What follows belongs to an exercise in optimizing a design on an open flow for small area, a short achievable clock period and few clock cycles; a production flow would make more cautious choices.
Where RTL was checked, it was by simulation tests only, not by an equivalence proof against the original.
The series may have gaps, and a smaller design here may also do less where the tests do not look.
Only the layout flow was run in runs 2 and 3; the RTL was not checked for function there.

==> flow/design.v <==
module RegisterUnit
#(
    parameter W = 8,
    parameter RstValue = 0
)(
    input                   clk, rst, en, 
    input       [W-1:0]     D,
    output reg  [W-1:0]     Q
);
always @(posedge clk or negedge rst)begin
    if (!rst) Q <= RstValue;
    else if (en) Q <= D;
    else Q <= Q;
end
endmodule
module MultiplexerUnit
#(
    parameter SEL = 2,
    parameter WORD = 8
)
(
    input   [(2**SEL)*WORD-1:0] DATAin,
    input   [SEL-1:0] Select,
    output  [WORD-1:0] DATAout
);
wire [WORD-1:0] Ddatas [2**SEL-1:0];
genvar i;
generate
    for(i = 0; i < 2**SEL; i = i + 1)begin : Dat
        assign Ddatas[i] = DATAin[(WORD-1+WORD*i):(0+WORD*i)];
    end
endgenerate
assign DATAout = Ddatas[Select];
endmodule
module DecoderUnit
#(
    parameter LEN = 2
)
(
    input   [LEN-1:0]   Dir,
    output  [2**LEN-1:0] Sal
);
localparam [2**LEN-1:0]ONE = 'b1;
assign Sal = ONE << Dir;
endmodule
module Register_File
#(
    parameter N = 32,
    parameter ADDR = 5
)
(
    input               clk,
    input               reset,
    input               Reg_Write_i,
    input   [ADDR-1:0]  Write_Register_i,
    input   [ADDR-1:0]  Read_Register_1_i,
    input   [ADDR-1:0]  Read_Register_2_i,
    input   [N-1:0]     Write_Data_i,
    output  [N-1:0]     Read_Data_1_o,
    output  [N-1:0]     Read_Data_2_o
);
wire [2**ADDR-1:0] DecEnables;
wire [(2**ADDR)*N-1:0] Words;
genvar i;
generate
    for(i = 0; i < 2**ADDR; i = i + 1) begin: REG
        if (i == 0)
            RegisterUnit #(.W(N)) R(.clk(clk), .rst(reset), .en(Reg_Write_i & DecEnables[i]), .D({N{1'b0}}), .Q(Words[(N-1+N*i):(0+N*i)]));
        else if (i == 29)
            RegisterUnit #(.W(N), .RstValue(32'h1001_0000 + ('d63 << 2))) R(.clk(clk), .rst(reset), .en(Reg_Write_i & DecEnables[i]), .D(Write_Data_i), .Q(Words[(N-1+N*i):(0+N*i)]));
        else
            RegisterUnit #(.W(N)) R(.clk(clk), .rst(reset), .en(Reg_Write_i & DecEnables[i]), .D(Write_Data_i), .Q(Words[(N-1+N*i):(0+N*i)]));
    end
endgenerate
DecoderUnit #(.LEN(ADDR)) Decoder(.Dir(Write_Register_i), .Sal(DecEnables));
MultiplexerUnit #(.SEL(ADDR), .WORD(N)) Mux0(.DATAin(Words),.Select(Read_Register_1_i),.DATAout(Read_Data_1_o));
MultiplexerUnit #(.SEL(ADDR), .WORD(N)) Mux1(.DATAin(Words),.Select(Read_Register_2_i),.DATAout(Read_Data_2_o));
endmodule
module ALU 
#(
	parameter WIDTH = 8
)(
	input	[WIDTH-1:0]		A_in, B_in,
	input	[3:0]			select,
	output					Z,
	output reg [WIDTH-1:0]		ALUres	
);		  
wire [4:0] shampt;
assign Z = (ALUres == 'h0)? 1'b1: 1'b0;
assign shampt = B_in[10:6];
always @(*) begin
	case (select)
		4'b0000:	ALUres = A_in + B_in;
		4'b0001:	ALUres = A_in & B_in;
		4'b0010:	ALUres = A_in | B_in;
		4'b0011:	ALUres = ~(A_in | B_in);
		4'b0100:	ALUres = (A_in < B_in) ? 'b1: 'b0; 
		4'b0101:	ALUres = A_in << shampt;
		4'b0110:	ALUres = A_in >> shampt;
		4'b0111:	ALUres = A_in - B_in;
		4'b1000:	ALUres = A_in * B_in;
		4'b1001:	ALUres = {B_in[15:0], 16'b0};
		default: 	ALUres = A_in + B_in;
	endcase
end
endmodule
module RAM_mem
#(
    parameter WORD = 32, DEPTH = 64
)(
    input [$clog2(DEPTH)-1:0] ADDR,
    input [WORD-1:0] DATA_in,
    input clk, we,
    output [WORD-1:0] DATA_out
);
reg [WORD-1:0] ram [DEPTH-1:0];
always @(posedge clk) begin
    if (we) ram[ADDR] <= DATA_in;
end
assign DATA_out = ram[ADDR];
endmodule
module Memory_System
#(
    parameter MEMORY_DEPTH = 64,
    DATA_WIDTH = 32,
    ROM_ADDR_W = 10
)(
    input Write_Enable_i, CLK, RST,
    input [DATA_WIDTH-1:0] Write_Data,
    input [31:0] Address_i,
    output [DATA_WIDTH-1:0] Read_Data,
    output [DATA_WIDTH-1:0] OutPort1,
    input [DATA_WIDTH-1:0] InPort1,
    output [ROM_ADDR_W-1:0] ROM_Addr_o,
    input [DATA_WIDTH-1:0] ROM_Data_i
);
wire [DATA_WIDTH-1:0] ram_out, rom_out;
reg [1:0] MUXsel;
wire Outen;
wire [$clog2(MEMORY_DEPTH)-1:0] Addr_mems;
assign ROM_Addr_o = Address_i[ROM_ADDR_W+1:2];
assign rom_out = ROM_Data_i;
RAM_mem
#(
    .WORD(DATA_WIDTH), .DEPTH(MEMORY_DEPTH)
) RAM_U0(
    .ADDR(Addr_mems),
    .DATA_in(Write_Data),
    .clk(CLK),
    .we(Write_Enable_i & (MUXsel == 2'b01)),
    .DATA_out(ram_out)
);
MultiplexerUnit
#(    
    .SEL(2), .WORD(DATA_WIDTH)
) MUX_U0(
    .DATAin({OutPort1, InPort1, ram_out, rom_out}),
    .Select(MUXsel),
    .DATAout(Read_Data)
);
RegisterUnit 
#(
    .W(DATA_WIDTH)
)   OutPort(
    .clk(CLK),
    .rst(RST),
    .en(Outen),
    .D(Write_Data),
    .Q(OutPort1)
);
assign Addr_mems = Address_i[$clog2(MEMORY_DEPTH)+1:2];
assign Outen = (Write_Enable_i && MUXsel == 2'b11)? 1'b1: 1'b0;
always @(*)begin
    if (Address_i == 32'h3F_FFC0) MUXsel <= 2'b11;
    else if (Address_i == 32'h3F_FFBC) MUXsel <= 2'b10;
    else if (Address_i >= 32'h1001_0000) MUXsel <= 2'b01;
    else  MUXsel <= 2'b00;
end
endmodule
module SignExtend(
    input       [15:0]  Imm,
    input               SignZero,
    output      [31:0]  ExtImm
);
assign ExtImm = SignZero? {16'b0,Imm} : {{16{Imm[15]}}, Imm};
endmodule
module UC_FSM
(
    input CLK,
    input CLR,
    input [5:0] Op,
    input [5:0] Funct,
    output  PCWrite, BranchEq, BranchNeq, IorD, MemWrite, IRWrite,
    output  RegDst, MemtoReg, RegWrite, ALUSrcA, PCSrc, Jen, Jal,
    output  SignZero, IntorPeri,
    output [1:0] ALUSrcB,
    output [3:0] ALUControl
);
reg [20:0] Ctrl_signals;
localparam [2:0] 
    IF = 3'b000,
    ID = 3'b001, 
    EX = 3'b010, 
    MA = 3'b011, 
    WB = 3'b100;
localparam [5:0]
    _add    = 'h20,
    _addu   = 'h21,
    _and    = 'h24,
    _jr     = 'h8,
    _nor    = 'h27,
    _or     = 'h25,
    _slt    = 'h2a,
    _sltu   = 'h2b,
    _sll    = 'h0,
    _srl    = 'h2,
    _sub    = 'h22,
    _subu   = 'h23,
    _addi   = 'h8,
    _addiu  = 'h9,
    _andi   = 'hc,
    _beq    = 'h4,
    _bne    = 'h5,
    _lbu    = 'h24,
    _lhu    = 'h25,
    _ll     = 'h30,
    _lui    = 'hf,
    _lw     = 'h23,
    _ori    = 'hd,
    _slti   = 'ha,
    _sltiu  = 'hb,
    _sb     = 'h28,
    _sc     = 'h38,
    _sh     = 'h29,
    _sw     = 'h2b,
    _j      = 'h2,
    _jal    = 'h3,
    _mul    = 'h1C;  
assign {Jal,
        IntorPeri, SignZero, Jen, PCWrite,           
        BranchEq, BranchNeq, IorD, MemWrite,     
        IRWrite, RegDst, MemtoReg, RegWrite,     
        ALUSrcA, ALUSrcB, PCSrc,              
        ALUControl                        
        } = Ctrl_signals;
reg [2:0] STATE, NEXT;
always @(posedge CLK or negedge CLR) begin
    if (!CLR) STATE <= IF;
    else STATE <= NEXT;
end
always @(*) begin
    case (STATE)
        IF:begin     
            NEXT = ID;
            Ctrl_signals = 'h01_08_20;
        end  
        ID:begin     
            case (Op)
                'h0:begin
                    NEXT = EX;
                    case (Funct)
                        _jr:Ctrl_signals = 'h00_00_80;
                        default: Ctrl_signals = 'h0;
                    endcase
                end
                _addi:begin
                    NEXT = EX;
                    Ctrl_signals = 'h00_00_C0;
                end
                _addiu:begin
                    NEXT = EX;
                    Ctrl_signals = 'h00_00_C0;
                end
                _ori:begin
                    NEXT = EX;
                    Ctrl_signals = 'h04_00_C2;
                end
                _slti:begin
                    NEXT = EX;
                    Ctrl_signals = 'h00_00_C4;
                end
                _beq:begin
                    NEXT = EX;
                    Ctrl_signals = 'h00_00_60;
                end
                _j:begin
                    NEXT = IF;
                    Ctrl_signals = 'h03_00_00;
                end
                _jal:begin
                    NEXT = IF;
                    Ctrl_signals = 'h13_01_00;
                end
                _lui:begin
                    NEXT = EX;
                    Ctrl_signals = 'h00_00_C9;
                end
                _lw:begin
                    NEXT = EX;
                    Ctrl_signals = 'h00_22_C0;
                end
                _sw:begin
                    NEXT = EX;
                    Ctrl_signals = 'h00_20_C0;
                end
                _mul:begin
                    NEXT = EX;
                    Ctrl_signals = 'h0;
                end
                default:begin
                    NEXT = EX;
                    Ctrl_signals = 'h0;
                end  
            endcase
        end  
        EX:begin     
            case (Op)
                'h0:begin  
                    case (Funct)
                        _add :begin
                            NEXT = WB;
                            Ctrl_signals = 'h00_04_80;
                        end
                        _jr:begin
                            NEXT = IF;
                            Ctrl_signals = 'h01_00_80;
                        end
                        default: begin
                            NEXT = EX;
                            Ctrl_signals = 'h0;
                        end
                    endcase
                end
                _addi:begin
                    NEXT = WB;
                    Ctrl_signals = 'h00_00_C0;
                end
                _addiu:begin
                    NEXT = WB;
                    Ctrl_signals = 'h00_00_C0;
                end
                _ori:begin
                    NEXT = WB;
                    Ctrl_signals = 'h04_00_C2;
                end
                _slti:begin
                    NEXT = WB;
                    Ctrl_signals = 'h00_00_C4;
                end
                _beq:begin
                    NEXT = IF;
                    Ctrl_signals = 'h00_80_97;
                end
                _lui:begin
                    NEXT = WB;
                    Ctrl_signals = 'h00_00_C9;
                end
                _lw:begin
                    NEXT = MA;
                    Ctrl_signals = 'h00_22_C0;
                end
                _sw:begin
                    NEXT = WB;
                    Ctrl_signals = 'h00_20_C0;
                end
                _mul:begin
                    NEXT = WB;
                    Ctrl_signals = 'h00_04_88;
                end
                default: begin
                    NEXT = WB;
                    Ctrl_signals = 'h0;
                end
            endcase
        end  
        MA:begin  
            case (Op)
                _lw:begin
                    NEXT = WB;
                    Ctrl_signals = 'h00_22_00;
                end
                default:begin
                    NEXT = IF;
                    Ctrl_signals = 'h0;
                end
            endcase
        end       
        WB:begin     
            case (Op)
                'h0:begin  
                    NEXT = IF;
                    case (Funct)
                        _add : Ctrl_signals = 'h00_05_00;
                        default: Ctrl_signals = 'h0;
                    endcase
                end
                _addi:begin
                    NEXT = IF;
                    Ctrl_signals = 'h0_01_00;
                end
                _addiu:begin
                    NEXT = IF;
                    Ctrl_signals = 'h0_01_00;
                end
                _ori :begin
                    NEXT = IF;
                    Ctrl_signals = 'h08_01_00;
                end
                _slti:begin
                    NEXT = IF;
                    Ctrl_signals = 'h00_01_00;
                end
                _lui:begin
                    NEXT = IF;
                    Ctrl_signals = 'h00_01_00;
                end
                _lw:begin
                    NEXT = IF;
                    Ctrl_signals = 'h00_03_00;
                end
                _sw:begin
                    NEXT = IF;
                    Ctrl_signals = 'h00_30_00;
                end
                _mul:begin
                    NEXT = IF;
                    Ctrl_signals = 'h00_05_00;
                end
                default: begin
                    NEXT = IF;
                    Ctrl_signals = 'h0;
                end
            endcase
        end  
        default:begin    
            NEXT = IF;
            Ctrl_signals = 'h0;
        end
    endcase  
end  
endmodule
module MIPS_Multi_Cycle
(
    input clk,
    input reset,
    input   [7:0] GPIO_i,
    output  [31:0] GPIO_o_hex,
    output  [9:0] rom_addr,
    input   [31:0] rom_data
);
localparam BUS = 32;
wire    [BUS-1:0]  MS_Rdat;     
wire    [BUS-1:0]  RF_RD1, RF_RD2;  
wire               ALU_z, PCen;
wire    [BUS-1:0]  ALUresult;  
wire    [BUS-1:0]  SignImm;  
wire IorD, MemWrite, IRWrite, PCWrite;
wire BranchEq, PCSrc, ALUSrcA, RegWrite, Jal;
wire MemtoReg, RegDst, BranchNeq, Jen, SignZero, IntorPeri;
wire [1:0] ALUSrcB;
wire [3:0] ALUControl;
wire [BUS-1:0]  PC_reg, Instr_reg, Data_reg, A_reg, B_reg, ACC_reg;  
wire [BUS-1:0]  AdrSM_mux, WDRF_mux, SrcA_mux, SrcB_mux, PCin_mux, ALUR_mux, Peri_mux;    
wire [4:0] A3RF_mux, IorR_mux;
assign PCen = PCWrite || (BranchEq && ALU_z) || (BranchNeq && ~ALU_z) ;
Memory_System #(.MEMORY_DEPTH(64), .DATA_WIDTH(BUS), .ROM_ADDR_W(10)) 
IDM_U0(
    .Write_Enable_i(MemWrite),
    .CLK(clk),
    .RST(reset),
    .Write_Data(B_reg),
    .Address_i(AdrSM_mux),
    .Read_Data(MS_Rdat),
    .OutPort1(GPIO_o_hex),
    .InPort1({24'b0, GPIO_i}),
    .ROM_Addr_o(rom_addr),
    .ROM_Data_i(rom_data)
);
Register_File #(.N(BUS), .ADDR(5))
RF_U1(
    .clk(clk),
    .reset(reset),
    .Reg_Write_i(RegWrite),
    .Write_Register_i(A3RF_mux),
    .Read_Register_1_i(Instr_reg[25:21]),
    .Read_Register_2_i(Instr_reg[20:16]),
    .Write_Data_i(Peri_mux),
    .Read_Data_1_o(RF_RD1),
    .Read_Data_2_o(RF_RD2)
);
ALU #(.WIDTH(BUS))
ALU_U2(
    .A_in(SrcA_mux),
    .B_in(SrcB_mux),
	.select(ALUControl),
    .Z(ALU_z),
    .ALUres(ALUresult)	
);
SignExtend SigExt_U14(
    .Imm(Instr_reg[15:0]),
    .SignZero(SignZero),
    .ExtImm(SignImm)
);
UC_FSM UC_U15(
    .CLK(clk),
    .CLR(reset),
    .Op(Instr_reg[31:26]),
    .Funct(Instr_reg[5:0]),
    .PCWrite(PCWrite),
    .BranchEq(BranchEq),
    .BranchNeq(BranchNeq),
    .IorD(IorD),
    .MemWrite(MemWrite),
    .IRWrite(IRWrite),
    .RegDst(RegDst),
    .MemtoReg(MemtoReg),
    .RegWrite(RegWrite),
    .ALUSrcA(ALUSrcA),
    .PCSrc(PCSrc),
    .ALUSrcB(ALUSrcB),
    .ALUControl(ALUControl),
    .Jen(Jen),
    .SignZero(SignZero),
    .IntorPeri(IntorPeri),
    .Jal(Jal)
);
RegisterUnit#(.W(BUS), .RstValue(32'h0040_0000))
PC_U3(
    .clk(clk),
    .rst(reset),
    .en(PCen),
    .D(PCin_mux),
    .Q(PC_reg)
);
RegisterUnit#(.W(BUS))
IR_U4(
    .clk(clk),
    .rst(reset),
    .en(IRWrite),
    .D(MS_Rdat),
    .Q(Instr_reg)
);
RegisterUnit#(.W(BUS))
DT_U5(
    .clk(clk),
    .rst(reset),
    .en(1'b1),
    .D(MS_Rdat),
    .Q(Data_reg)
);
RegisterUnit#(.W(2*BUS))
RFreg_U6(
    .clk(clk),
    .rst(reset),
    .en(1'b1),
    .D({RF_RD2, RF_RD1}),
    .Q({B_reg, A_reg})
);
RegisterUnit#(.W(BUS))
ACC_U7(
    .clk(clk),
    .rst(reset),
    .en(1'b1),
    .D(ALUresult),
    .Q(ACC_reg)
);
MultiplexerUnit#(.SEL(1), .WORD(BUS))
DIRmux_U8(
    .DATAin({ACC_reg, PC_reg}),
    .Select(IorD),
    .DATAout(AdrSM_mux)
);
MultiplexerUnit#(.SEL(1), .WORD(5))
WRRFmux_U9(
    .DATAin({Instr_reg[15:11], Instr_reg[20:16]}),
    .Select(RegDst),
    .DATAout(IorR_mux)
);
MultiplexerUnit#(.SEL(1), .WORD(5))
WRRFmux_U18(
    .DATAin({5'd31, IorR_mux}),
    .Select(Jal),
    .DATAout(A3RF_mux)
);
MultiplexerUnit#(.SEL(1), .WORD(BUS))
WDRFmux_U10(
    .DATAin({Data_reg, ACC_reg}),
    .Select(MemtoReg),
    .DATAout(WDRF_mux)
);
MultiplexerUnit#(.SEL(1), .WORD(BUS))
Aselmux_U11(
    .DATAin({A_reg, PC_reg}),
    .Select(ALUSrcA),
    .DATAout(SrcA_mux)
);
MultiplexerUnit#(.SEL(2), .WORD(BUS))
Bselmux_U12(
    .DATAin({SignImm << 2, SignImm, 32'h4, B_reg}),
    .Select(ALUSrcB),
    .DATAout(SrcB_mux)
);
MultiplexerUnit#(.SEL(1), .WORD(BUS))
ALUoutmux_U13(
    .DATAin({ACC_reg, ALUresult}),
    .Select(PCSrc),
    .DATAout(ALUR_mux)
);
MultiplexerUnit#(.SEL(1), .WORD(BUS))
PCselmux_U16(
    .DATAin({{PC_reg[31:28], Instr_reg[25:0], 2'b00}, ALUR_mux}),
    .Select(Jen),
    .DATAout(PCin_mux)
);
MultiplexerUnit#(.SEL(1), .WORD(BUS))
Periphmux_U17(
    .DATAin({{24'h0 , GPIO_i} , WDRF_mux}),
    .Select(IntorPeri),
    .DATAout(Peri_mux)
);
endmodule
==> flow/run.sh <==
#!/bin/bash
# synth_recipe.tcl (not shown) runs the flow's synth.tcl, then flattens the netlist and writes it again
# the make line also repeats each setting of config.mk as NAME=value (left out here)
make -C /OpenROAD-flow-scripts/flow DESIGN_CONFIG=/design/flow/config.mk WORK_HOME=/design/flow/orfs CLKGATE_MAP_FILE= SYNTH_SCRIPT=/design/flow/synth_recipe.tcl finish
==> flow/config.mk <==
export PLATFORM = sky130hd
export DESIGN_NAME = MIPS_Multi_Cycle
export DESIGN_NICKNAME = MIPS_Multi_Cycle
export VERILOG_FILES = /design/flow/design.v
export SDC_FILE = /design/flow/constraint.sdc
export NUM_CORES = 8
export LEC_CHECK = 0
export CAP_MARGIN = 30
export CORE_MARGIN = 2
export CORE_UTILIZATION = 40
export SLEW_MARGIN = 30
==> flow/constraint.sdc <==
create_clock -name core_clock -period 15.0 [get_ports {clk}]
set_input_delay 3.0000 -clock core_clock [delete_from_list [all_inputs] [get_ports {clk}]]
set_output_delay 3.0000 -clock core_clock [all_outputs]
set_load 0.01 [all_outputs]
run_1/cell_density.png
The die is cut into 31 by 31 equal tiles; black is low, pale yellow is high, 0 to 100% covered.
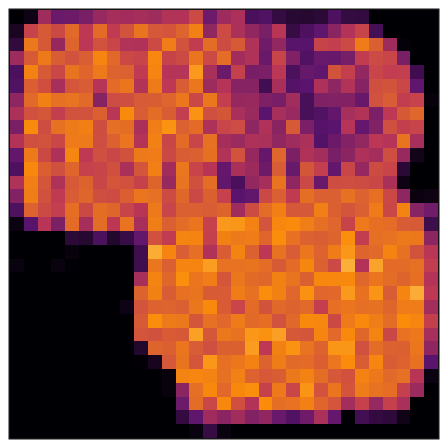
densest ninth of the die: center
tiles over 75% full: 3.3%
mean over tiles: 43%
fullest tile: 83%

run_1/clk_routes.png
The bar under the picture is 200 um long.
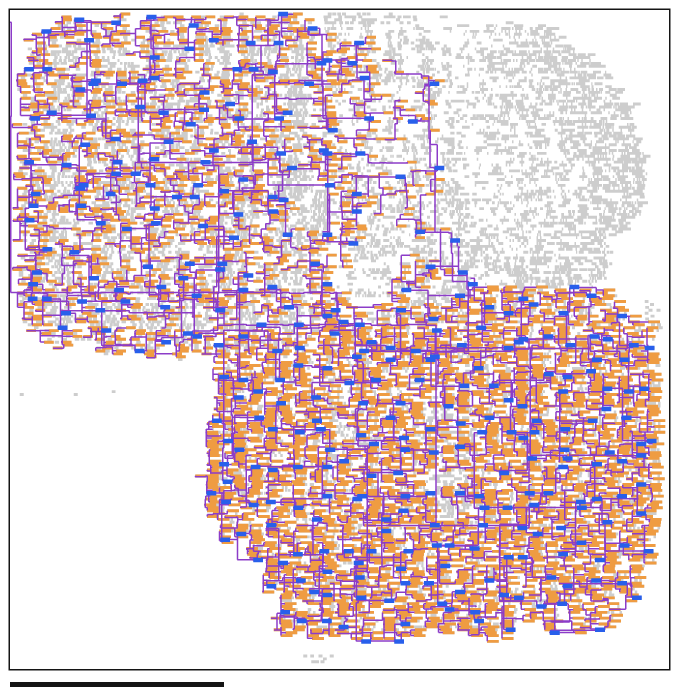
legend:
  clock wires:
    color: purple
    length: 38.4 mm
  clock drivers:
    color: blue
    count: 343
  flip-flops:
    color: orange
    count: 3267
routed clock nets: 344

run_1/io_fan.png
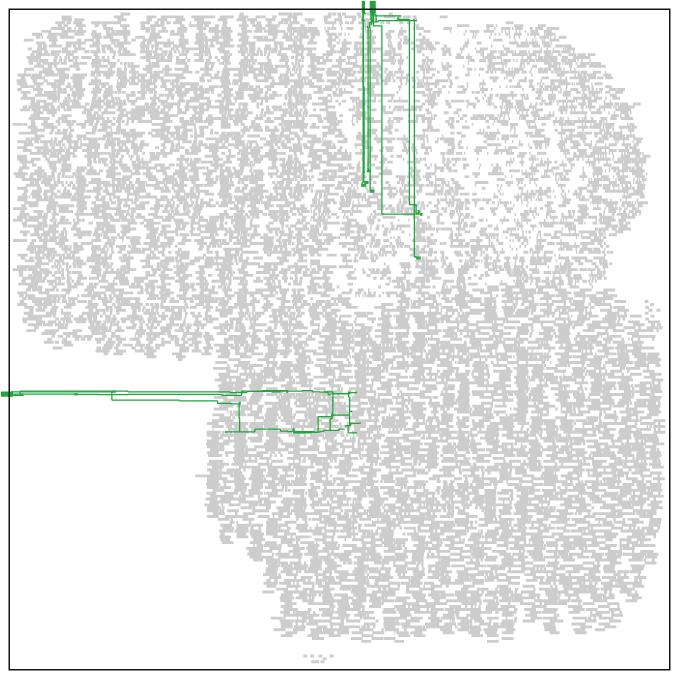
legend:
  `rom_addr`:
    color: green
    bits: 10
    direction: output
    edge: 7 top, 3 left
    end_cells: 10
    wire: 2610 um

==> impl.org, run 1 <==
** Place
- Placer Congestion :: 0.9814
- Placed wire-length estimate :: 371700 um
- Worst setup timing slack at the placement stage :: 1572 ps
- Port buffer count :: 83

** Global routing
- Global routing used 32.33% of the available tracks.
- Largest net degree at the start of global routing :: 163
- The via count of the first global-routing pass is 108200.
- Summed over all layers, the global routing overflow is 0.
- The initial antenna violation count was 44.
- Global-route wire length before repair :: 868200 um

** Setup path
- Worst stage delay on the critical path :: 720 ps
- Arrival time worst endpoint :: 14760 ps
- Along the worst path, the maximum fanout reaches 36.
- Required time of the critical path :: 15880 ps
- Element type at the critical path end :: flip-flop
- CP dominant cell by count :: sky130_fd_sc_hd__fa_1
- The worst setup path is of the flip-flop to flip-flop kind.
- Among all stages on the critical path, the largest delay is contributed by sky130_fd_sc_hd__clkinv_1.
- STA classifies the critical path startpoint as a flip-flop.

** Drt
- Routed wire length on met2 :: 268400 um
- In the final routed layout, each cell accounts on average for 38.60 um.
- Routed vias :: 111800
- Met3 wire length :: 84070 um
- After detailed routing, the total wire length is 633100 um.
- For this run, the detailed router's first-pass iteration total came to 13.
- Vias per inst :: 6.818
- In the final routing, the length of wire on met1 measures 234600 um.
- Post-route ant nets :: 0
- The first routing iteration left 18260 violations.
- The highest metal layer carrying signal wires in the routed design is met5.
- Remaining design rule violation count :: 0

** STA
- Tmin final :: 13880 ps
- Hold violation count in the final report :: 0
- Setup violations remaining at the end of the flow were counted as 0.
- Timing would allow up to 72.04 MHz.
- At the pin with the least slew margin, the transition time is 1203 ps.
- The worst path meets setup with 1119 ps of slack.
- Dividing the final minimum period by the clock period gives 92.54%.
- Final Max Slew Viols :: 0
- Tightest slew margin relative to the limit :: 19.83%
- Between clock sinks in the finished design, the worst skew comes to 114.5 ps.
- Setup repair after global routing missed its margin :: false
- Summed negative setup slack over all endpoints :: 0 ps

** CTS
- For this design, the CTS-stage hold fixing added 0 buffers.
- Clock-pin slew was measured on the worst setup and hold paths at 60 ps.
- Clock tree from TritonCTS :: done
- In this run, post-CTS repair resized a total of 0 instances.
- For the worst-skew pair, the clock arrives at the later sink with an insertion delay of 1010 ps.
- The number of setup buffers added after CTS is 0.
- H-Tree Depth :: 5
- In this run the deepest clock path goes through 4 buffers.
- Clk root buf :: sky130_fd_sc_hd__clkbuf_16
- Total CTS buffers :: 343
- CTS saw 3267 sinks.

** Synth
- Summing the areas of all fa, ha and maj instances in the mapped netlist gives 7.281% of the synthesized area.
- Summing the areas of all xor and xnor instances in the mapped netlist gives 0.6466% of the synthesized area.
- Main combinational cell family by area after synthesis :: compound AO/OA/AOI/OAI gates
- In this run, synthesis produced a sequential element count of 3267.
- After synthesis, the share of cell area in mux cells is 8.568%.
- Simple-gate share of the synthesized area :: 5.746%
- By count the netlist is led by sky130_fd_sc_hd__edfxtp_1, sky130_fd_sc_hd__dfrtp_1, sky130_fd_sc_hd__mux2_2.
- Share of the synthesized area in the top cell type :: 40.90%
- Post-Syn Area per Cell :: 13.56 um2
- For this run, asynchronously set or reset flops after synthesis account for 37.31%.
- Yosys mapped a number of flops with a built-in enable equal to 2048.
- Synthesis handed over a netlist of 11090 instances.
- The number of nets in the synthesized netlist is 11760.
- For this run, the leading register cell type out of synthesis is sky130_fd_sc_hd__edfxtp_1.
- Part of the Yosys area used for sequential elements :: 61.20%
- Yosys instantiated no cell more often than sky130_fd_sc_hd__edfxtp_1.
- The cell area that synthesis handed to floorplanning was 150400 um2.
- Post-synthesis cell type with the largest combined area :: sky130_fd_sc_hd__edfxtp_1
- Top cells by area in the synthesized netlist :: sky130_fd_sc_hd__edfxtp_1, sky130_fd_sc_hd__dfrtp_1, sky130_fd_sc_hd__mux2_2
- The Yosys step of the flow raised 12 warnings.
- Summing the areas of all compound-gate instances in the mapped netlist gives 13.17% of the synthesized area.
- Distinct cell type count after synthesis :: 103

** Floorplan
- 84 I/O pins were placed.
- Number of placement rows :: 225
- The die covers 380800 um2.
- Height of the chip :: 617.1 um
- From left edge to right edge, the die measures 617.1 um.
- After floorplanning, the core was sized to cover 375000 um2.
- The initial utilization of the core area, before any placement, comes to 40.10%.

** Final layout
- The register with the most flip-flops in the layout has 2048 of them.
- In the final layout, the share of cells above drive strength 1 is 20.41%.
- Top reg by flops :: IDM_U0.RAM_U0.ram
- Filler instances :: 33190
- Compared with the post-synthesis result, the final layout area differs by 13.49%.
- Leaving out fill and tap cells, the most frequent cells in the layout are sky130_fd_sc_hd__edfxtp_1, sky130_fd_sc_hd__dfrtp_1, sky130_fd_sc_hd__mux2_2.
- Top Registers :: IDM_U0.RAM_U0.ram (2048), RF_U1.REG.genblk1.genblk1.R.Q (992), RFreg_U6.Q (64)
- Leaving out fill and tap cells, the most frequent cell in the layout is sky130_fd_sc_hd__edfxtp_1.
- In the final design database the tool counted 11760 nets.

** Hold path
- The tightest min-delay check is of the flip-flop to flip-flop type.

** Run status
- Outcome :: no timing/DRC/antenna violations

** Job
- The tool flagged a number of max-cap violations equal to 0.
Testbench counts for the RTL of run 1, summed over its fixed seeds: cycles 1,843,110.
run 1: critical path: cells and delay by family, from the launching register on:
family | cells | cell delay (ps)
xor gates and xnor gates | 1 | 240
DFF | 1 | 650
muxes | 1 | 470
adders and majority gates | 9 | 3660
AOI/OAI and AO/OA | 11 | 4100
buffers and inverters | 4 | 990
and+or+nand+nor | 8 | 3590
run 1: path summary, 6_finish.rpt:
path                             start                   end  slack [ps]  depth (start not counted)
min                        PC_U3.Q[29]           PC_U3.Q[29]         520                          1
min reg2reg                PC_U3.Q[29]           PC_U3.Q[29]         520                          1
min in group asynchronous        reset  IDM_U0.OutPort.Q[26]        2000                          1
max in group asynchronous        reset        RFreg_U6.Q[37]        9950                          4
max                        IR_U4.Q[29]           PC_U3.Q[12]        1120                         34
max reg2reg                IR_U4.Q[29]           PC_U3.Q[12]        1120                         34
run 1: layout make-up:
class / instances / area [um2] / share of cell area, %
well taps: 4994 / 6248 / 3.662
multi-input cells: 6483 / 55100 / 32.29
repair buffers: 483 / 4200 / 2.461
inverters: 511 / 1921 / 1.126
diodes: 45 / 112.6 / 0.06599
clock buffers: 476 / 9543 / 5.592
clock inverters: 143 / 1465 / 0.8586
flip-flops and latches: 3267 / 92050 / 53.95
run 1: cells by family (layout without fill, tap and decap cells):
family                     Yosys count  in the layout
DFF                               3267           3267
AOI/OAI and AO/OA                 2794           2794
and+or+nand+nor                   1806           1806
buffers and inverters             1341           1613
muxes                             1151           1151
adders and majority gates          629            629
xor gates and xnor gates           103            103
other                                0             45
run 1: per-layer routing:
metal / vias to the layer above / track usage, %
li1: 42960 / -
met1: 57710 / 42.16
met4: 22 / 18.76
met2: 8826 / 47.09
met3: 2312 / 10.66
met5: - / 0.05051
run 1: through the flow:
step                      instance area, um2  util, %  instances  hold slack, ps
after floorplan                       150400        -      11090           477.4
after global placement                159000    42.40      15730           493.3
after detailed placement              159300    42.49      15740           509.8
after CTS                             170300    45.42      16360           524.5
after global routing                  170600    45.49      16370           537.2
final                                 170600    45.51      16400           524.4
==> run 2: too many edits to list; what changed since run 1 <==
flow/design.v: 621 -> 1215 lines; modules unchanged: 0
  Register_File: edited, 33 -> 38 lines
  MUL_S1: new, 796 lines
  MUL_S2: new, 122 lines
  MUL: new, 12 lines
  RAM_mem: edited, 15 -> 13 lines
  Memory_System: edited, 58 -> 20 lines
  UC_FSM: edited, 255 -> 45 lines
  MIPS_Multi_Cycle: edited, 180 -> 169 lines
  removed: RegisterUnit, MultiplexerUnit, DecoderUnit, ALU, SignExtend
==> module MUL as of run 2 <==
module MUL (
    input         clk,
    input  [31:0] a,
    input  [31:0] b,
    output [31:0] p
);
wire [118:0] cs;
reg  [118:0] cs_q;
MUL_S1 S1 (.a(a), .b(b), .cs(cs));
always @(posedge clk) cs_q <= cs;
MUL_S2 S2 (.cs(cs_q), .p(p));
endmodule
==> module MIPS_Multi_Cycle as of run 2 <==
module MIPS_Multi_Cycle
(
    input clk,
    input reset,
    input   [7:0] GPIO_i,
    output  [31:0] GPIO_o_hex,
    output  [9:0] rom_addr,
    input   [31:0] rom_data
);
reg  [9:0]  pc_f;         
reg  [9:0]  ra_q;         
reg         halted;
reg  [31:0] d_ir;
reg  [9:0]  d_pc;
reg         d_v;
reg  [31:0] e_a, e_b, e_sd;
reg  [9:0]  e_bt;
reg  [4:0]  e_rd;
reg         e_we, e_beq, e_lw, e_sw, e_mul, e_slt;
reg         e_sdl;
reg  [31:0] m_res, m_sd;
reg  [4:0]  m_rd;
reg         m_we, m_lw, m_sw, m_mul, m_rom;
reg  [31:0] w_res;
reg  [4:0]  w_rd;
reg         w_we;
reg  [31:0] port_q;
assign rom_addr   = ra_q;
assign GPIO_o_hex = port_q;
wire [4:0] d_rs = d_ir[25:21];
wire [4:0] d_rt = d_ir[20:16];
wire is_jr, is_halt, is_jmp, is_jal, is_beq, is_slti, is_mul, is_lw, is_sw;
wire imm_b, const_b, use_rs, use_rt, wen;
wire [4:0] wdest;
UC_FSM DEC (
    .ir(d_ir), .is_jr(is_jr), .is_halt(is_halt), .is_jmp(is_jmp), .is_jal(is_jal),
    .is_beq(is_beq), .is_slti(is_slti), .is_mul(is_mul), .is_lw(is_lw), .is_sw(is_sw),
    .imm_b(imm_b), .const_b(const_b), .use_rs(use_rs), .use_rt(use_rt),
    .wen(wen), .wdest(wdest)
);
wire [31:0] rs_v, rt_v;
Register_File RF (
    .clk(clk), .reset(reset),
    .we(w_we), .wa(w_rd), .wd(w_res),
    .ra1(d_rs), .ra2(d_rt),
    .rd1(rs_v), .rd2(rt_v)
);
wire ex_wr_rs  = e_we & (e_rd == d_rs);
wire ex_wr_rt  = e_we & (e_rd == d_rt);
wire mem_wr_rs = m_we & (m_rd == d_rs);
wire mem_wr_rt = m_we & (m_rd == d_rt);
wire e_late    = e_lw | e_mul;
wire stall_lu = e_late & (((use_rs | is_jr) & ex_wr_rs) | (use_rt & ex_wr_rt));
wire        ex_taken;
wire        ex_rom;
wire [9:0]  ex_ra;
wire [31:0] x_res;
wire [31:0] mem_res;
wire d_stall = d_v & stall_lu;
wire d_go    = d_v & ~d_stall & ~ex_taken;
wire d_jump  = d_go & (is_jmp | is_jr);
wire d_halt  = d_go & is_halt;
wire [31:0] fwd_rs = ex_wr_rs ? x_res : mem_wr_rs ? mem_res : rs_v;
wire [31:0] fwd_rt = ex_wr_rt ? x_res : mem_wr_rt ? mem_res : rt_v;
wire [9:0]  d_jt = is_jr ? fwd_rs[11:2] : d_ir[9:0];
wire [31:0] sext = {{16{d_ir[15]}}, d_ir[15:0]};
wire [10:0] pc_inc = {1'b0, d_pc} + 11'd1;
wire [31:0] link = {9'b0, 1'b1, 9'b0, pc_inc[10], pc_inc[9:0], 2'b00};
wire [31:0] cval = is_jal ? link :
                   d_ir[27] ? {d_ir[15:0], 16'b0} :    
                   {24'b0, GPIO_i};
wire [31:0] d_b = const_b ? cval :
                  imm_b ? (is_slti ? ~sext : sext) : fwd_rt;
wire [31:0] d_a = const_b ? 32'b0 : fwd_rs;
wire [9:0] pc_next = ex_taken ? e_bt :
                     d_jump   ? d_jt :
                     (d_stall | m_rom | halted | d_halt) ? pc_f :
                     pc_f + 10'd1;
always @(posedge clk or negedge reset) begin
    if (!reset) begin
        pc_f   <= 10'd0;
        ra_q   <= 10'd0;
        halted <= 1'b0;
        d_v    <= 1'b0;
    end else begin
        pc_f   <= pc_next;
        ra_q   <= ex_rom ? ex_ra : pc_next;
        if (d_halt) halted <= 1'b1;
        if (ex_taken | ~d_stall)
            d_v <= ~(ex_taken | d_jump | d_halt | halted | m_rom);
    end
end
always @(posedge clk) begin
    if (~d_stall) begin
        d_ir <= rom_data;
        d_pc <= pc_f;
    end
end
always @(posedge clk or negedge reset) begin
    if (!reset) begin
        e_we <= 1'b0; e_beq <= 1'b0; e_lw <= 1'b0; e_sw <= 1'b0; e_mul <= 1'b0;
        e_slt <= 1'b0; e_sdl <= 1'b0;
    end else begin
        e_we   <= d_go & wen;
        e_beq  <= d_go & is_beq;
        e_lw   <= d_go & is_lw;
        e_sw   <= d_go & is_sw;
        e_mul  <= d_go & is_mul;
        e_slt  <= is_slti;
        e_sdl  <= ex_wr_rt & e_late;
    end
end
always @(posedge clk) begin
    e_a  <= d_a;
    e_b  <= d_b;
    e_sd <= fwd_rt;
    e_bt <= d_pc + 10'd1 + d_ir[9:0];
    e_rd <= wdest;
end
wire [32:0] sum = {1'b0, e_a} + {1'b0, e_b} + {32'b0, e_slt};
assign x_res = e_slt ? {31'b0, ~sum[32]} : sum[31:0];
assign ex_taken = e_beq & (e_a == e_b);
wire x_port = (sum[31:0] == 32'h003F_FFC0);
wire x_gpio = (sum[31:0] == 32'h003F_FFBC);
wire x_ram  = (sum[31:16] >= 16'h1001);
assign ex_rom = e_lw & ~x_port & ~x_gpio & ~x_ram;
assign ex_ra  = sum[11:2];
wire [31:0] mul_p;
MUL MULT (.clk(clk), .a(e_a), .b(e_b), .p(mul_p));
always @(posedge clk or negedge reset) begin
    if (!reset) begin
        m_we <= 1'b0; m_lw <= 1'b0; m_sw <= 1'b0; m_mul <= 1'b0; m_rom <= 1'b0;
    end else begin
        m_we  <= e_we;
        m_lw  <= e_lw;
        m_sw  <= e_sw;
        m_mul <= e_mul;
        m_rom <= ex_rom;
    end
end
always @(posedge clk) begin
    m_res <= x_res;
    m_sd  <= e_sdl ? mem_res : e_sd;    
    m_rd  <= e_rd;
end
wire [31:0] ram_q, load_q;
wire is_port, is_ram, is_rom_unused;
Memory_System MS (
    .addr(m_res), .ram_q(ram_q), .port_q(port_q), .gpio_i(GPIO_i), .rom_q(rom_data),
    .is_port(is_port), .is_ram(is_ram), .is_rom(is_rom_unused), .load_q(load_q)
);
RAM_mem RAM (
    .clk(clk), .we(m_sw & is_ram), .addr(m_res[7:2]), .din(m_sd), .dout(ram_q)
);
assign mem_res = m_lw ? load_q : m_mul ? mul_p : m_res;
always @(posedge clk or negedge reset) begin
    if (!reset) begin
        port_q <= 32'h0;
        w_we   <= 1'b0;
    end else begin
        if (m_sw & is_port) port_q <= m_sd;
        w_we <= m_we;
    end
end
always @(posedge clk) begin
    w_res <= mem_res;
    w_rd  <= m_rd;
end
endmodule
==> module RAM_mem as of run 2 <==
module RAM_mem (
    input         clk,
    input         we,
    input  [5:0]  addr,
    input  [31:0] din,
    output [31:0] dout
);
reg [31:0] ram [0:63];
always @(posedge clk) begin
    if (we) ram[addr] <= din;
end
assign dout = ram[addr];
endmodule
==> module UC_FSM as of run 2 <==
module UC_FSM (
    input  [31:0] ir,
    output        is_jr,
    output        is_halt,
    output        is_jmp,      
    output        is_jal,
    output        is_beq,
    output        is_slti,
    output        is_mul,
    output        is_lw,
    output        is_sw,
    output        imm_b,       
    output        const_b,     
    output        use_rs,      
    output        use_rt,      
    output        wen,         
    output [4:0]  wdest
);
wire [5:0] op = ir[31:26];
wire [5:0] fn = ir[5:0];
wire [4:0] rt = ir[20:16];
wire [4:0] rd = ir[15:11];
wire is_r    = (op == 6'h00);
wire is_add  = is_r & (fn == 6'h20);
assign is_jr   = is_r & (fn == 6'h08);
assign is_halt = is_r & ~is_add & ~is_jr;
assign is_jal  = (op == 6'h03);
assign is_jmp  = (op == 6'h02) | is_jal;
assign is_beq  = (op == 6'h04);
wire is_addi = (op == 6'h08) | (op == 6'h09);
assign is_slti = (op == 6'h0A);
wire is_ori  = (op == 6'h0D);
wire is_lui  = (op == 6'h0F);
assign is_mul  = (op == 6'h1C);
assign is_lw   = (op == 6'h23);
assign is_sw   = (op == 6'h2B);
assign imm_b   = is_addi | is_slti | is_lw | is_sw;
assign const_b = is_lui | is_ori | is_jal;
assign use_rs  = is_add | is_mul | is_beq | imm_b;
assign use_rt  = is_add | is_mul | is_beq;
wire writes_rd = is_add | is_mul;
wire writes_rt = is_addi | is_slti | is_ori | is_lui | is_lw;
assign wdest = writes_rd ? rd : is_jal ? 5'd31 : rt;
assign wen   = (writes_rd | writes_rt | is_jal) & (wdest != 5'd0);
endmodule
==> module MUL_S2 as of run 2 <==
module MUL_S2 (
    input  [118:0] cs,
    output [31:0] p
);
wire s1 = cs[8] ^ cs[9];
wire c2 = cs[8] & cs[9];
wire s3 = cs[12] ^ cs[13];
wire c4 = cs[12] & cs[13];
wire s5 = cs[15] ^ cs[16] ^ cs[17];
wire c6 = (cs[15] & cs[16]) | (cs[15] & cs[17]) | (cs[16] & cs[17]);
wire s7 = cs[19] ^ cs[20] ^ cs[21];
wire c8 = (cs[19] & cs[20]) | (cs[19] & cs[21]) | (cs[20] & cs[21]);
wire s9 = cs[23] ^ cs[24] ^ cs[25];
wire c10 = (cs[23] & cs[24]) | (cs[23] & cs[25]) | (cs[24] & cs[25]);
wire s11 = cs[27] ^ cs[28] ^ cs[29];
wire c12 = (cs[27] & cs[28]) | (cs[27] & cs[29]) | (cs[28] & cs[29]);
wire s13 = cs[31] ^ cs[32] ^ cs[33];
wire c14 = (cs[31] & cs[32]) | (cs[31] & cs[33]) | (cs[32] & cs[33]);
wire s15 = cs[35] ^ cs[36] ^ cs[37];
wire c16 = (cs[35] & cs[36]) | (cs[35] & cs[37]) | (cs[36] & cs[37]);
wire s17 = cs[39] ^ cs[40] ^ cs[41];
wire c18 = (cs[39] & cs[40]) | (cs[39] & cs[41]) | (cs[40] & cs[41]);
wire s19 = cs[43] ^ cs[44] ^ cs[45];
wire c20 = (cs[43] & cs[44]) | (cs[43] & cs[45]) | (cs[44] & cs[45]);
wire s21 = cs[47] ^ cs[48] ^ cs[49];
wire c22 = (cs[47] & cs[48]) | (cs[47] & cs[49]) | (cs[48] & cs[49]);
wire s23 = cs[51] ^ cs[52] ^ cs[53];
wire c24 = (cs[51] & cs[52]) | (cs[51] & cs[53]) | (cs[52] & cs[53]);
wire s25 = cs[55] ^ cs[56] ^ cs[57];
wire c26 = (cs[55] & cs[56]) | (cs[55] & cs[57]) | (cs[56] & cs[57]);
wire s27 = cs[59] ^ cs[60] ^ cs[61];
wire c28 = (cs[59] & cs[60]) | (cs[59] & cs[61]) | (cs[60] & cs[61]);
wire s29 = cs[63] ^ cs[64] ^ cs[65];
wire c30 = (cs[63] & cs[64]) | (cs[63] & cs[65]) | (cs[64] & cs[65]);
wire s31 = cs[67] ^ cs[68] ^ cs[69];
wire c32 = (cs[67] & cs[68]) | (cs[67] & cs[69]) | (cs[68] & cs[69]);
wire s33 = cs[71] ^ cs[72] ^ cs[73];
wire c34 = (cs[71] & cs[72]) | (cs[71] & cs[73]) | (cs[72] & cs[73]);
wire s35 = cs[75] ^ cs[76] ^ cs[77];
wire c36 = (cs[75] & cs[76]) | (cs[75] & cs[77]) | (cs[76] & cs[77]);
wire s37 = cs[79] ^ cs[80] ^ cs[81];
wire c38 = (cs[79] & cs[80]) | (cs[79] & cs[81]) | (cs[80] & cs[81]);
wire s39 = cs[83] ^ cs[84] ^ cs[85];
wire c40 = (cs[83] & cs[84]) | (cs[83] & cs[85]) | (cs[84] & cs[85]);
wire s41 = cs[87] ^ cs[88] ^ cs[89];
wire c42 = (cs[87] & cs[88]) | (cs[87] & cs[89]) | (cs[88] & cs[89]);
wire s43 = cs[91] ^ cs[92] ^ cs[93];
wire c44 = (cs[91] & cs[92]) | (cs[91] & cs[93]) | (cs[92] & cs[93]);
wire s45 = cs[95] ^ cs[96] ^ cs[97];
wire c46 = (cs[95] & cs[96]) | (cs[95] & cs[97]) | (cs[96] & cs[97]);
wire s47 = cs[99] ^ cs[100] ^ cs[101];
wire c48 = (cs[99] & cs[100]) | (cs[99] & cs[101]) | (cs[100] & cs[101]);
wire s49 = cs[103] ^ cs[104] ^ cs[105];
wire c50 = (cs[103] & cs[104]) | (cs[103] & cs[105]) | (cs[104] & cs[105]);
wire s51 = cs[107] ^ cs[108] ^ cs[109];
wire c52 = (cs[107] & cs[108]) | (cs[107] & cs[109]) | (cs[108] & cs[109]);
wire s53 = cs[111] ^ cs[112] ^ cs[113];
wire c54 = (cs[111] & cs[112]) | (cs[111] & cs[113]) | (cs[112] & cs[113]);
wire s55 = cs[115] ^ cs[116] ^ cs[117];
wire s57 = cs[3] ^ cs[4];
wire c58 = cs[3] & cs[4];
wire s59 = cs[6] ^ cs[7];
wire c60 = cs[6] & cs[7];
wire s61 = s1 ^ cs[10] ^ cs[11];
wire c62 = (s1 & cs[10]) | (s1 & cs[11]) | (cs[10] & cs[11]);
wire s63 = s3 ^ cs[14] ^ c2;
wire c64 = (s3 & cs[14]) | (s3 & c2) | (cs[14] & c2);
wire s65 = s5 ^ cs[18] ^ c4;
wire c66 = (s5 & cs[18]) | (s5 & c4) | (cs[18] & c4);
wire s67 = s7 ^ cs[22] ^ c6;
wire c68 = (s7 & cs[22]) | (s7 & c6) | (cs[22] & c6);
wire s69 = s9 ^ cs[26] ^ c8;
wire c70 = (s9 & cs[26]) | (s9 & c8) | (cs[26] & c8);
wire s71 = s11 ^ cs[30] ^ c10;
wire c72 = (s11 & cs[30]) | (s11 & c10) | (cs[30] & c10);
wire s73 = s13 ^ cs[34] ^ c12;
wire c74 = (s13 & cs[34]) | (s13 & c12) | (cs[34] & c12);
wire s75 = s15 ^ cs[38] ^ c14;
wire c76 = (s15 & cs[38]) | (s15 & c14) | (cs[38] & c14);
wire s77 = s17 ^ cs[42] ^ c16;
wire c78 = (s17 & cs[42]) | (s17 & c16) | (cs[42] & c16);
wire s79 = s19 ^ cs[46] ^ c18;
wire c80 = (s19 & cs[46]) | (s19 & c18) | (cs[46] & c18);
wire s81 = s21 ^ cs[50] ^ c20;
wire c82 = (s21 & cs[50]) | (s21 & c20) | (cs[50] & c20);
wire s83 = s23 ^ cs[54] ^ c22;
wire c84 = (s23 & cs[54]) | (s23 & c22) | (cs[54] & c22);
wire s85 = s25 ^ cs[58] ^ c24;
wire c86 = (s25 & cs[58]) | (s25 & c24) | (cs[58] & c24);
wire s87 = s27 ^ cs[62] ^ c26;
wire c88 = (s27 & cs[62]) | (s27 & c26) | (cs[62] & c26);
wire s89 = s29 ^ cs[66] ^ c28;
wire c90 = (s29 & cs[66]) | (s29 & c28) | (cs[66] & c28);
wire s91 = s31 ^ cs[70] ^ c30;
wire c92 = (s31 & cs[70]) | (s31 & c30) | (cs[70] & c30);
wire s93 = s33 ^ cs[74] ^ c32;
wire c94 = (s33 & cs[74]) | (s33 & c32) | (cs[74] & c32);
wire s95 = s35 ^ cs[78] ^ c34;
wire c96 = (s35 & cs[78]) | (s35 & c34) | (cs[78] & c34);
wire s97 = s37 ^ cs[82] ^ c36;
wire c98 = (s37 & cs[82]) | (s37 & c36) | (cs[82] & c36);
wire s99 = s39 ^ cs[86] ^ c38;
wire c100 = (s39 & cs[86]) | (s39 & c38) | (cs[86] & c38);
wire s101 = s41 ^ cs[90] ^ c40;
wire c102 = (s41 & cs[90]) | (s41 & c40) | (cs[90] & c40);
wire s103 = s43 ^ cs[94] ^ c42;
wire c104 = (s43 & cs[94]) | (s43 & c42) | (cs[94] & c42);
wire s105 = s45 ^ cs[98] ^ c44;
wire c106 = (s45 & cs[98]) | (s45 & c44) | (cs[98] & c44);
wire s107 = s47 ^ cs[102] ^ c46;
wire c108 = (s47 & cs[102]) | (s47 & c46) | (cs[102] & c46);
wire s109 = s49 ^ cs[106] ^ c48;
wire c110 = (s49 & cs[106]) | (s49 & c48) | (cs[106] & c48);
wire s111 = s51 ^ cs[110] ^ c50;
wire c112 = (s51 & cs[110]) | (s51 & c50) | (cs[110] & c50);
wire s113 = s53 ^ cs[114] ^ c52;
wire c114 = (s53 & cs[114]) | (s53 & c52) | (cs[114] & c52);
wire s115 = s55 ^ cs[118] ^ c54;
wire [31:0] r0 = {s115, s113, s111, s109, s107, s105, s103, s101, s99, s97, s95, s93, s91, s89, s87, s85, s83, s81, s79, s77, s75, s73, s71, s69, s67, s65, s63, s61, s59, s57, cs[2], cs[0]};
wire [31:0] r1 = {c114, c112, c110, c108, c106, c104, c102, c100, c98, c96, c94, c92, c90, c88, c86, c84, c82, c80, c78, c76, c74, c72, c70, c68, c66, c64, c62, c60, c58, cs[5], 1'b0, cs[1]};
assign p = r0 + r1;
endmodule
==> module Register_File as of run 2 <==
module Register_File (
    input             clk,
    input             reset,
    input             we,
    input      [4:0]  wa,
    input      [31:0] wd,
    input      [4:0]  ra1,
    input      [4:0]  ra2,
    output     [31:0] rd1,
    output     [31:0] rd2
);
reg [31:0] rf [1:31];
reg [31:1] rv;
always @(posedge clk) begin
    if (we) rf[wa] <= wd;
end
always @(posedge clk or negedge reset) begin
    if (!reset) rv <= 31'b0;
    else if (we) rv[wa] <= 1'b1;
end
function [31:0] rd_port;
    input [4:0] a;
    begin
        if (we && wa == a)
            rd_port = wd;
        else if (a == 5'd0)
            rd_port = 32'h0;
        else if (rv[a])
            rd_port = rf[a];
        else if (a == 5'd29)
            rd_port = 32'h1001_00FC;
        else
            rd_port = 32'h0;
    end
endfunction
assign rd1 = rd_port(ra1);
assign rd2 = rd_port(ra2);
endmodule
--- a/flow/config.mk
+++ b/flow/config.mk
@@ -6,4 +6,5 @@
 export NUM_CORES = 8
 export LEC_CHECK = 0
+export ABC_CLOCK_PERIOD_IN_PS = 3000
 export CAP_MARGIN = 30
 export CORE_MARGIN = 2
run_2/clocks.png
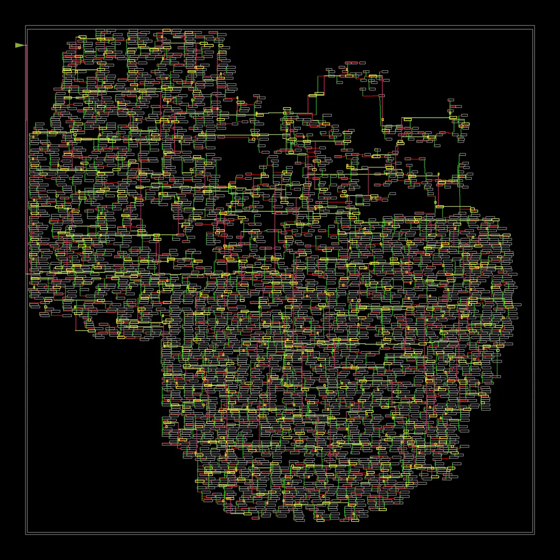
clock buffers: 481
total CTS buffers: 372

run_2/io_fan.png
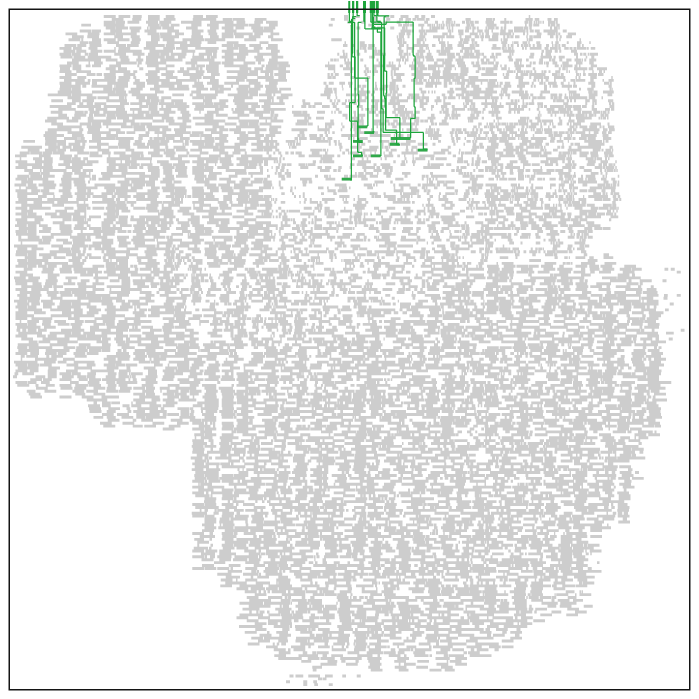
legend:
  `rom_addr`:
    color: green
    bits: 10
    direction: output
    edge: top
    end_cells: 10
    wire: 1510 um

==> run 2 against run 1 <==
  * Maximum frequency is 99% higher
  * Via count is 3.2% lower
  * Final cell count is 0.52% lower
  * Sequential share of layout area is 2.9 points higher
  * Count of clock-buffer cells in the layout is 5 higher
  * First-iteration DRC count is 2.7% lower
  * Critical endpoint is now e_b[24]
==> impl.org, run 2 <==
** Global routing
- Grt peak-use layer :: met2 (unchanged)
- Grt met3 use :: 6.779% (was 10.66%)
- The via count of the first global-routing pass was 102000 (was 108200).
- The largest net degree at the start of global routing came to 105 (was 163).
- Met2 demand-to-capacity share in global routing :: 43.41% (was 47.09%)
- The initial antenna violation count is 44 (unchanged).
- Overflow left after global routing :: 0 (unchanged)
- Met1 layer usage reported by global route :: 38.87% (was 42.16%)
- The first-pass GRT wire length is 827400 um (was 868200 um).
- The global-route usage over all layers came to 28.95% (was 32.33%).

** STA
- Setup repair after global routing missed its margin :: false (unchanged)
- Tightest slew margin relative to the limit :: 19.27% (was 19.83%)
- The final number of setup-violating endpoints is 0 (unchanged).
- Hold violation count in the final report :: 0 (unchanged)
- Final Max Slew Viols :: 0 (unchanged)
- The actual slew at the worst max-slew pin came to 1177 ps (was 1203 ps).
- Hold slack final :: 329.2 ps (was 524.4 ps)
- Summed negative setup slack over all endpoints :: 0 ps (unchanged)
- Worst clock skew :: 80.09 ps (was 114.5 ps)
- Worst setup margin :: 8031 ps (was 1119 ps)
- Period utilisation layout :: 46.46% (was 92.54%)
- Tmin final :: 6969 ps (was 13880 ps)
- Top achievable clock speed :: 143.5 MHz (was 72.04 MHz)

** Setup path
- The total buffers and inverters traversed by the critical path came to 5 (was 4).
- The maximum single-stage delay on the critical path came to 880 ps (was 720 ps).
- The library cell appearing most often on the critical path is sky130_fd_sc_hd__buf_4 (was sky130_fd_sc_hd__fa_1).
- The master of the slowest instance on the critical path was sky130_fd_sc_hd__clkinv_1 (unchanged).
- Cell chain of the critical path :: buf_4 > buf_12 > buf_4 > clkinv_1 > a221oi_1 > nor2_1 > a2111oi_2 > buf_4 > a21oi_1 > a2111oi_2 > o221a_2 > a21oi_1 > nor2_1
- The category of the worst setup path launch point is a flip-flop (unchanged).
- The number of cell instances on the worst register-to-register path is 13 (was 34).
- The largest driver fanout on the critical path is 104 (was 36).
- The reg-to-reg critical path startpoint is m_res[4] (was IR_U4.Q[29]).
- Element type at the critical path end :: flip-flop (unchanged)
- Setup slack of the most critical reg-to-reg path :: 8030 ps (was 1120 ps)
- The family of cells with the greatest summed delay on the critical path was buffers and inverters (was compound AO/OA/AOI/OAI gates).
- The endpoint of the worst-slack reg-to-reg timing path is e_b[24] (was PC_U3.Q[12]).
- The data required time of the critical path was 15860 ps (was 15880 ps).
- The worst setup path category is flip-flop to flip-flop (unchanged).
- The arrival time of data at the critical path endpoint was 7830 ps (was 14760 ps).

** Job
- Count of maximum capacitance violations :: 0 (unchanged)

** Floorplan
- The area of the placeable core is 396500 um2 (was 375000 um2).
- The site row count was 231 (was 225).
- Horiz. Die Dim :: 635.7 um (was 617.1 um)
- Die area :: 404100 um2 (was 380800 um2)
- The effective utilization at floorplan is 40.26% (was 40.10%).
- The height of the die is 635.7 um (was 617.1 um).
- The number of ports placed on the die boundary is 84 (unchanged).

** Final layout
- Top Registers :: RAM.ram (2048), RF.rf (992), MULT.cs_q (119) (was IDM_U0.RAM_U0.ram (2048), RF_U1.REG.genblk1.genblk1.R.Q (992), RFreg_U6.Q (64))
- The top register by number of flip-flops was RAM.ram (was IDM_U0.RAM_U0.ram).
- The signed area change from the synthesized netlist to the final layout is 12.56% (was 13.49%).
- The commonest non-fill, non-tap cell in the layout is sky130_fd_sc_hd__edfxtp_1 (unchanged).
- Fraction of final layout cells sized beyond drive strength 1 :: 18.91% (was 20.41%)
- The layout filler cell count is 34360 (was 33190).
- Max FFs per register :: 2048 (unchanged)
- Most frequent cells in the layout: sky130_fd_sc_hd__edfxtp_1, sky130_fd_sc_hd__mux4_2, sky130_fd_sc_hd__a21oi_1 (was sky130_fd_sc_hd__edfxtp_1, sky130_fd_sc_hd__dfrtp_1, sky130_fd_sc_hd__mux2_2).
- The summed area of non-filler cells in the final layout was 179700 um2 (was 170600 um2).
- The net count of the finished layout was 11100 (was 11760).

** Place
- Placed standard-cell area :: 167500 um2 (was 159300 um2)
- Placer Congestion :: 0.9807 (was 0.9814)
- Worst setup timing slack at the placement stage :: 8469 ps (was 1572 ps)
- Port buffer count :: 83 (unchanged)
- The detailed placement HPWL was 373900 um (was 371700 um).

** Drt
- The DRC violation total after the first TritonRoute iteration is 17760 (was 18260).
- Pre-antenna DRT Iters :: 6 (was 13)
- Remaining design rule violation count :: 0 (unchanged)
- Post-route ant nets :: 0 (unchanged)
- The average vias per placed instance was 6.637 (was 6.818).
- Routed vias :: 108300 (was 111800)
- The total length of routed wires came to 603900 um (was 633100 um).
- DR WL/cell :: 37.01 um (was 38.60 um)

** Synth
- Primary FF master, synth :: sky130_fd_sc_hd__edfxtp_1 (unchanged)
- Part of the Yosys area used for sequential elements :: 63.85% (was 61.20%)
- The number of synthesized flops with an enable pin is 3082 (was 2048).
- The yosys synthesis warning count was 4 (was 12).
- Top cells by area in the synthesized netlist: sky130_fd_sc_hd__edfxtp_1, sky130_fd_sc_hd__mux4_2, sky130_fd_sc_hd__dfxtp_1 (was sky130_fd_sc_hd__edfxtp_1, sky130_fd_sc_hd__dfrtp_1, sky130_fd_sc_hd__mux2_2).
- The count of mapped cells out of synthesis came to 10790 (was 11090).
- Most numerous cell types in the synthesized netlist :: sky130_fd_sc_hd__edfxtp_1, sky130_fd_sc_hd__nor2_1, sky130_fd_sc_hd__mux4_2 (was sky130_fd_sc_hd__edfxtp_1, sky130_fd_sc_hd__dfrtp_1, sky130_fd_sc_hd__mux2_2)
- Library cell with the highest instance count after synthesis :: sky130_fd_sc_hd__edfxtp_1 (unchanged)
- Register bit count reported by yosys :: 3526 (was 3267)
- The netlist area before placement came to 159600 um2 (was 150400 um2).
- Post-Syn Area per Cell :: 14.80 um2 (was 13.56 um2)
- Synthesized netlist net count :: 11140 (was 11760)
- The portion of synthesized cell area occupied by the leading cell type was 57.98% (was 40.90%).
- Distinct cell type count after synthesis :: 100 (was 103)
- The dominant cell type by area after synthesis was sky130_fd_sc_hd__edfxtp_1 (unchanged).
- The share of flip-flops with an asynchronous set or reset after synthesis is 2.779% (was 37.31%).

** Run status
- Outcome :: no timing/DRC/antenna violations (unchanged)

** CTS
- The cell at the root of the clock tree is sky130_fd_sc_hd__clkbuf_16 (unchanged).
- CTS clock-pin slew for the worst setup and hold paths :: 60 ps (about the same)
- Clock sink total :: 3526 (was 3267)
- Number of hold-repair buffers added at the cts stage :: 0 (unchanged)
- H-Tree Depth :: 5 (unchanged)
- The post-cts sizing count came to 0 (unchanged).
- Maximum count of clock buffers along a single path :: 4 (unchanged)
- Setup fix buffers added after clock tree synthesis :: 0 (unchanged)
- Clock tree from TritonCTS :: done (unchanged)

** Hold path
- Hold wc startpoint :: e_sw (was PC_U3.Q[29])
- The capture endpoint of the worst hold path was m_sw (was PC_U3.Q[29]).
- The cell count of the worst hold path came to 0 (was 1).
- The class of the tightest hold or removal check was flip-flop to flip-flop (unchanged).
run_2/cell_density.png
The die is cut into 32 by 32 equal tiles; black is low, pale yellow is high, 0 to 100% covered.
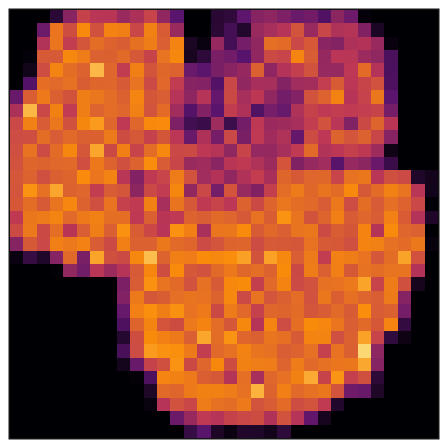
nearly empty tiles: 22%
fullest tile: 92%
mean over tiles: 43%
emptiest ninth of the die: lower left

run_2/clk_routes.png
The bar under the picture is 200 um long.
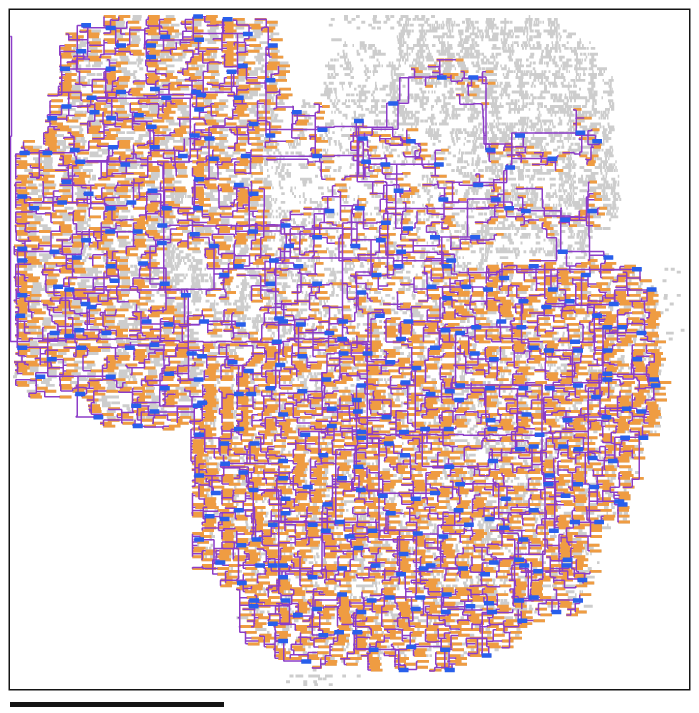
worst skew pair latency: 1000 ps

==> run 2: cell count changes after synthesis, sizes merged, moves of 392 or more <==
| cell | previous run | this run |
|---|---|---|
| mux4 | 0 | 628 |
| a21oi | 154 | 590 |
| o22ai | 1068 | 517 |
| mux2 | 1085 | 250 |
| dfrtp | 1210 | 98 |
| a22oi | 622 | 230 |
| edfxtp | 2048 | 3082 |
==> run 2: through the flow <==
step,utilization (%),cells
2_1_floorplan,-,10790
3_3_place_gp,42.17,15600
3_5_place_dp,42.23,15600
4_1_cts,45.26,16290
5_1_grt,45.30,16300
6_report,45.31,16320
==> run 2: how the worst max path moves through the flow <==
stage,from,end,depth (start not counted)
floorplan,rom_data[11],ra_q[9],7
global placement,GPIO_i[7],ra_q[5],9
detailed placement,m_res[4],ra_q[6],15
CTS,m_res[4],ra_q[6],15
global route,m_res[4],e_b[24],13
finish,m_res[4],e_b[24],13
==> run 2: cell families (layout without fill, tap and decap cells) <==
| logic type | count (synthesis) | count (layout) | synth area share, % |
|---|---|---|---|
| AO/OA/AOI/OAI | 2724 | 2724 | 11.35 |
| adder cells (fa/ha/maj) | 370 | 370 | 3.714 |
| flip-flops | 3526 | 3526 | 63.85 |
| XOR/XNOR | 231 | 231 | 1.272 |
| multiplexers | 1105 | 1105 | 12.06 |
| buffers and inverters | 1078 | 1345 | 2.779 |
| AND/OR/NAND/NOR | 1755 | 1755 | 4.978 |
| other | 0 | 19 | 0 |
==> run 2: area by class of cell <==
type	instances	area, um2	area share (%)
sequential	3526	102100	56.82
tap	5242	6559	3.650
clock inverter	208	2117	1.178
multi-input combinational	6185	54290	30.22
antenna	19	47.55	0.02646
timing repair buffer	466	3939	2.192
inverter	190	718.2	0.3997
clock buffer	481	9903	5.512
==> run 2: metal layers <==
metal,share of wire [%],vias up,wire (um)
met5,0.030,-,183
met4,6.9,24,41400
met3,12,1584,74490
met2,44,8084,265100
met1,37,55690,222700
li1,-,42910,-
## Run 3: what changed since run 2
--- a/flow/design.v
+++ b/flow/design.v
@@ -969,35 +969,36 @@
 module RAM_mem (
     input         clk,
     input         we,
-    input  [5:0]  addr,
+    input  [63:0] wsel,
     input  [31:0] din,
     output [31:0] dout
 );
 reg [31:0] ram [0:63];
+integer i;
 always @(posedge clk) begin
-    if (we) ram[addr] <= din;
+    for (i = 0; i < 64; i = i + 1)
+        if (we & wsel[i]) ram[i] <= din;
 end
-assign dout = ram[addr];
+reg [31:0] q;
+always @(*) begin
+    q = 32'b0;
+    for (i = 0; i < 64; i = i + 1)
+        q = q | (ram[i] & {32{wsel[i]}});
+end
+assign dout = q;
 endmodule
 module Memory_System (
-    input  [31:0] addr,
+    input         is_port,
+    input         is_gpio,
+    input         is_ram,
     input  [31:0] ram_q,
     input  [31:0] port_q,
-    input  [7:0]  gpio_i,
-    input  [31:0] rom_q,
-    output        is_port,
-    output        is_ram,
-    output        is_rom,
+    input  [7:0]  gpio_q,
     output [31:0] load_q
 );
-wire is_gpio;
-assign is_port = (addr == 32'h003F_FFC0);
-assign is_gpio = (addr == 32'h003F_FFBC);
-assign is_ram  = (addr[31:16] >= 16'h1001);
-assign is_rom  = ~is_port & ~is_gpio & ~is_ram;
 assign load_q = is_port ? port_q :
-                is_gpio ? {24'b0, gpio_i} :
-                is_ram  ? ram_q : rom_q;
+                is_gpio ? {24'b0, gpio_q} :
+                is_ram  ? ram_q : 32'b0;
 endmodule
 module UC_FSM (
     input  [31:0] ir,
@@ -1066,11 +1067,14 @@
 reg         e_sdl;
 reg  [31:0] m_res, m_sd;
 reg  [4:0]  m_rd;
-reg         m_we, m_lw, m_sw, m_mul, m_rom;
+reg         m_we, m_lw, m_sw, m_mul, m_rom, m_sdr;
+reg         m_isport, m_isgpio, m_isram;
+reg  [63:0] m_wsel;       
 reg  [31:0] w_res;
 reg  [4:0]  w_rd;
 reg         w_we;
 reg  [31:0] port_q;
+reg  [7:0]  gpio_q;
 assign rom_addr   = ra_q;
 assign GPIO_o_hex = port_q;
 wire [4:0] d_rs = d_ir[25:21];
@@ -1096,7 +1100,9 @@
 wire mem_wr_rs = m_we & (m_rd == d_rs);
 wire mem_wr_rt = m_we & (m_rd == d_rt);
 wire e_late    = e_lw | e_mul;
-wire stall_lu = e_late & (((use_rs | is_jr) & ex_wr_rs) | (use_rt & ex_wr_rt));
+wire m_late    = m_rom | m_mul;    
+wire stall_lu = (e_late & (((use_rs | is_jr) & ex_wr_rs) | (use_rt & ex_wr_rt))) |
+                (m_late & (((use_rs | is_jr) & mem_wr_rs) | ((use_rt | is_sw) & mem_wr_rt)));
 wire        ex_taken;
 wire        ex_rom;
 wire [9:0]  ex_ra;
@@ -1114,7 +1120,7 @@
 wire [31:0] link = {9'b0, 1'b1, 9'b0, pc_inc[10], pc_inc[9:0], 2'b00};
 wire [31:0] cval = is_jal ? link :
                    d_ir[27] ? {d_ir[15:0], 16'b0} :    
-                   {24'b0, GPIO_i};
+                   {24'b0, gpio_q};
 wire [31:0] d_b = const_b ? cval :
                   imm_b ? (is_slti ? ~sext : sext) : fwd_rt;
 wire [31:0] d_a = const_b ? 32'b0 : fwd_rs;
@@ -1171,45 +1177,53 @@
 wire x_ram  = (sum[31:16] >= 16'h1001);
 assign ex_rom = e_lw & ~x_port & ~x_gpio & ~x_ram;
 assign ex_ra  = sum[11:2];
+wire [63:0] x_wsel = 64'b1 << sum[7:2];
 wire [31:0] mul_p;
 MUL MULT (.clk(clk), .a(e_a), .b(e_b), .p(mul_p));
 always @(posedge clk or negedge reset) begin
     if (!reset) begin
         m_we <= 1'b0; m_lw <= 1'b0; m_sw <= 1'b0; m_mul <= 1'b0; m_rom <= 1'b0;
+        m_sdr <= 1'b0;
     end else begin
         m_we  <= e_we;
         m_lw  <= e_lw;
         m_sw  <= e_sw;
         m_mul <= e_mul;
         m_rom <= ex_rom;
+        m_sdr <= e_sdl & m_late;
     end
 end
 always @(posedge clk) begin
     m_res <= x_res;
     m_sd  <= e_sdl ? mem_res : e_sd;    
     m_rd  <= e_rd;
+    m_isport <= x_port;
+    m_isgpio <= x_gpio;
+    m_isram  <= x_ram;
+    m_wsel   <= x_wsel;
+    gpio_q   <= GPIO_i;
 end
+wire [31:0] st_d = m_sdr ? w_res : m_sd;
 wire [31:0] ram_q, load_q;
-wire is_port, is_ram, is_rom_unused;
-Memory_System MS (
-    .addr(m_res), .ram_q(ram_q), .port_q(port_q), .gpio_i(GPIO_i), .rom_q(rom_data),
-    .is_port(is_port), .is_ram(is_ram), .is_rom(is_rom_unused), .load_q(load_q)
-);
 RAM_mem RAM (
-    .clk(clk), .we(m_sw & is_ram), .addr(m_res[7:2]), .din(m_sd), .dout(ram_q)
+    .clk(clk), .we(m_sw & m_isram), .wsel(m_wsel), .din(st_d), .dout(ram_q)
+);
+Memory_System MS (
+    .is_port(m_isport), .is_gpio(m_isgpio), .is_ram(m_isram),
+    .ram_q(ram_q), .port_q(port_q), .gpio_q(gpio_q), .load_q(load_q)
 );
-assign mem_res = m_lw ? load_q : m_mul ? mul_p : m_res;
+assign mem_res = m_lw ? load_q : m_res;
 always @(posedge clk or negedge reset) begin
     if (!reset) begin
         port_q <= 32'h0;
         w_we   <= 1'b0;
     end else begin
-        if (m_sw & is_port) port_q <= m_sd;
+        if (m_sw & m_isport) port_q <= st_d;
         w_we <= m_we;
     end
 end
 always @(posedge clk) begin
-    w_res <= mem_res;
+    w_res <= m_rom ? rom_data : m_mul ? mul_p : mem_res;
     w_rd  <= m_rd;
 end
 endmodule
--- a/flow/config.mk
+++ b/flow/config.mk
@@ -8,5 +8,5 @@
 export ABC_CLOCK_PERIOD_IN_PS = 3000
 export CAP_MARGIN = 30
 export CORE_MARGIN = 2
-export CORE_UTILIZATION = 40
+export CORE_UTILIZATION = 60
 export SLEW_MARGIN = 30
run_3/clocks.png
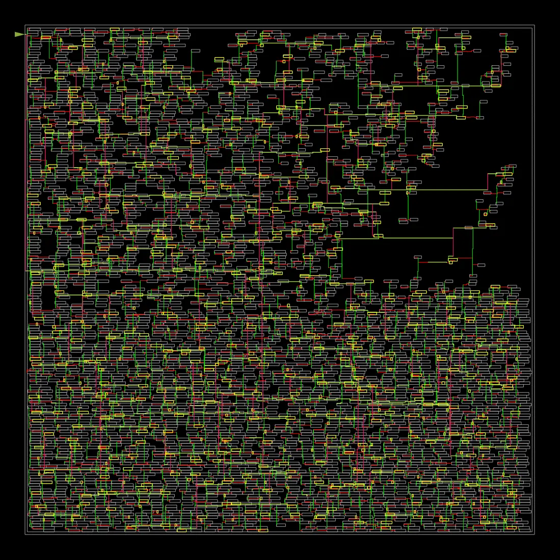
clock buffers: 464
clock sink total: 3602
number of flip-flops and latches: 3602
total CTS buffers: 365

run_3/cell_density.png
The die is cut into 26 by 26 equal tiles; black is low, pale yellow is high, 0 to 100% covered.
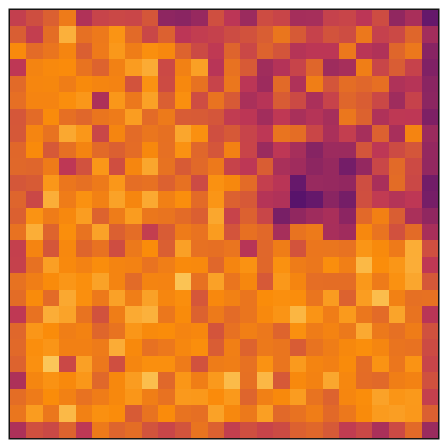
placeable core region: 262000 um2
effective utilization at floorplan: 60.30%
fin util: 67.20%

==> run 3 against run 2 <==
  * Die area fell by 34%
  * Critical path depth shrank 1
  * Core utilization grew 22 points
  * Non-clock buffer count is 6 higher
  * Highest routed layer unchanged
==> impl.org, run 3 <==
** Synth
- Number of synthesized flops with an enable pin :: 3082 (unchanged)
- The share of flip-flops with an asynchronous set or reset after synthesis came to 2.748% (was 2.779%).
- Cell area after synthesis :: 158000 um2 (was 159600 um2)
- Top cells by area in the synthesized netlist: sky130_fd_sc_hd__edfxtp_1, sky130_fd_sc_hd__mux4_2, sky130_fd_sc_hd__dfxtp_1 (unchanged).
- Primary FF master, synth :: sky130_fd_sc_hd__edfxtp_1 (unchanged)
- Post-synthesis cell count :: 10370 (was 10790)
- The post-synthesis sequential element count was 3602 (was 3526).
- Synthesized-area fraction occupied by ao, oa, aoi and oai cells :: 11.85% (was 11.35%)
- Main combinational cell family by area after synthesis :: compound AO/OA/AOI/OAI gates (was multiplexers)
- The count of unique library cells instantiated by Yosys came to 94 (was 100).
- XOR/XNOR share of the synthesized area :: 1.397% (was 1.272%)
- The portion of synthesized cell area occupied by the leading cell type is 58.57% (was 57.98%).
- The yosys synthesis warning count is 5 (was 4).
- The multiplexer share of the synthesized area was 10.18% (was 12.06%).
- Most numerous cell types in the synthesized netlist: sky130_fd_sc_hd__edfxtp_1, sky130_fd_sc_hd__nor2_1, sky130_fd_sc_hd__clkbuf_1 (was sky130_fd_sc_hd__edfxtp_1, sky130_fd_sc_hd__nor2_1, sky130_fd_sc_hd__mux4_2).
- The number of nets in the synthesized netlist was 10730 (was 11140).
- Library cell with the highest instance count after synthesis :: sky130_fd_sc_hd__edfxtp_1 (unchanged)
- Post-synthesis share of cell area spent on full adders, half adders and majority gates :: 3.780% (was 3.714%)
- The simple-gate portion of the synthesized area was 4.872% (was 4.978%).
- The synthesized area per cell was 15.23 um2 (was 14.80 um2).
- Post-synthesis cell type with the largest combined area :: sky130_fd_sc_hd__edfxtp_1 (unchanged)
- The proportion of synthesized chip area in sequential cells came to 65.48% (was 63.85%).

** STA
- Top achievable clock speed :: 184.6 MHz (was 143.5 MHz)
- The actual slew at the worst max-slew pin is 1167 ps (was 1177 ps).
- Count of final setup violators :: 0 (unchanged)
- Period utilisation layout :: 36.12% (was 46.46%)
- The worst clock skew was 81.86 ps (was 80.09 ps).
- Setup repair after global routing missed its margin :: false (unchanged)
- The setup TNS came to 0 ps (unchanged).
- Hold violation count in the final report :: 0 (unchanged)
- Tightest slew margin relative to the limit :: 22.21% (was 19.27%)
- Hold slack final :: 354.8 ps (was 329.2 ps)
- The final critical delay including setup and external delays is 5418 ps (was 6969 ps).
- Final Max Slew Viols :: 0 (unchanged)

** Final layout
- Most frequent cells in the layout: sky130_fd_sc_hd__edfxtp_1, sky130_fd_sc_hd__nor2_1, sky130_fd_sc_hd__mux4_2 (was sky130_fd_sc_hd__edfxtp_1, sky130_fd_sc_hd__mux4_2, sky130_fd_sc_hd__a21oi_1).
- Commonest non-fill, non-tap cell in the layout :: sky130_fd_sc_hd__edfxtp_1 (unchanged)
- The summed area of non-filler cells in the final layout came to 176100 um2 (was 179700 um2).
- Max FFs per register :: 2048 (unchanged)
- The share of post-route cells with drive strength above 1 was 17.75% (was 18.91%).
- The top register by number of flip-flops is RAM.ram (unchanged).
- Top Registers :: RAM.ram (2048), RF.rf (992), MULT.cs_q (119) (unchanged)
- The net count of the finished layout was 10760 (was 11100).
- The signed area change from the synthesized netlist to the final layout came to 11.46% (was 12.56%).

** Setup path
- Endpoint of the most critical register-to-register path :: ra_q[9] (was e_b[24])
- The reg-to-reg critical path startpoint is m_wsel[50] (was m_res[4]).
- Arrival time worst endpoint :: 6230 ps (was 7830 ps)
- Setup slack of the most critical reg-to-reg path :: 9580 ps (was 8030 ps)
- Cell chain of the critical path: buf_4 > a22o_1 > a221oi_1 > nand4_1 > or4_1 > a22oi_1 > a21o_1 > o22ai_1 > a211oi_1 > a211o_1 > nand2_1 > mux2_2 (was buf_4 > buf_12 > buf_4 > clkinv_1 > a221oi_1 > nor2_1 > a2111oi_2 > buf_4 > a21oi_1 > a2111oi_2 > o221a_2 > a21oi_1 > nor2_1).
- The data required time of the critical path came to 15810 ps (was 15860 ps).
- The largest driver fanout on the critical path was 18 (was 104).
- The category of the worst setup path launch point is a flip-flop (unchanged).
- The master of the slowest instance on the critical path is sky130_fd_sc_hd__a22oi_1 (was sky130_fd_sc_hd__clkinv_1).
- The worst setup path category was flip-flop to flip-flop (unchanged).
- The critical path capture point type is a flip-flop (unchanged).
- The number of cell instances on the worst register-to-register path came to 12 (was 13).
- The maximum single-stage delay on the critical path came to 980 ps (was 880 ps).
- CP startpoint :: m_wsel[50] (was m_res[4])

** CTS
- Worst skew pair latency :: 990 ps (was 1000 ps)
- Clk root buf :: sky130_fd_sc_hd__clkbuf_16 (unchanged)
- The quantity of hold-fixing buffers added after cts was 0 (unchanged).
- The CTS clock-pin slew for the worst setup and hold paths is 60 ps (about the same).
- Clock tree from TritonCTS :: done (unchanged)
- Resize count post-CTS :: 0 (unchanged)
- The number of buffers added for setup after CTS was 0 (unchanged).
- H-Tree Depth :: 5 (unchanged)
- The maximum root-to-sink buffer count came to 4 (unchanged).

** Hold path
- The cell count of the worst hold path came to 0 (unchanged).
- Hold wc startpoint :: e_sw (unchanged)
- The class of the tightest hold or removal check was flip-flop to flip-flop (unchanged).
- The capture endpoint of the worst hold path is m_sw (unchanged).

** Drt
- The detail-routed net length per standard cell was 43.26 um (was 37.01 um).
- Pre-antenna DRT Iters :: 10 (was 6)
- The via count came to 109300 (was 108300).
- Vias per inst :: 7.675 (was 6.637)
- The remaining antenna violation count after routing was 0 (unchanged).
- Remaining design rule violation count :: 0 (unchanged)
- DR iter-0 viols :: 21690 (was 17760)
- The total length of routed wires came to 616300 um (was 603900 um).

** Place
- Placer Congestion :: 1.008 (was 0.9807)
- The placement-stage cell area came to 163600 um2 (was 167500 um2).
- Port buffer count :: 83 (unchanged)
- The detailed placement HPWL is 357800 um (was 373900 um).

** Floorplan
- Height of the chip :: 517.2 um (was 635.7 um)
- The site row count is 188 (was 231).
- The area of the die is 267500 um2 (was 404100 um2).
- Boundary Pins :: 84 (unchanged)
- Horiz. Die Dim :: 517.2 um (was 635.7 um)

** Global routing
- The initial antenna violation count came to 38 (was 44).
- Overflow left after global routing :: 0 (unchanged)
- Overall fraction of global-route tracks in use :: 45.95% (was 28.95%)
- Largest net degree at the start of global routing :: 118 (was 105)
- Number of global-route vias before repair :: 101100 (was 102000)
- Global-route wire length before repair :: 833000 um (was 827400 um)

** Job
- Count of maximum capacitance violations :: 0 (unchanged)

** Run status
- Outcome :: no timing/DRC/antenna violations (unchanged)
run_3/clk_routes.png
The bar under the picture is 200 um long.
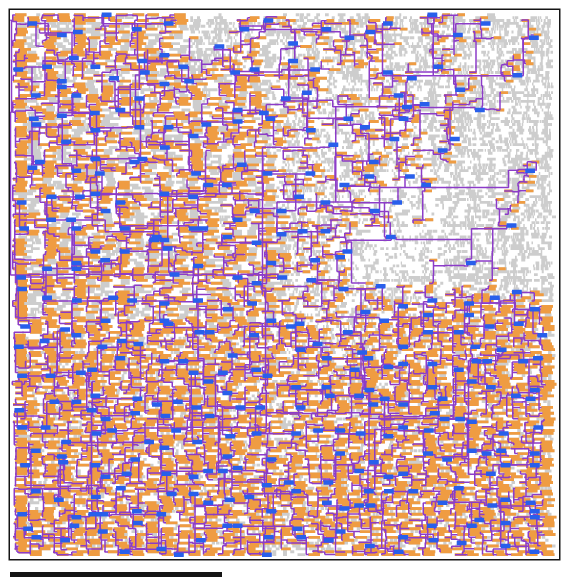
legend:
  clock drivers:
    color: blue
    count: 365
  flip-flops:
    color: orange
    count: 3602
  clock wires:
    color: purple
    length: 40.3 mm
routed clock nets: 366
flops lie: spread over the die

run_3/io_fan.png
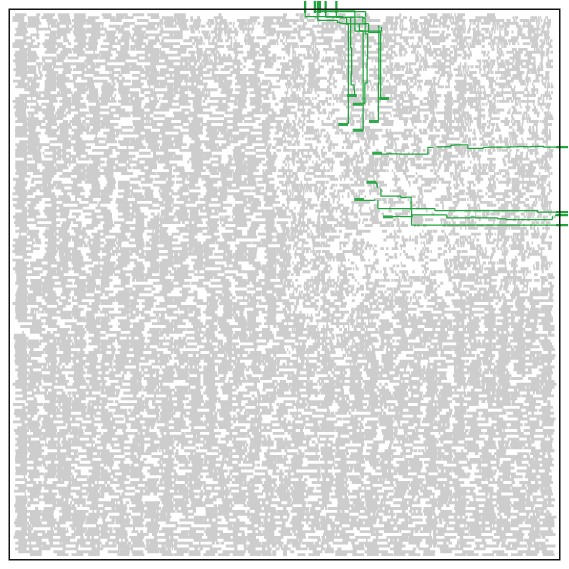
legend:
  `rom_addr`:
    color: green
    bits: 10
    direction: output
    edge: 6 top, 4 right
    end_cells: 10
    wire: 1620 um

## run 3: cell types whose count changed in the layout (fill, tap and decap cells not counted), moves of 71 or more
cell / change
sky130_fd_sc_hd__a22oi_1: -103
sky130_fd_sc_hd__o221ai_1: -115
sky130_fd_sc_hd__a22o_1: +481
sky130_fd_sc_hd__o21ai_0: -71
sky130_fd_sc_hd__o22ai_1: -429
sky130_fd_sc_hd__nand4_1: +116
sky130_fd_sc_hd__mux2i_1: -80
sky130_fd_sc_hd__mux2_2: -135
sky130_fd_sc_hd__a221oi_1: +422
## run 3: per-layer routing
layer  wire [um]  global-route usage [%]  vias up
li1            -                       -    41680
met1      211700                   62.48    55200
met2      255700                   63.76    10220
met3      104200                   17.49     2208
met4       44510                   25.79       26
met5         279                  0.2163        -
## run 3: final cells by class
cell class              instances  area [um2]
flip-flops and latches       3602      103600
repair buffers                472        3961
fillers                     18070       85940
inverters                     177       666.9
well taps                    3515        4398
diodes                         18       45.04
clock inverters               215        2414
multi-input cells            5782       51150
clock buffers                 464        9847
## run 3: worst max-delay path, delay by kind of cell, from the launching register on
family | cells | cell delay (ps)
AOI/OAI and AO/OA | 7 | 2810
DFF | 1 | 590
and+or+nand+nor | 3 | 1060
buffers and inverters | 1 | 430
muxes | 1 | 260
## run 3: logic make-up after synthesis
family / after synthesis
XOR/XNOR: 249
adder cells (fa/ha/maj): 374
buffers and inverters: 990
AND/OR/NAND/NOR: 1693
multiplexers: 860
flip-flops: 3602
AO/OA/AOI/OAI: 2606
## run 3: worst max-delay path by stage
stage | slack, ps | endpoint | depth (start not counted)
after global routing | 9570 | e_a[20] | 12
after detailed placement | 9680 | e_a[1] | 10
after global placement | 9660 | e_a[1] | 10
after CTS | 9670 | e_a[1] | 10
after floorplan | 11100 | MULT.cs_q[115] | 17
final | 9580 | ra_q[9] | 12
## run 3: metrics by stage
stage	util [%]	cells	setup WS [ps]
4_1_cts	67.11	14220	9668
3_5_place_dp	62.43	13540	9676
3_3_place_gp	62.35	13530	9656
5_1_grt	67.19	14230	9574
2_1_floorplan	-	10370	11100
6_report	67.20	14250	9582
## Run 4: what changed since run 3
--- a/flow/design.v
+++ b/flow/design.v
@@ -1059,7 +1059,9 @@
 reg         halted;
 reg  [31:0] d_ir;
 reg  [9:0]  d_pc;
+reg  [9:0]  d_pt;         
 reg         d_v;
+reg  [9:0]  ras0, ras1;
 reg  [31:0] e_a, e_b, e_sd;
 reg  [9:0]  e_bt;
 reg  [4:0]  e_rd;
@@ -1101,8 +1103,9 @@
 wire mem_wr_rt = m_we & (m_rd == d_rt);
 wire e_late    = e_lw | e_mul;
 wire m_late    = m_rom | m_mul;    
-wire stall_lu = (e_late & (((use_rs | is_jr) & ex_wr_rs) | (use_rt & ex_wr_rt))) |
-                (m_late & (((use_rs | is_jr) & mem_wr_rs) | ((use_rt | is_sw) & mem_wr_rt)));
+wire stall_lu = (e_late & ((use_rs & ex_wr_rs) | (use_rt & ex_wr_rt))) |
+                (m_late & (((use_rs | is_jr) & mem_wr_rs) | ((use_rt | is_sw) & mem_wr_rt))) |
+                (is_jr & ex_wr_rs);
 wire        ex_taken;
 wire        ex_rom;
 wire [9:0]  ex_ra;
@@ -1110,11 +1113,12 @@
 wire [31:0] mem_res;
 wire d_stall = d_v & stall_lu;
 wire d_go    = d_v & ~d_stall & ~ex_taken;
-wire d_jump  = d_go & (is_jmp | is_jr);
+wire [31:0] jr_v = mem_wr_rs ? mem_res : rs_v;
+wire d_jump  = d_go & is_jr & (jr_v[11:2] != d_pt);
 wire d_halt  = d_go & is_halt;
 wire [31:0] fwd_rs = ex_wr_rs ? x_res : mem_wr_rs ? mem_res : rs_v;
 wire [31:0] fwd_rt = ex_wr_rt ? x_res : mem_wr_rt ? mem_res : rt_v;
-wire [9:0]  d_jt = is_jr ? fwd_rs[11:2] : d_ir[9:0];
+wire [9:0]  d_jt = jr_v[11:2];
 wire [31:0] sext = {{16{d_ir[15]}}, d_ir[15:0]};
 wire [10:0] pc_inc = {1'b0, d_pc} + 11'd1;
 wire [31:0] link = {9'b0, 1'b1, 9'b0, pc_inc[10], pc_inc[9:0], 2'b00};
@@ -1124,10 +1128,27 @@
 wire [31:0] d_b = const_b ? cval :
                   imm_b ? (is_slti ? ~sext : sext) : fwd_rt;
 wire [31:0] d_a = const_b ? 32'b0 : fwd_rs;
+wire       if_jmp  = (rom_data[31:27] == 5'b00001);
+wire       if_jal  = if_jmp & rom_data[26];
+wire       if_jr   = (rom_data[31:26] == 6'h00) & (rom_data[5:0] == 6'h08);
+wire [9:0] pc_inc1 = pc_f + 10'd1;
+wire [9:0] pc_seq  = if_jmp ? rom_data[9:0] : if_jr ? ras0 : pc_inc1;
+wire       pc_hold = d_stall | m_rom | halted | d_halt;
+wire       if_go   = ~(ex_taken | d_jump | pc_hold);
 wire [9:0] pc_next = ex_taken ? e_bt :
                      d_jump   ? d_jt :
-                     (d_stall | m_rom | halted | d_halt) ? pc_f :
-                     pc_f + 10'd1;
+                     pc_hold  ? pc_f : pc_seq;
+always @(posedge clk or negedge reset) begin
+    if (!reset) begin
+        ras0 <= 10'd0;
+        ras1 <= 10'd0;
+    end else if (if_go & if_jal) begin
+        ras0 <= pc_inc1;
+        ras1 <= ras0;
+    end else if (if_go & if_jr) begin
+        ras0 <= ras1;
+    end
+end
 always @(posedge clk or negedge reset) begin
     if (!reset) begin
         pc_f   <= 10'd0;
@@ -1146,6 +1167,7 @@
     if (~d_stall) begin
         d_ir <= rom_data;
         d_pc <= pc_f;
+        d_pt <= ras0;
     end
 end
 always @(posedge clk or negedge reset) begin
--- a/flow/config.mk
+++ b/flow/config.mk
@@ -9,4 +9,7 @@
 export CAP_MARGIN = 30
 export CORE_MARGIN = 2
 export CORE_UTILIZATION = 60
+export CTS_BUF_LIST = sky130_fd_sc_hd__clkbuf_8
+export CTS_CLUSTER_DIAMETER = 50
+export CTS_CLUSTER_SIZE = 12
 export SLEW_MARGIN = 30
run_4/cell_density.png
The die is cut into 26 by 26 equal tiles; black is low, pale yellow is high, 0 to 100% covered.
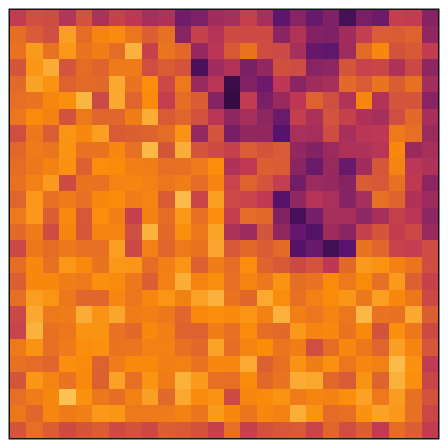
mean over tiles: 62%
tiles over 75% full: 16%
fullest tile: 87%

run_4/io_fan.png
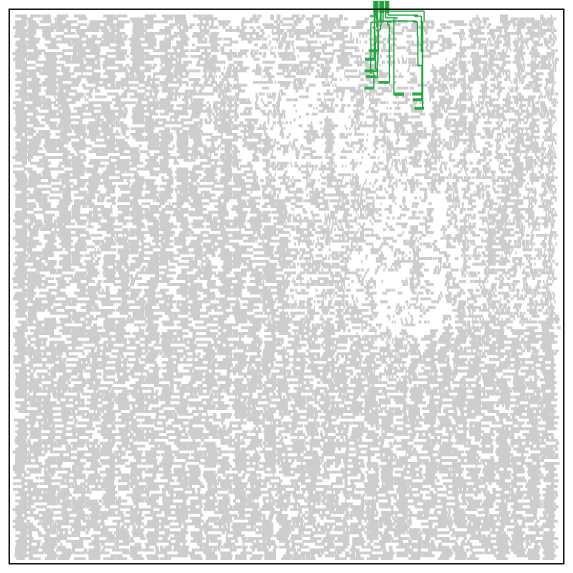
legend:
  `rom_addr`:
    color: green
    bits: 10
    direction: output
    edge: top
    end_cells: 10
    wire: 862 um

==> run 4 against run 3 <==
  * Global-route usage down 1.2 points
  * Still clean on timing, DRC and antenna
  * Via count grew 1.4%
  * Synthesized area up 1.5%
  * Critical path depth rose by 4
  * First-iteration DRC count increased by 1.3%
  * Critical endpoint is now ras1[2]
==> impl.org, run 4 <==
** Synth
- Cell area after synthesis :: 160400 um2 (was 158000 um2)
- The proportion of synthesized chip area in sequential cells is 64.98% (was 65.48%).
- Number of synthesized flops with an enable pin :: 3092 (was 3082)
- Most numerous cell types in the synthesized netlist: sky130_fd_sc_hd__edfxtp_1, sky130_fd_sc_hd__nor2_1, sky130_fd_sc_hd__a221oi_1, sky130_fd_sc_hd__mux4_2, sky130_fd_sc_hd__clkbuf_1 (was sky130_fd_sc_hd__edfxtp_1, sky130_fd_sc_hd__nor2_1, sky130_fd_sc_hd__clkbuf_1).
- Top cells by area in the synthesized netlist :: sky130_fd_sc_hd__edfxtp_1, sky130_fd_sc_hd__mux4_2, sky130_fd_sc_hd__dfxtp_1 (unchanged)
- Share of the synthesized area in the top cell type :: 57.87% (was 58.57%)
- The synthesized area per cell came to 15.04 um2 (was 15.23 um2).
- The number of nets in the synthesized netlist came to 11020 (was 10730).
- Register bit count reported by yosys :: 3632 (was 3602)
- The count of mapped cells out of synthesis is 10670 (was 10370).
- Total number of yosys warnings :: 5 (unchanged)
- The count of unique library cells instantiated by Yosys is 104 (was 94).
- Post-synthesis cell type with the largest combined area :: sky130_fd_sc_hd__edfxtp_1 (unchanged)
- The most common cell in the netlist was sky130_fd_sc_hd__edfxtp_1 (unchanged).
- The flip-flop cell with the highest count after synthesis is sky130_fd_sc_hd__edfxtp_1 (unchanged).
- The share of flip-flops with an asynchronous set or reset after synthesis was 3.276% (was 2.748%).

** Place
- Placed wire-length estimate :: 362300 um (was 357800 um)
- Placer Congestion :: 0.9695 (was 1.008)
- Placed standard-cell area :: 165600 um2 (was 163600 um2)
- Dpl cells :: 13780 (was 13540)
- The number of port buffers was 83 (unchanged).
- The worst slack at placement came to 8126 ps (was 9676 ps).

** Floorplan
- Placeable core region :: 265600 um2 (was 262000 um2)
- The number of ports placed on the die boundary came to 84 (unchanged).
- The area of the die was 271500 um2 (was 267500 um2).
- The height of the die came to 521.1 um (was 517.2 um).
- Effective utilization at floorplan :: 60.41% (was 60.30%)
- Number of placement rows :: 189 (was 188)

** CTS
- Number of hold-repair buffers added at the cts stage :: 0 (unchanged)
- The CTS tree is done (unchanged).
- Setup fix buffers added after clock tree synthesis :: 0 (unchanged)
- Clk root buf :: sky130_fd_sc_hd__clkbuf_8 (was sky130_fd_sc_hd__clkbuf_16)
- Resize count post-CTS :: 0 (unchanged)
- CTS clock-pin slew for the worst setup and hold paths :: 90 ps (was 60 ps)
- Maximum count of clock buffers along a single path :: 4 (unchanged)
- The maximum level of the CTS H-tree is 5 (unchanged).

** Drt
- The number of optimization iterations in the first detailed-route pass was 7 (was 10).
- The number of DRC violations after detailed routing is 0 (unchanged).
- The DRC violation total after the first TritonRoute iteration was 21970 (was 21690).
- The total length of routed wires is 615700 um (was 616300 um).
- The average vias per placed instance was 7.672 (was 7.675).
- Post-route ant nets :: 0 (unchanged)
- Routed vias :: 110800 (was 109300)
- The detail-routed net length per standard cell is 42.63 um (was 43.26 um).

** STA
- The post-route worst hold slack came to 362.3 ps (was 354.8 ps).
- Hold violation count in the final report :: 0 (unchanged)
- Setup repair after global routing missed its margin :: false (unchanged)
- Tightest slew margin relative to the limit :: 25.56% (was 22.21%)
- Top achievable clock speed :: 142.2 MHz (was 184.6 MHz)
- The final max-slew violation count is 0 (unchanged).
- The least setup slack across all paths after layout is 7969 ps (was 9582 ps).
- Tightest Pin Transition :: 1117 ps (was 1167 ps)
- Tmin final :: 7031 ps (was 5418 ps)
- The final number of setup-violating endpoints is 0 (unchanged).
- Summed negative setup slack over all endpoints :: 0 ps (unchanged)
- The part of the cycle the worst path needs came to 46.88% (was 36.12%).

** Setup path
- The total buffers and inverters traversed by the critical path came to 4 (was 1).
- The critical path capture point type was a flip-flop (unchanged).
- CP max FO :: 71 (was 18)
- Arrival time worst endpoint :: 7980 ps (was 6230 ps)
- Endpoint of the most critical register-to-register path :: ras1[2] (was ra_q[9])
- The data required time of the critical path is 15940 ps (was 15810 ps).
- Cell chain of the critical path: buf_4 > buf_12 > buf_16 > mux4_2 > mux4_2 > nand2_1 > nand3_1 > a222oi_1 > nand2_1 > a32oi_1 > a21oi_1 > a21oi_1 > a31oi_4 > buf_4 > nor2b_4 > mux2_4 (was buf_4 > a22o_1 > a221oi_1 > nand4_1 > or4_1 > a22oi_1 > a21o_1 > o22ai_1 > a211oi_1 > a211o_1 > nand2_1 > mux2_2).
- The category of the worst setup path launch point was a flip-flop (unchanged).
- Setup slack of the most critical reg-to-reg path :: 7970 ps (was 9580 ps)
- The number of cell instances on the worst register-to-register path was 16 (was 12).
- Crit-path leading delay family :: buffers and inverters (was compound AO/OA/AOI/OAI gates)
- Worst stage delay on the critical path :: 950 ps (was 980 ps)
- The worst setup path category is flip-flop to flip-flop (unchanged).
- Critical-path top delay cell :: sky130_fd_sc_hd__dfxtp_4 (was sky130_fd_sc_hd__a22oi_1)

** Final layout
- The share of post-route cells with drive strength above 1 is 16.80% (was 17.75%).
- The final design utilization was 65.14% (was 67.20%).
- The net count of the finished layout is 11010 (was 10760).
- Top Registers: RAM.ram (2048), RF.rf (992), MULT.cs_q (119) (unchanged).
- The commonest non-fill, non-tap cell in the layout is sky130_fd_sc_hd__edfxtp_1 (unchanged).
- Non-filler instance count after layout :: 14440 (was 14250)
- Cell area after layout :: 173000 um2 (was 176100 um2)
- Area Overhead vs Synth :: 7.830% (was 11.46%)
- Max FFs per register :: 2048 (unchanged)
- Most frequent cells in the layout: sky130_fd_sc_hd__edfxtp_1, sky130_fd_sc_hd__nor2_1, sky130_fd_sc_hd__a221oi_1, sky130_fd_sc_hd__mux4_2, sky130_fd_sc_hd__nand2_1 (was sky130_fd_sc_hd__edfxtp_1, sky130_fd_sc_hd__nor2_1, sky130_fd_sc_hd__mux4_2).
- The top register by number of flip-flops was RAM.ram (unchanged).

** Hold path
- Hold Crit Endpoint :: m_sw (unchanged)
- The cell count of the worst hold path came to 0 (unchanged).
- The class of the tightest hold or removal check is flip-flop to flip-flop (unchanged).
- The hold path startpoint is e_sw (unchanged).

** Global routing
- The initial antenna violation count came to 38 (unchanged).
- Overflow left after global routing :: 0 (unchanged)
- The largest net degree at the start of global routing came to 137 (was 118).
- The global-route usage over all layers was 44.77% (was 45.95%).
- The via count of the first global-routing pass came to 103200 (was 101100).
- The first-pass GRT wire length came to 832800 um (was 833000 um).

** Run status
- Outcome: no timing/DRC/antenna violations (unchanged).
Testbench counts for the RTL of run 4, summed over its fixed seeds: cycles 501,966.
run_4/clk_routes.png
The bar under the picture is 200 um long.
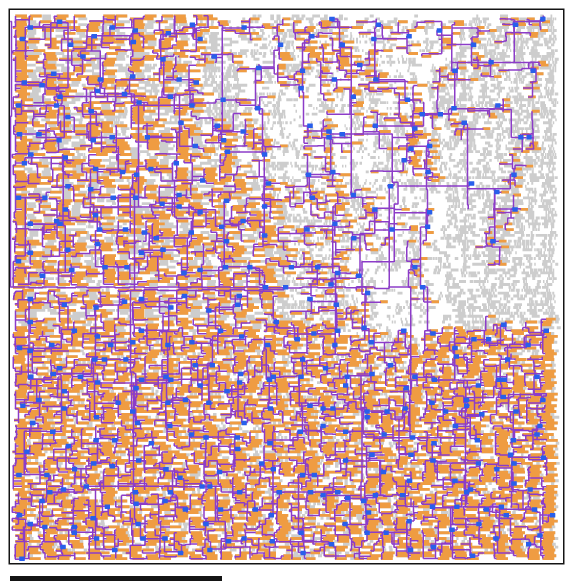
worst skew pair latency: 1150 ps
worst clock skew: 104.0 ps

run_4/clocks.png
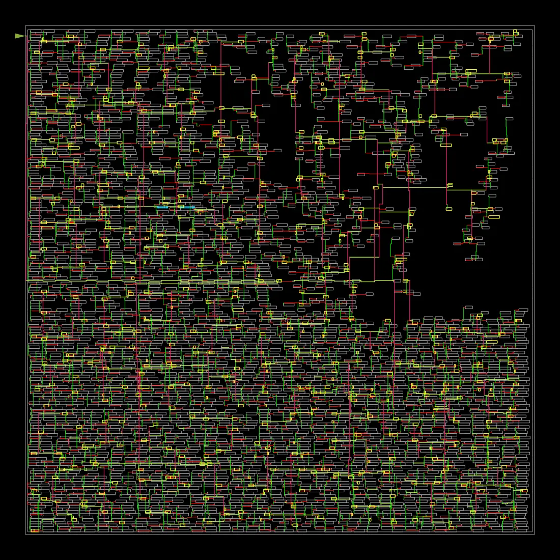
number of flip-flops and latches: 3632
clock sink total: 3632
clock buffers: 401

run 4: cell count changes after synthesis, moves of 17 or more:
cell | previous run | this run
sky130_fd_sc_hd__nand2_1 | 523 | 543
sky130_fd_sc_hd__a21oi_1 | 547 | 517
sky130_fd_sc_hd__mux2i_1 | 153 | 170
sky130_fd_sc_hd__clkbuf_1 | 588 | 556
sky130_fd_sc_hd__buf_1 | 132 | 193
sky130_fd_sc_hd__nor2b_1 | 29 | 49
sky130_fd_sc_hd__nor2_1 | 622 | 660
sky130_fd_sc_hd__a21o_1 | 35 | 77
sky130_fd_sc_hd__mux4_2 | 582 | 564
sky130_fd_sc_hd__o21ai_0 | 325 | 361
sky130_fd_sc_hd__dfrtp_1 | 99 | 119
run 4: kinds of logic after synthesis:
logic type | synth area share (%)
DFF | 64.98
AOI/OAI and AO/OA | 12.27
and+or+nand+nor | 5.314
buffers and inverters | 2.470
muxes | 9.886
adders and majority gates | 3.767
xor gates and xnor gates | 1.309
run 4: worst max path at each step:
| stage | slack, ps | to | depth (start not counted) | startpoint |
|---|---|---|---|---|
| after global routing | 7620 | ras1[2] | 16 | flip-flop |
| after CTS | 8070 | ras1[2] | 15 | flip-flop |
| after global placement | 8140 | ras1[9] | 15 | flip-flop |
| after floorplan | 10310 | ra_q[4] | 8 | rom_data[28] |
| after detailed placement | 8130 | ras1[9] | 15 | flip-flop |
| final | 7970 | ras1[2] | 16 | flip-flop |
run 4: per-layer routing:
metal	vias up	GRT usage [%]	share of wire, %	wire length (um)
met5	-	0	0.043	266
met1	55430	60.78	34	209200
met2	10490	62.95	42	257800
met4	30	24.66	7.0	43360
li1	42530	-	-	-
met3	2340	16.50	17	105100
run 4: layout make-up:
cell class / instances / area (um2)
clock buffers: 401 / 5519
flip-flops and latches: 3632 / 104400
multi-input cells: 6025 / 52690
clock inverters: 220 / 1603
repair buffers: 426 / 3591
diodes: 30 / 75.07
inverters: 177 / 666.9
well taps: 3533 / 4420
fillers: 18700 / 92570
## Run 5: what changed since run 4
==> flow/flow/run.sh (new file) <==
#!/bin/bash
set -euo pipefail
bash standard.sh SETUP_SLACK_MARGIN=10.5 finish > standard.log 2>&1
==> flow/standard.sh (new file) <==
#!/bin/bash
# synth_recipe.tcl (not shown) runs the flow's synth.tcl, then flattens the netlist and writes it again
# the make line also repeats each setting of config.mk as NAME=value (left out here)
make -C /OpenROAD-flow-scripts/flow DESIGN_CONFIG=/design/flow/config.mk WORK_HOME=/design/flow/orfs CLKGATE_MAP_FILE= SYNTH_SCRIPT=/design/flow/synth_recipe.tcl "${@:-finish}"
removed: flow/run.sh
run_5/clocks.png
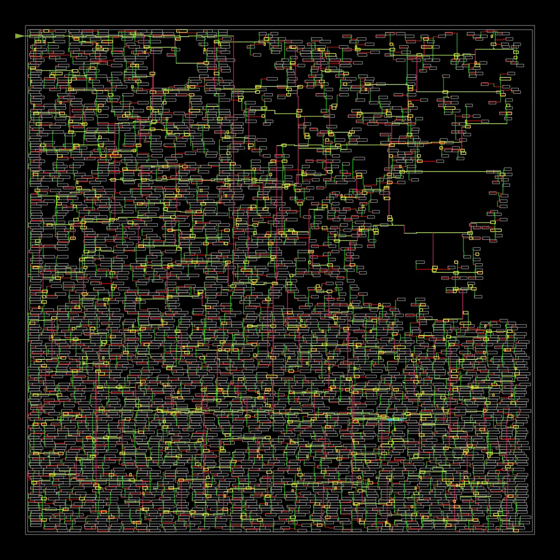
total CTS buffers: 394
worst clock skew: 135.9 ps

run_5/io_fan.png
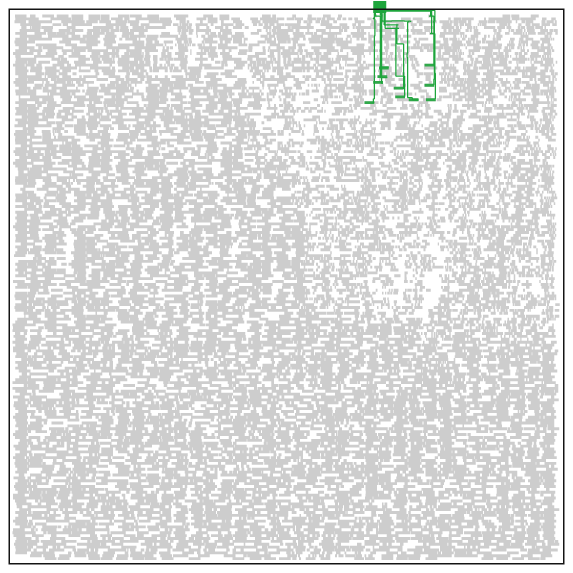
legend:
  `rom_addr`:
    color: green
    bits: 10
    direction: output
    edge: top
    end_cells: 10
    wire: 989 um

==> run 5 against run 4 <==
  * Synthesized cell count did not move
  * Worst hold slack got worse by 2.0 ps
  * Global-route usage rose by 0.90 points
  * Final area rose by 2.4%
==> impl.org, run 5 <==
** Run status
- Outcome :: no timing/DRC/antenna violations (unchanged)

** Setup path
- The data required time of the critical path was 12000 ps (was 15940 ps).
- CP startpoint :: port_q[19]
- The total buffers and inverters traversed by the critical path was 1 (was 4).
- The largest driver fanout on the critical path is 2 (was 71).
- Endpoint of the most critical register-to-register path :: w_res[22] (was ras1[2])
- Crit Reg-Reg Startpoint :: m_wsel[6]
- The worst setup slack for register-to-register paths was 10300 ps (was 7970 ps).
- CP Depth :: 1 (was 16)
- The number of cell instances on the worst register-to-register path came to 11 (was 16).
- The critical path capture point type is an output port (was flip-flop).
- Worst setup endpoint :: GPIO_o_hex[19] (was ras1[2])
- Arrival time worst endpoint :: 1780 ps (was 7980 ps)
- Cell chain of the critical path: buf_6 (was buf_4 > buf_12 > buf_16 > mux4_2 > mux4_2 > nand2_1 > nand3_1 > a222oi_1 > nand2_1 > a32oi_1 > a21oi_1 > a21oi_1 > a31oi_4 > buf_4 > nor2b_4 > mux2_4).
- Worst stage delay on the critical path :: 470 ps (was 950 ps)
- The family of cells with the greatest summed delay on the critical path is flip-flops (was buffers and inverters).
- Critical-path top delay cell :: sky130_fd_sc_hd__dfrtp_2 (was sky130_fd_sc_hd__dfxtp_4)
- The worst setup path category is flip-flop to output port (was flip-flop to flip-flop).
- The category of the worst setup path launch point is a flip-flop (unchanged).

** Synth
- Primary FF master, synth :: sky130_fd_sc_hd__edfxtp_1 (unchanged)
- The simple-gate portion of the synthesized area is 5.314% (unchanged).
- The number of nets in the synthesized netlist came to 11020 (unchanged).
- The xor and xnor fraction of the mapped netlist area was 1.309% (unchanged).
- Library cell with the highest instance count after synthesis :: sky130_fd_sc_hd__edfxtp_1 (unchanged)
- The synthesized area per cell was 15.04 um2 (unchanged).
- The proportion of synthesized chip area in sequential cells was 64.98% (unchanged).
- The yosys synthesis warning count was 5 (unchanged).
- Synthesized-area fraction occupied by ao, oa, aoi and oai cells :: 12.27% (unchanged)
- Mux cell area share after synthesis :: 9.886% (unchanged)
- The count of unique library cells instantiated by Yosys came to 104 (unchanged).
- The netlist area before placement was 160400 um2 (unchanged).
- The portion of synthesized cell area occupied by the leading cell type was 57.87% (unchanged).
- The number of synthesized flops with an enable pin is 3092 (unchanged).
- FFs w/ async S/R, synth :: 3.276% (unchanged)
- The post-synthesis sequential element count is 3632 (unchanged).
- The count of mapped cells out of synthesis came to 10670 (unchanged).
- Post-synthesis share of cell area spent on full adders, half adders and majority gates :: 3.767% (unchanged)
- Top cells by area in the synthesized netlist: sky130_fd_sc_hd__edfxtp_1, sky130_fd_sc_hd__mux4_2, sky130_fd_sc_hd__dfxtp_1 (unchanged).
- The main combinational cell family by area after synthesis is compound AO/OA/AOI/OAI gates (unchanged).
- Most numerous cell types in the synthesized netlist: sky130_fd_sc_hd__edfxtp_1, sky130_fd_sc_hd__nor2_1, sky130_fd_sc_hd__a221oi_1, sky130_fd_sc_hd__mux4_2, sky130_fd_sc_hd__clkbuf_1 (unchanged).
- Post-synthesis cell type with the largest combined area :: sky130_fd_sc_hd__edfxtp_1 (unchanged)

** Drt
- The number of optimization iterations in the first detailed-route pass is 9 (was 7).
- DR iter-0 viols :: 20960 (was 21970)
- The total length of routed wires came to 631700 um (was 615700 um).
- The via count came to 112600 (was 110800).
- Post-route ant nets :: 0 (unchanged)
- Vias per inst :: 7.702 (was 7.672)
- The number of DRC violations after detailed routing came to 0 (unchanged).
- DR WL/cell :: 43.22 um (was 42.63 um)

** STA
- The final critical delay including setup and external delays is 4785 ps (was 7031 ps).
- The post-route worst hold slack came to 360.3 ps (was 362.3 ps).
- The final number of setup-violating endpoints is 0 (unchanged).
- The setup TNS was 0 ps (unchanged).
- Hold violation count in the final report :: 0 (unchanged)
- Tightest Pin Transition :: 1173 ps (was 1117 ps)
- The worst slew margin relative to its limit is 21.81% (was 25.56%).
- The part of the cycle the worst path needs was 31.90% (was 46.88%).
- Top achievable clock speed :: 209.0 MHz (was 142.2 MHz)
- The least setup slack across all paths after layout came to 10220 ps (was 7969 ps).
- Setup repair after global routing missed its margin :: true (was false)
- The final max-slew violation count came to 0 (unchanged).

** Global routing
- The global-route usage over all layers is 45.68% (was 44.77%).
- The first-pass GRT wire length was 848700 um (was 832800 um).
- The remaining global-route overflow is 0 (unchanged).
- Largest net degree at the start of global routing :: 113 (was 137)
- Number of global-route vias before repair :: 104100 (was 103200)
- Antenna violations before repair :: 34 (was 38)

** CTS
- The clock latency of the later-clocked register in the worst-skew pair is 1220 ps (was 1150 ps).
- The cell at the root of the clock tree was sky130_fd_sc_hd__clkbuf_8 (unchanged).
- CTS clock-pin slew for the worst setup and hold paths :: 90 ps (about the same)
- The number of sinks handled by clock tree synthesis was 3632 (unchanged).
- H-Tree Depth :: 5 (unchanged)
- The CTS tree is done (unchanged).
- The maximum root-to-sink buffer count is 4 (unchanged).

** Final layout
- Fin util :: 66.71% (was 65.14%)
- Top reg by flops :: RAM.ram (unchanged)
- The layout filler cell count came to 18460 (was 18700).
- The commonest non-fill, non-tap cell in the layout is sky130_fd_sc_hd__edfxtp_1 (unchanged).
- Top Registers: RAM.ram (2048), RF.rf (992), MULT.cs_q (119) (unchanged).
- Area Overhead vs Synth :: 10.42% (was 7.830%)
- The share of post-route cells with drive strength above 1 is 20.26% (was 16.80%).
- Final net count :: 11180 (was 11010)
- Most frequent cells in the layout: sky130_fd_sc_hd__edfxtp_1, sky130_fd_sc_hd__nor2_1, sky130_fd_sc_hd__mux4_2 (was sky130_fd_sc_hd__edfxtp_1, sky130_fd_sc_hd__nor2_1, sky130_fd_sc_hd__a221oi_1, sky130_fd_sc_hd__mux4_2, sky130_fd_sc_hd__nand2_1).
- Max FFs per register :: 2048 (unchanged)

** Floorplan
- The area of the die was 271500 um2 (unchanged).
- The effective utilization at floorplan is 60.41% (unchanged).
- The site row count came to 189 (unchanged).
- Horiz. Die Dim :: 521.1 um (unchanged)
- Placeable core region :: 265600 um2 (unchanged)
- The number of ports placed on the die boundary was 84 (unchanged).
- Height of the chip :: 521.1 um (unchanged)

** Hold path
- The class of the tightest hold or removal check was flip-flop to flip-flop (unchanged).

** Place
- The number of port buffers was 83 (unchanged).
- Placer Congestion :: 0.9713 (was 0.9695)
- The detailed placement HPWL was 361000 um (was 362300 um).
- The worst slack at placement came to 8489 ps (was 8126 ps).

** Job
- Count of maximum capacitance violations :: 0 (unchanged)
run_5/clk_routes.png
The bar under the picture is 200 um long.
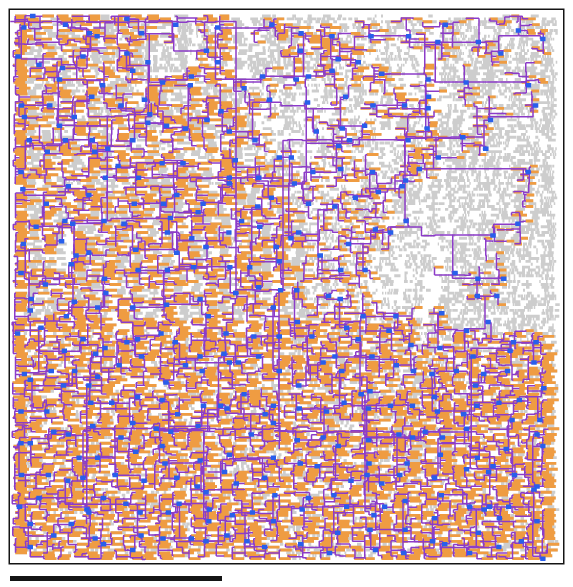
legend:
  clock drivers:
    color: blue
    count: 394
  clock wires:
    color: purple
    length: 41.1 mm
  flip-flops:
    color: orange
    count: 3632
flops lie: spread over the die

run_5/flops_by_reg.png
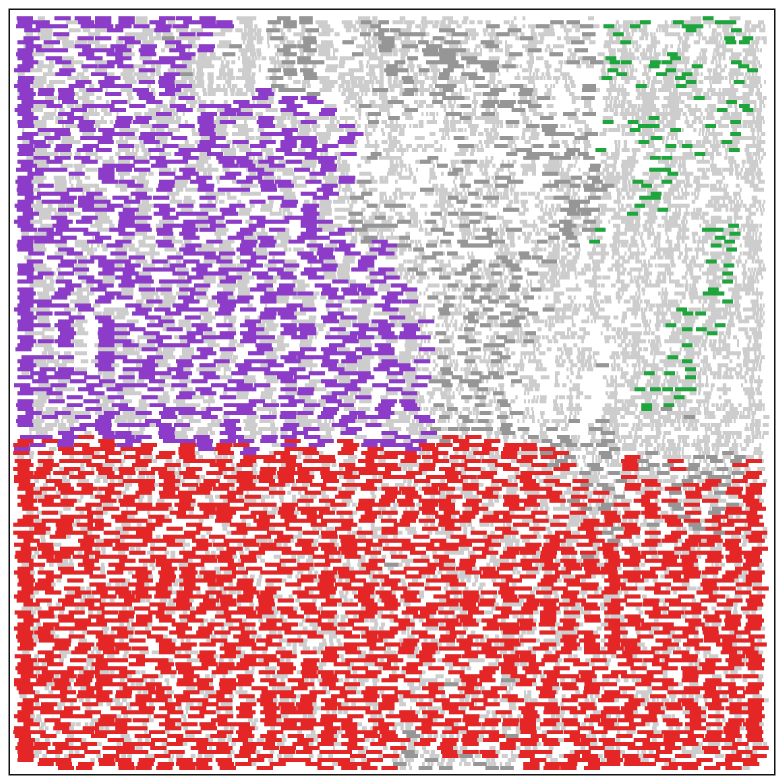
legend:
  `MULT.cs_q`:
    color: green
    flops: 119
    where: upper right
  `RF.rf`:
    color: purple
    flops: 992
  `RAM.ram`:
    color: red
    flops: 2048
not colored: 473

==> run 5: cell types whose count changed in the layout (fill, tap and decap cells not counted), sizes merged <==
cell / previous run / this run
o21ai: 368 / 369
bufinv: 15 / 20
clkbuf: 403 / 418
nor2b: 50 / 51
bufbuf: 0 / 7
clkinvlp: 20 / 24
clkdlybuf4s50: 82 / 40
inv: 297 / 294
clkinv: 65 / 62
diode: 30 / 31
buf: 342 / 528
==> run 5: layer usage <==
layer / vias to the layer above / GRT usage, % / wire length (um)
met1: 56720 / 61.53 / 214800
met5: - / 0.08775 / 173
li1: 42920 / - / -
met2: 10570 / 64.57 / 264900
met3: 2346 / 17.17 / 106000
met4: 24 / 24.89 / 45740
==> run 5: kinds of logic (layout without fill, tap and decap cells) <==
logic type	Yosys count	after routing
AND/OR/NAND/NOR	1835	1836
buffers and inverters	1009	1393
XOR/XNOR	239	239
AO/OA/AOI/OAI	2710	2711
other	0	31
flip-flops	3632	3632
adder cells (fa/ha/maj)	381	381
multiplexers	860	860
==> run 5: area by class of cell <==
| cell class | count | area [um2] | share of cell area (%) |
|---|---|---|---|
| clock inverter | 223 | 1886 | 1.064 |
| sequential | 3632 | 104600 | 59.03 |
| antenna | 31 | 77.57 | 0.04379 |
| inverter | 177 | 686.9 | 0.3878 |
| tap | 3533 | 4420 | 2.495 |
| clock buffer | 405 | 5574 | 3.147 |
| timing repair buffer | 588 | 6262 | 3.535 |
| multi-input combinational | 6027 | 53670 | 30.30 |
==> run 5: worst min-delay path by stage <==
stage	slack, ps	start	cells after the start	to
final	360	e_sw	0	m_sw
after floorplan	330	e_sw	0	m_sw
after detailed placement	360	e_sw	0	m_sw
after global routing	370	e_sw	0	m_sw
after global placement	340	e_sw	0	m_sw
after CTS	370	e_sw	0	m_sw
==> run 5: repair_timing <==
| item | CTS | global route |
|---|---|---|
| setup buffers | 90 | 55 |
| pin swaps | 31 | 48 |
| endpoints found under the setup margin | 215 | 142 |
| hold endpoints to repair | 0 | 0 |
| hold buffers | 0 | 0 |
| cloned | 10 | 8 |
| resized for setup | 585 | 152 |
==> run 5: through the flow <==
stage	instance area [um2]	instances
after floorplan	160500	10670
after global placement	165500	13790
after detailed placement	165600	13790
after CTS	175600	14520
after global routing	177100	14590
final	177100	14620

==> gallery <==
Sequential cells colored by netlist name.
(a)
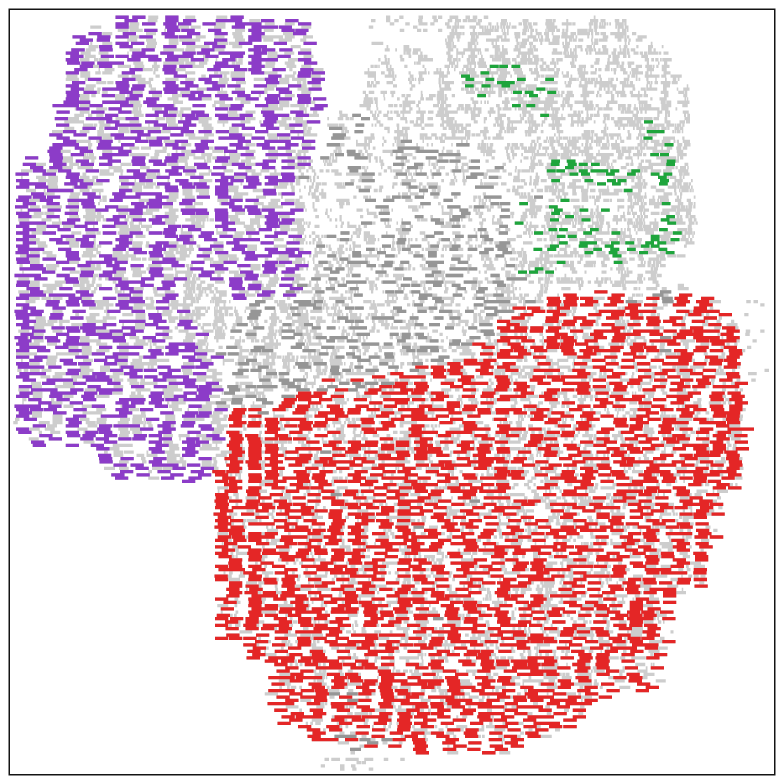
(b)
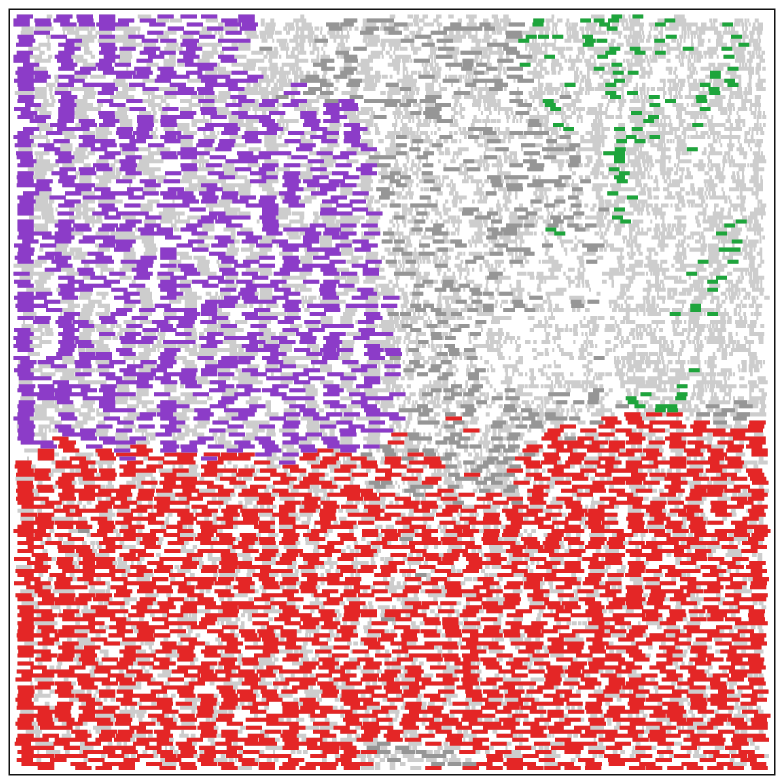
run 2: (a)
run 3: (b)

Key to (b):
legend:
  `RAM.ram`:
    color: red
    flops: 2048
  `RF.rf`:
    color: purple
    flops: 992
  `MULT.cs_q`:
    color: green
    flops: 119
    where: upper right
not colored: 443

## afterwards: timing with drivers on the ports
In the flow no input, the clock included, has a driving cell. The finished layouts below were timed again as built, in two steps. Step 1 sets driving cells, clkbuf_16 on the clock port and buf_2 on the other inputs (assumed; they add their load-dependent delay and slew). Step 2 adds t to the input delays and takes it off the output delays; t is the mean of the earliest and latest rising clock arrival at the registers after step 1. Input paths then give back, and output paths get back, about the clock's delay inside the block. a / b / c = ideal ports / drivers / drivers and shift; a / b = the first two.
| run | t, ns | setup slack, ns | worst hold slack (ns) | clock arrival spread, ns | slew at the worst register clock pin (ns) |
|---|---|---|---|---|---|
| run 1 | 1.049 | 1.119 / 1.119 / 1.119 | 0.524 / 0.524 / 0.524 | 0.119 / 0.120 | 0.07 / 0.07 |
| run 2 | 1.071 | 8.031 / 8.031 / 8.031 | 0.329 / 0.329 / 0.329 | 0.080 / 0.081 | 0.07 / 0.07 |
| run 3 | 1.042 | 9.582 / 9.582 / 9.582 | 0.355 / 0.355 / 0.355 | 0.092 / 0.092 | 0.07 / 0.07 |
| run 4 | 1.185 | 7.969 / 7.969 / 7.969 | 0.362 / 0.362 / 0.362 | 0.116 / 0.116 | 0.09 / 0.09 |
| run 5 | 1.261 | 10.215 / 10.107 / 9.386 | 0.360 / 0.360 / 0.360 | 0.139 / 0.138 | 0.09 / 0.09 |
After both steps every run listed still meets setup and hold. The setup slack of run 5, which loses most, moves by -0.108 ns with the drivers and by -0.829 ns with both steps.
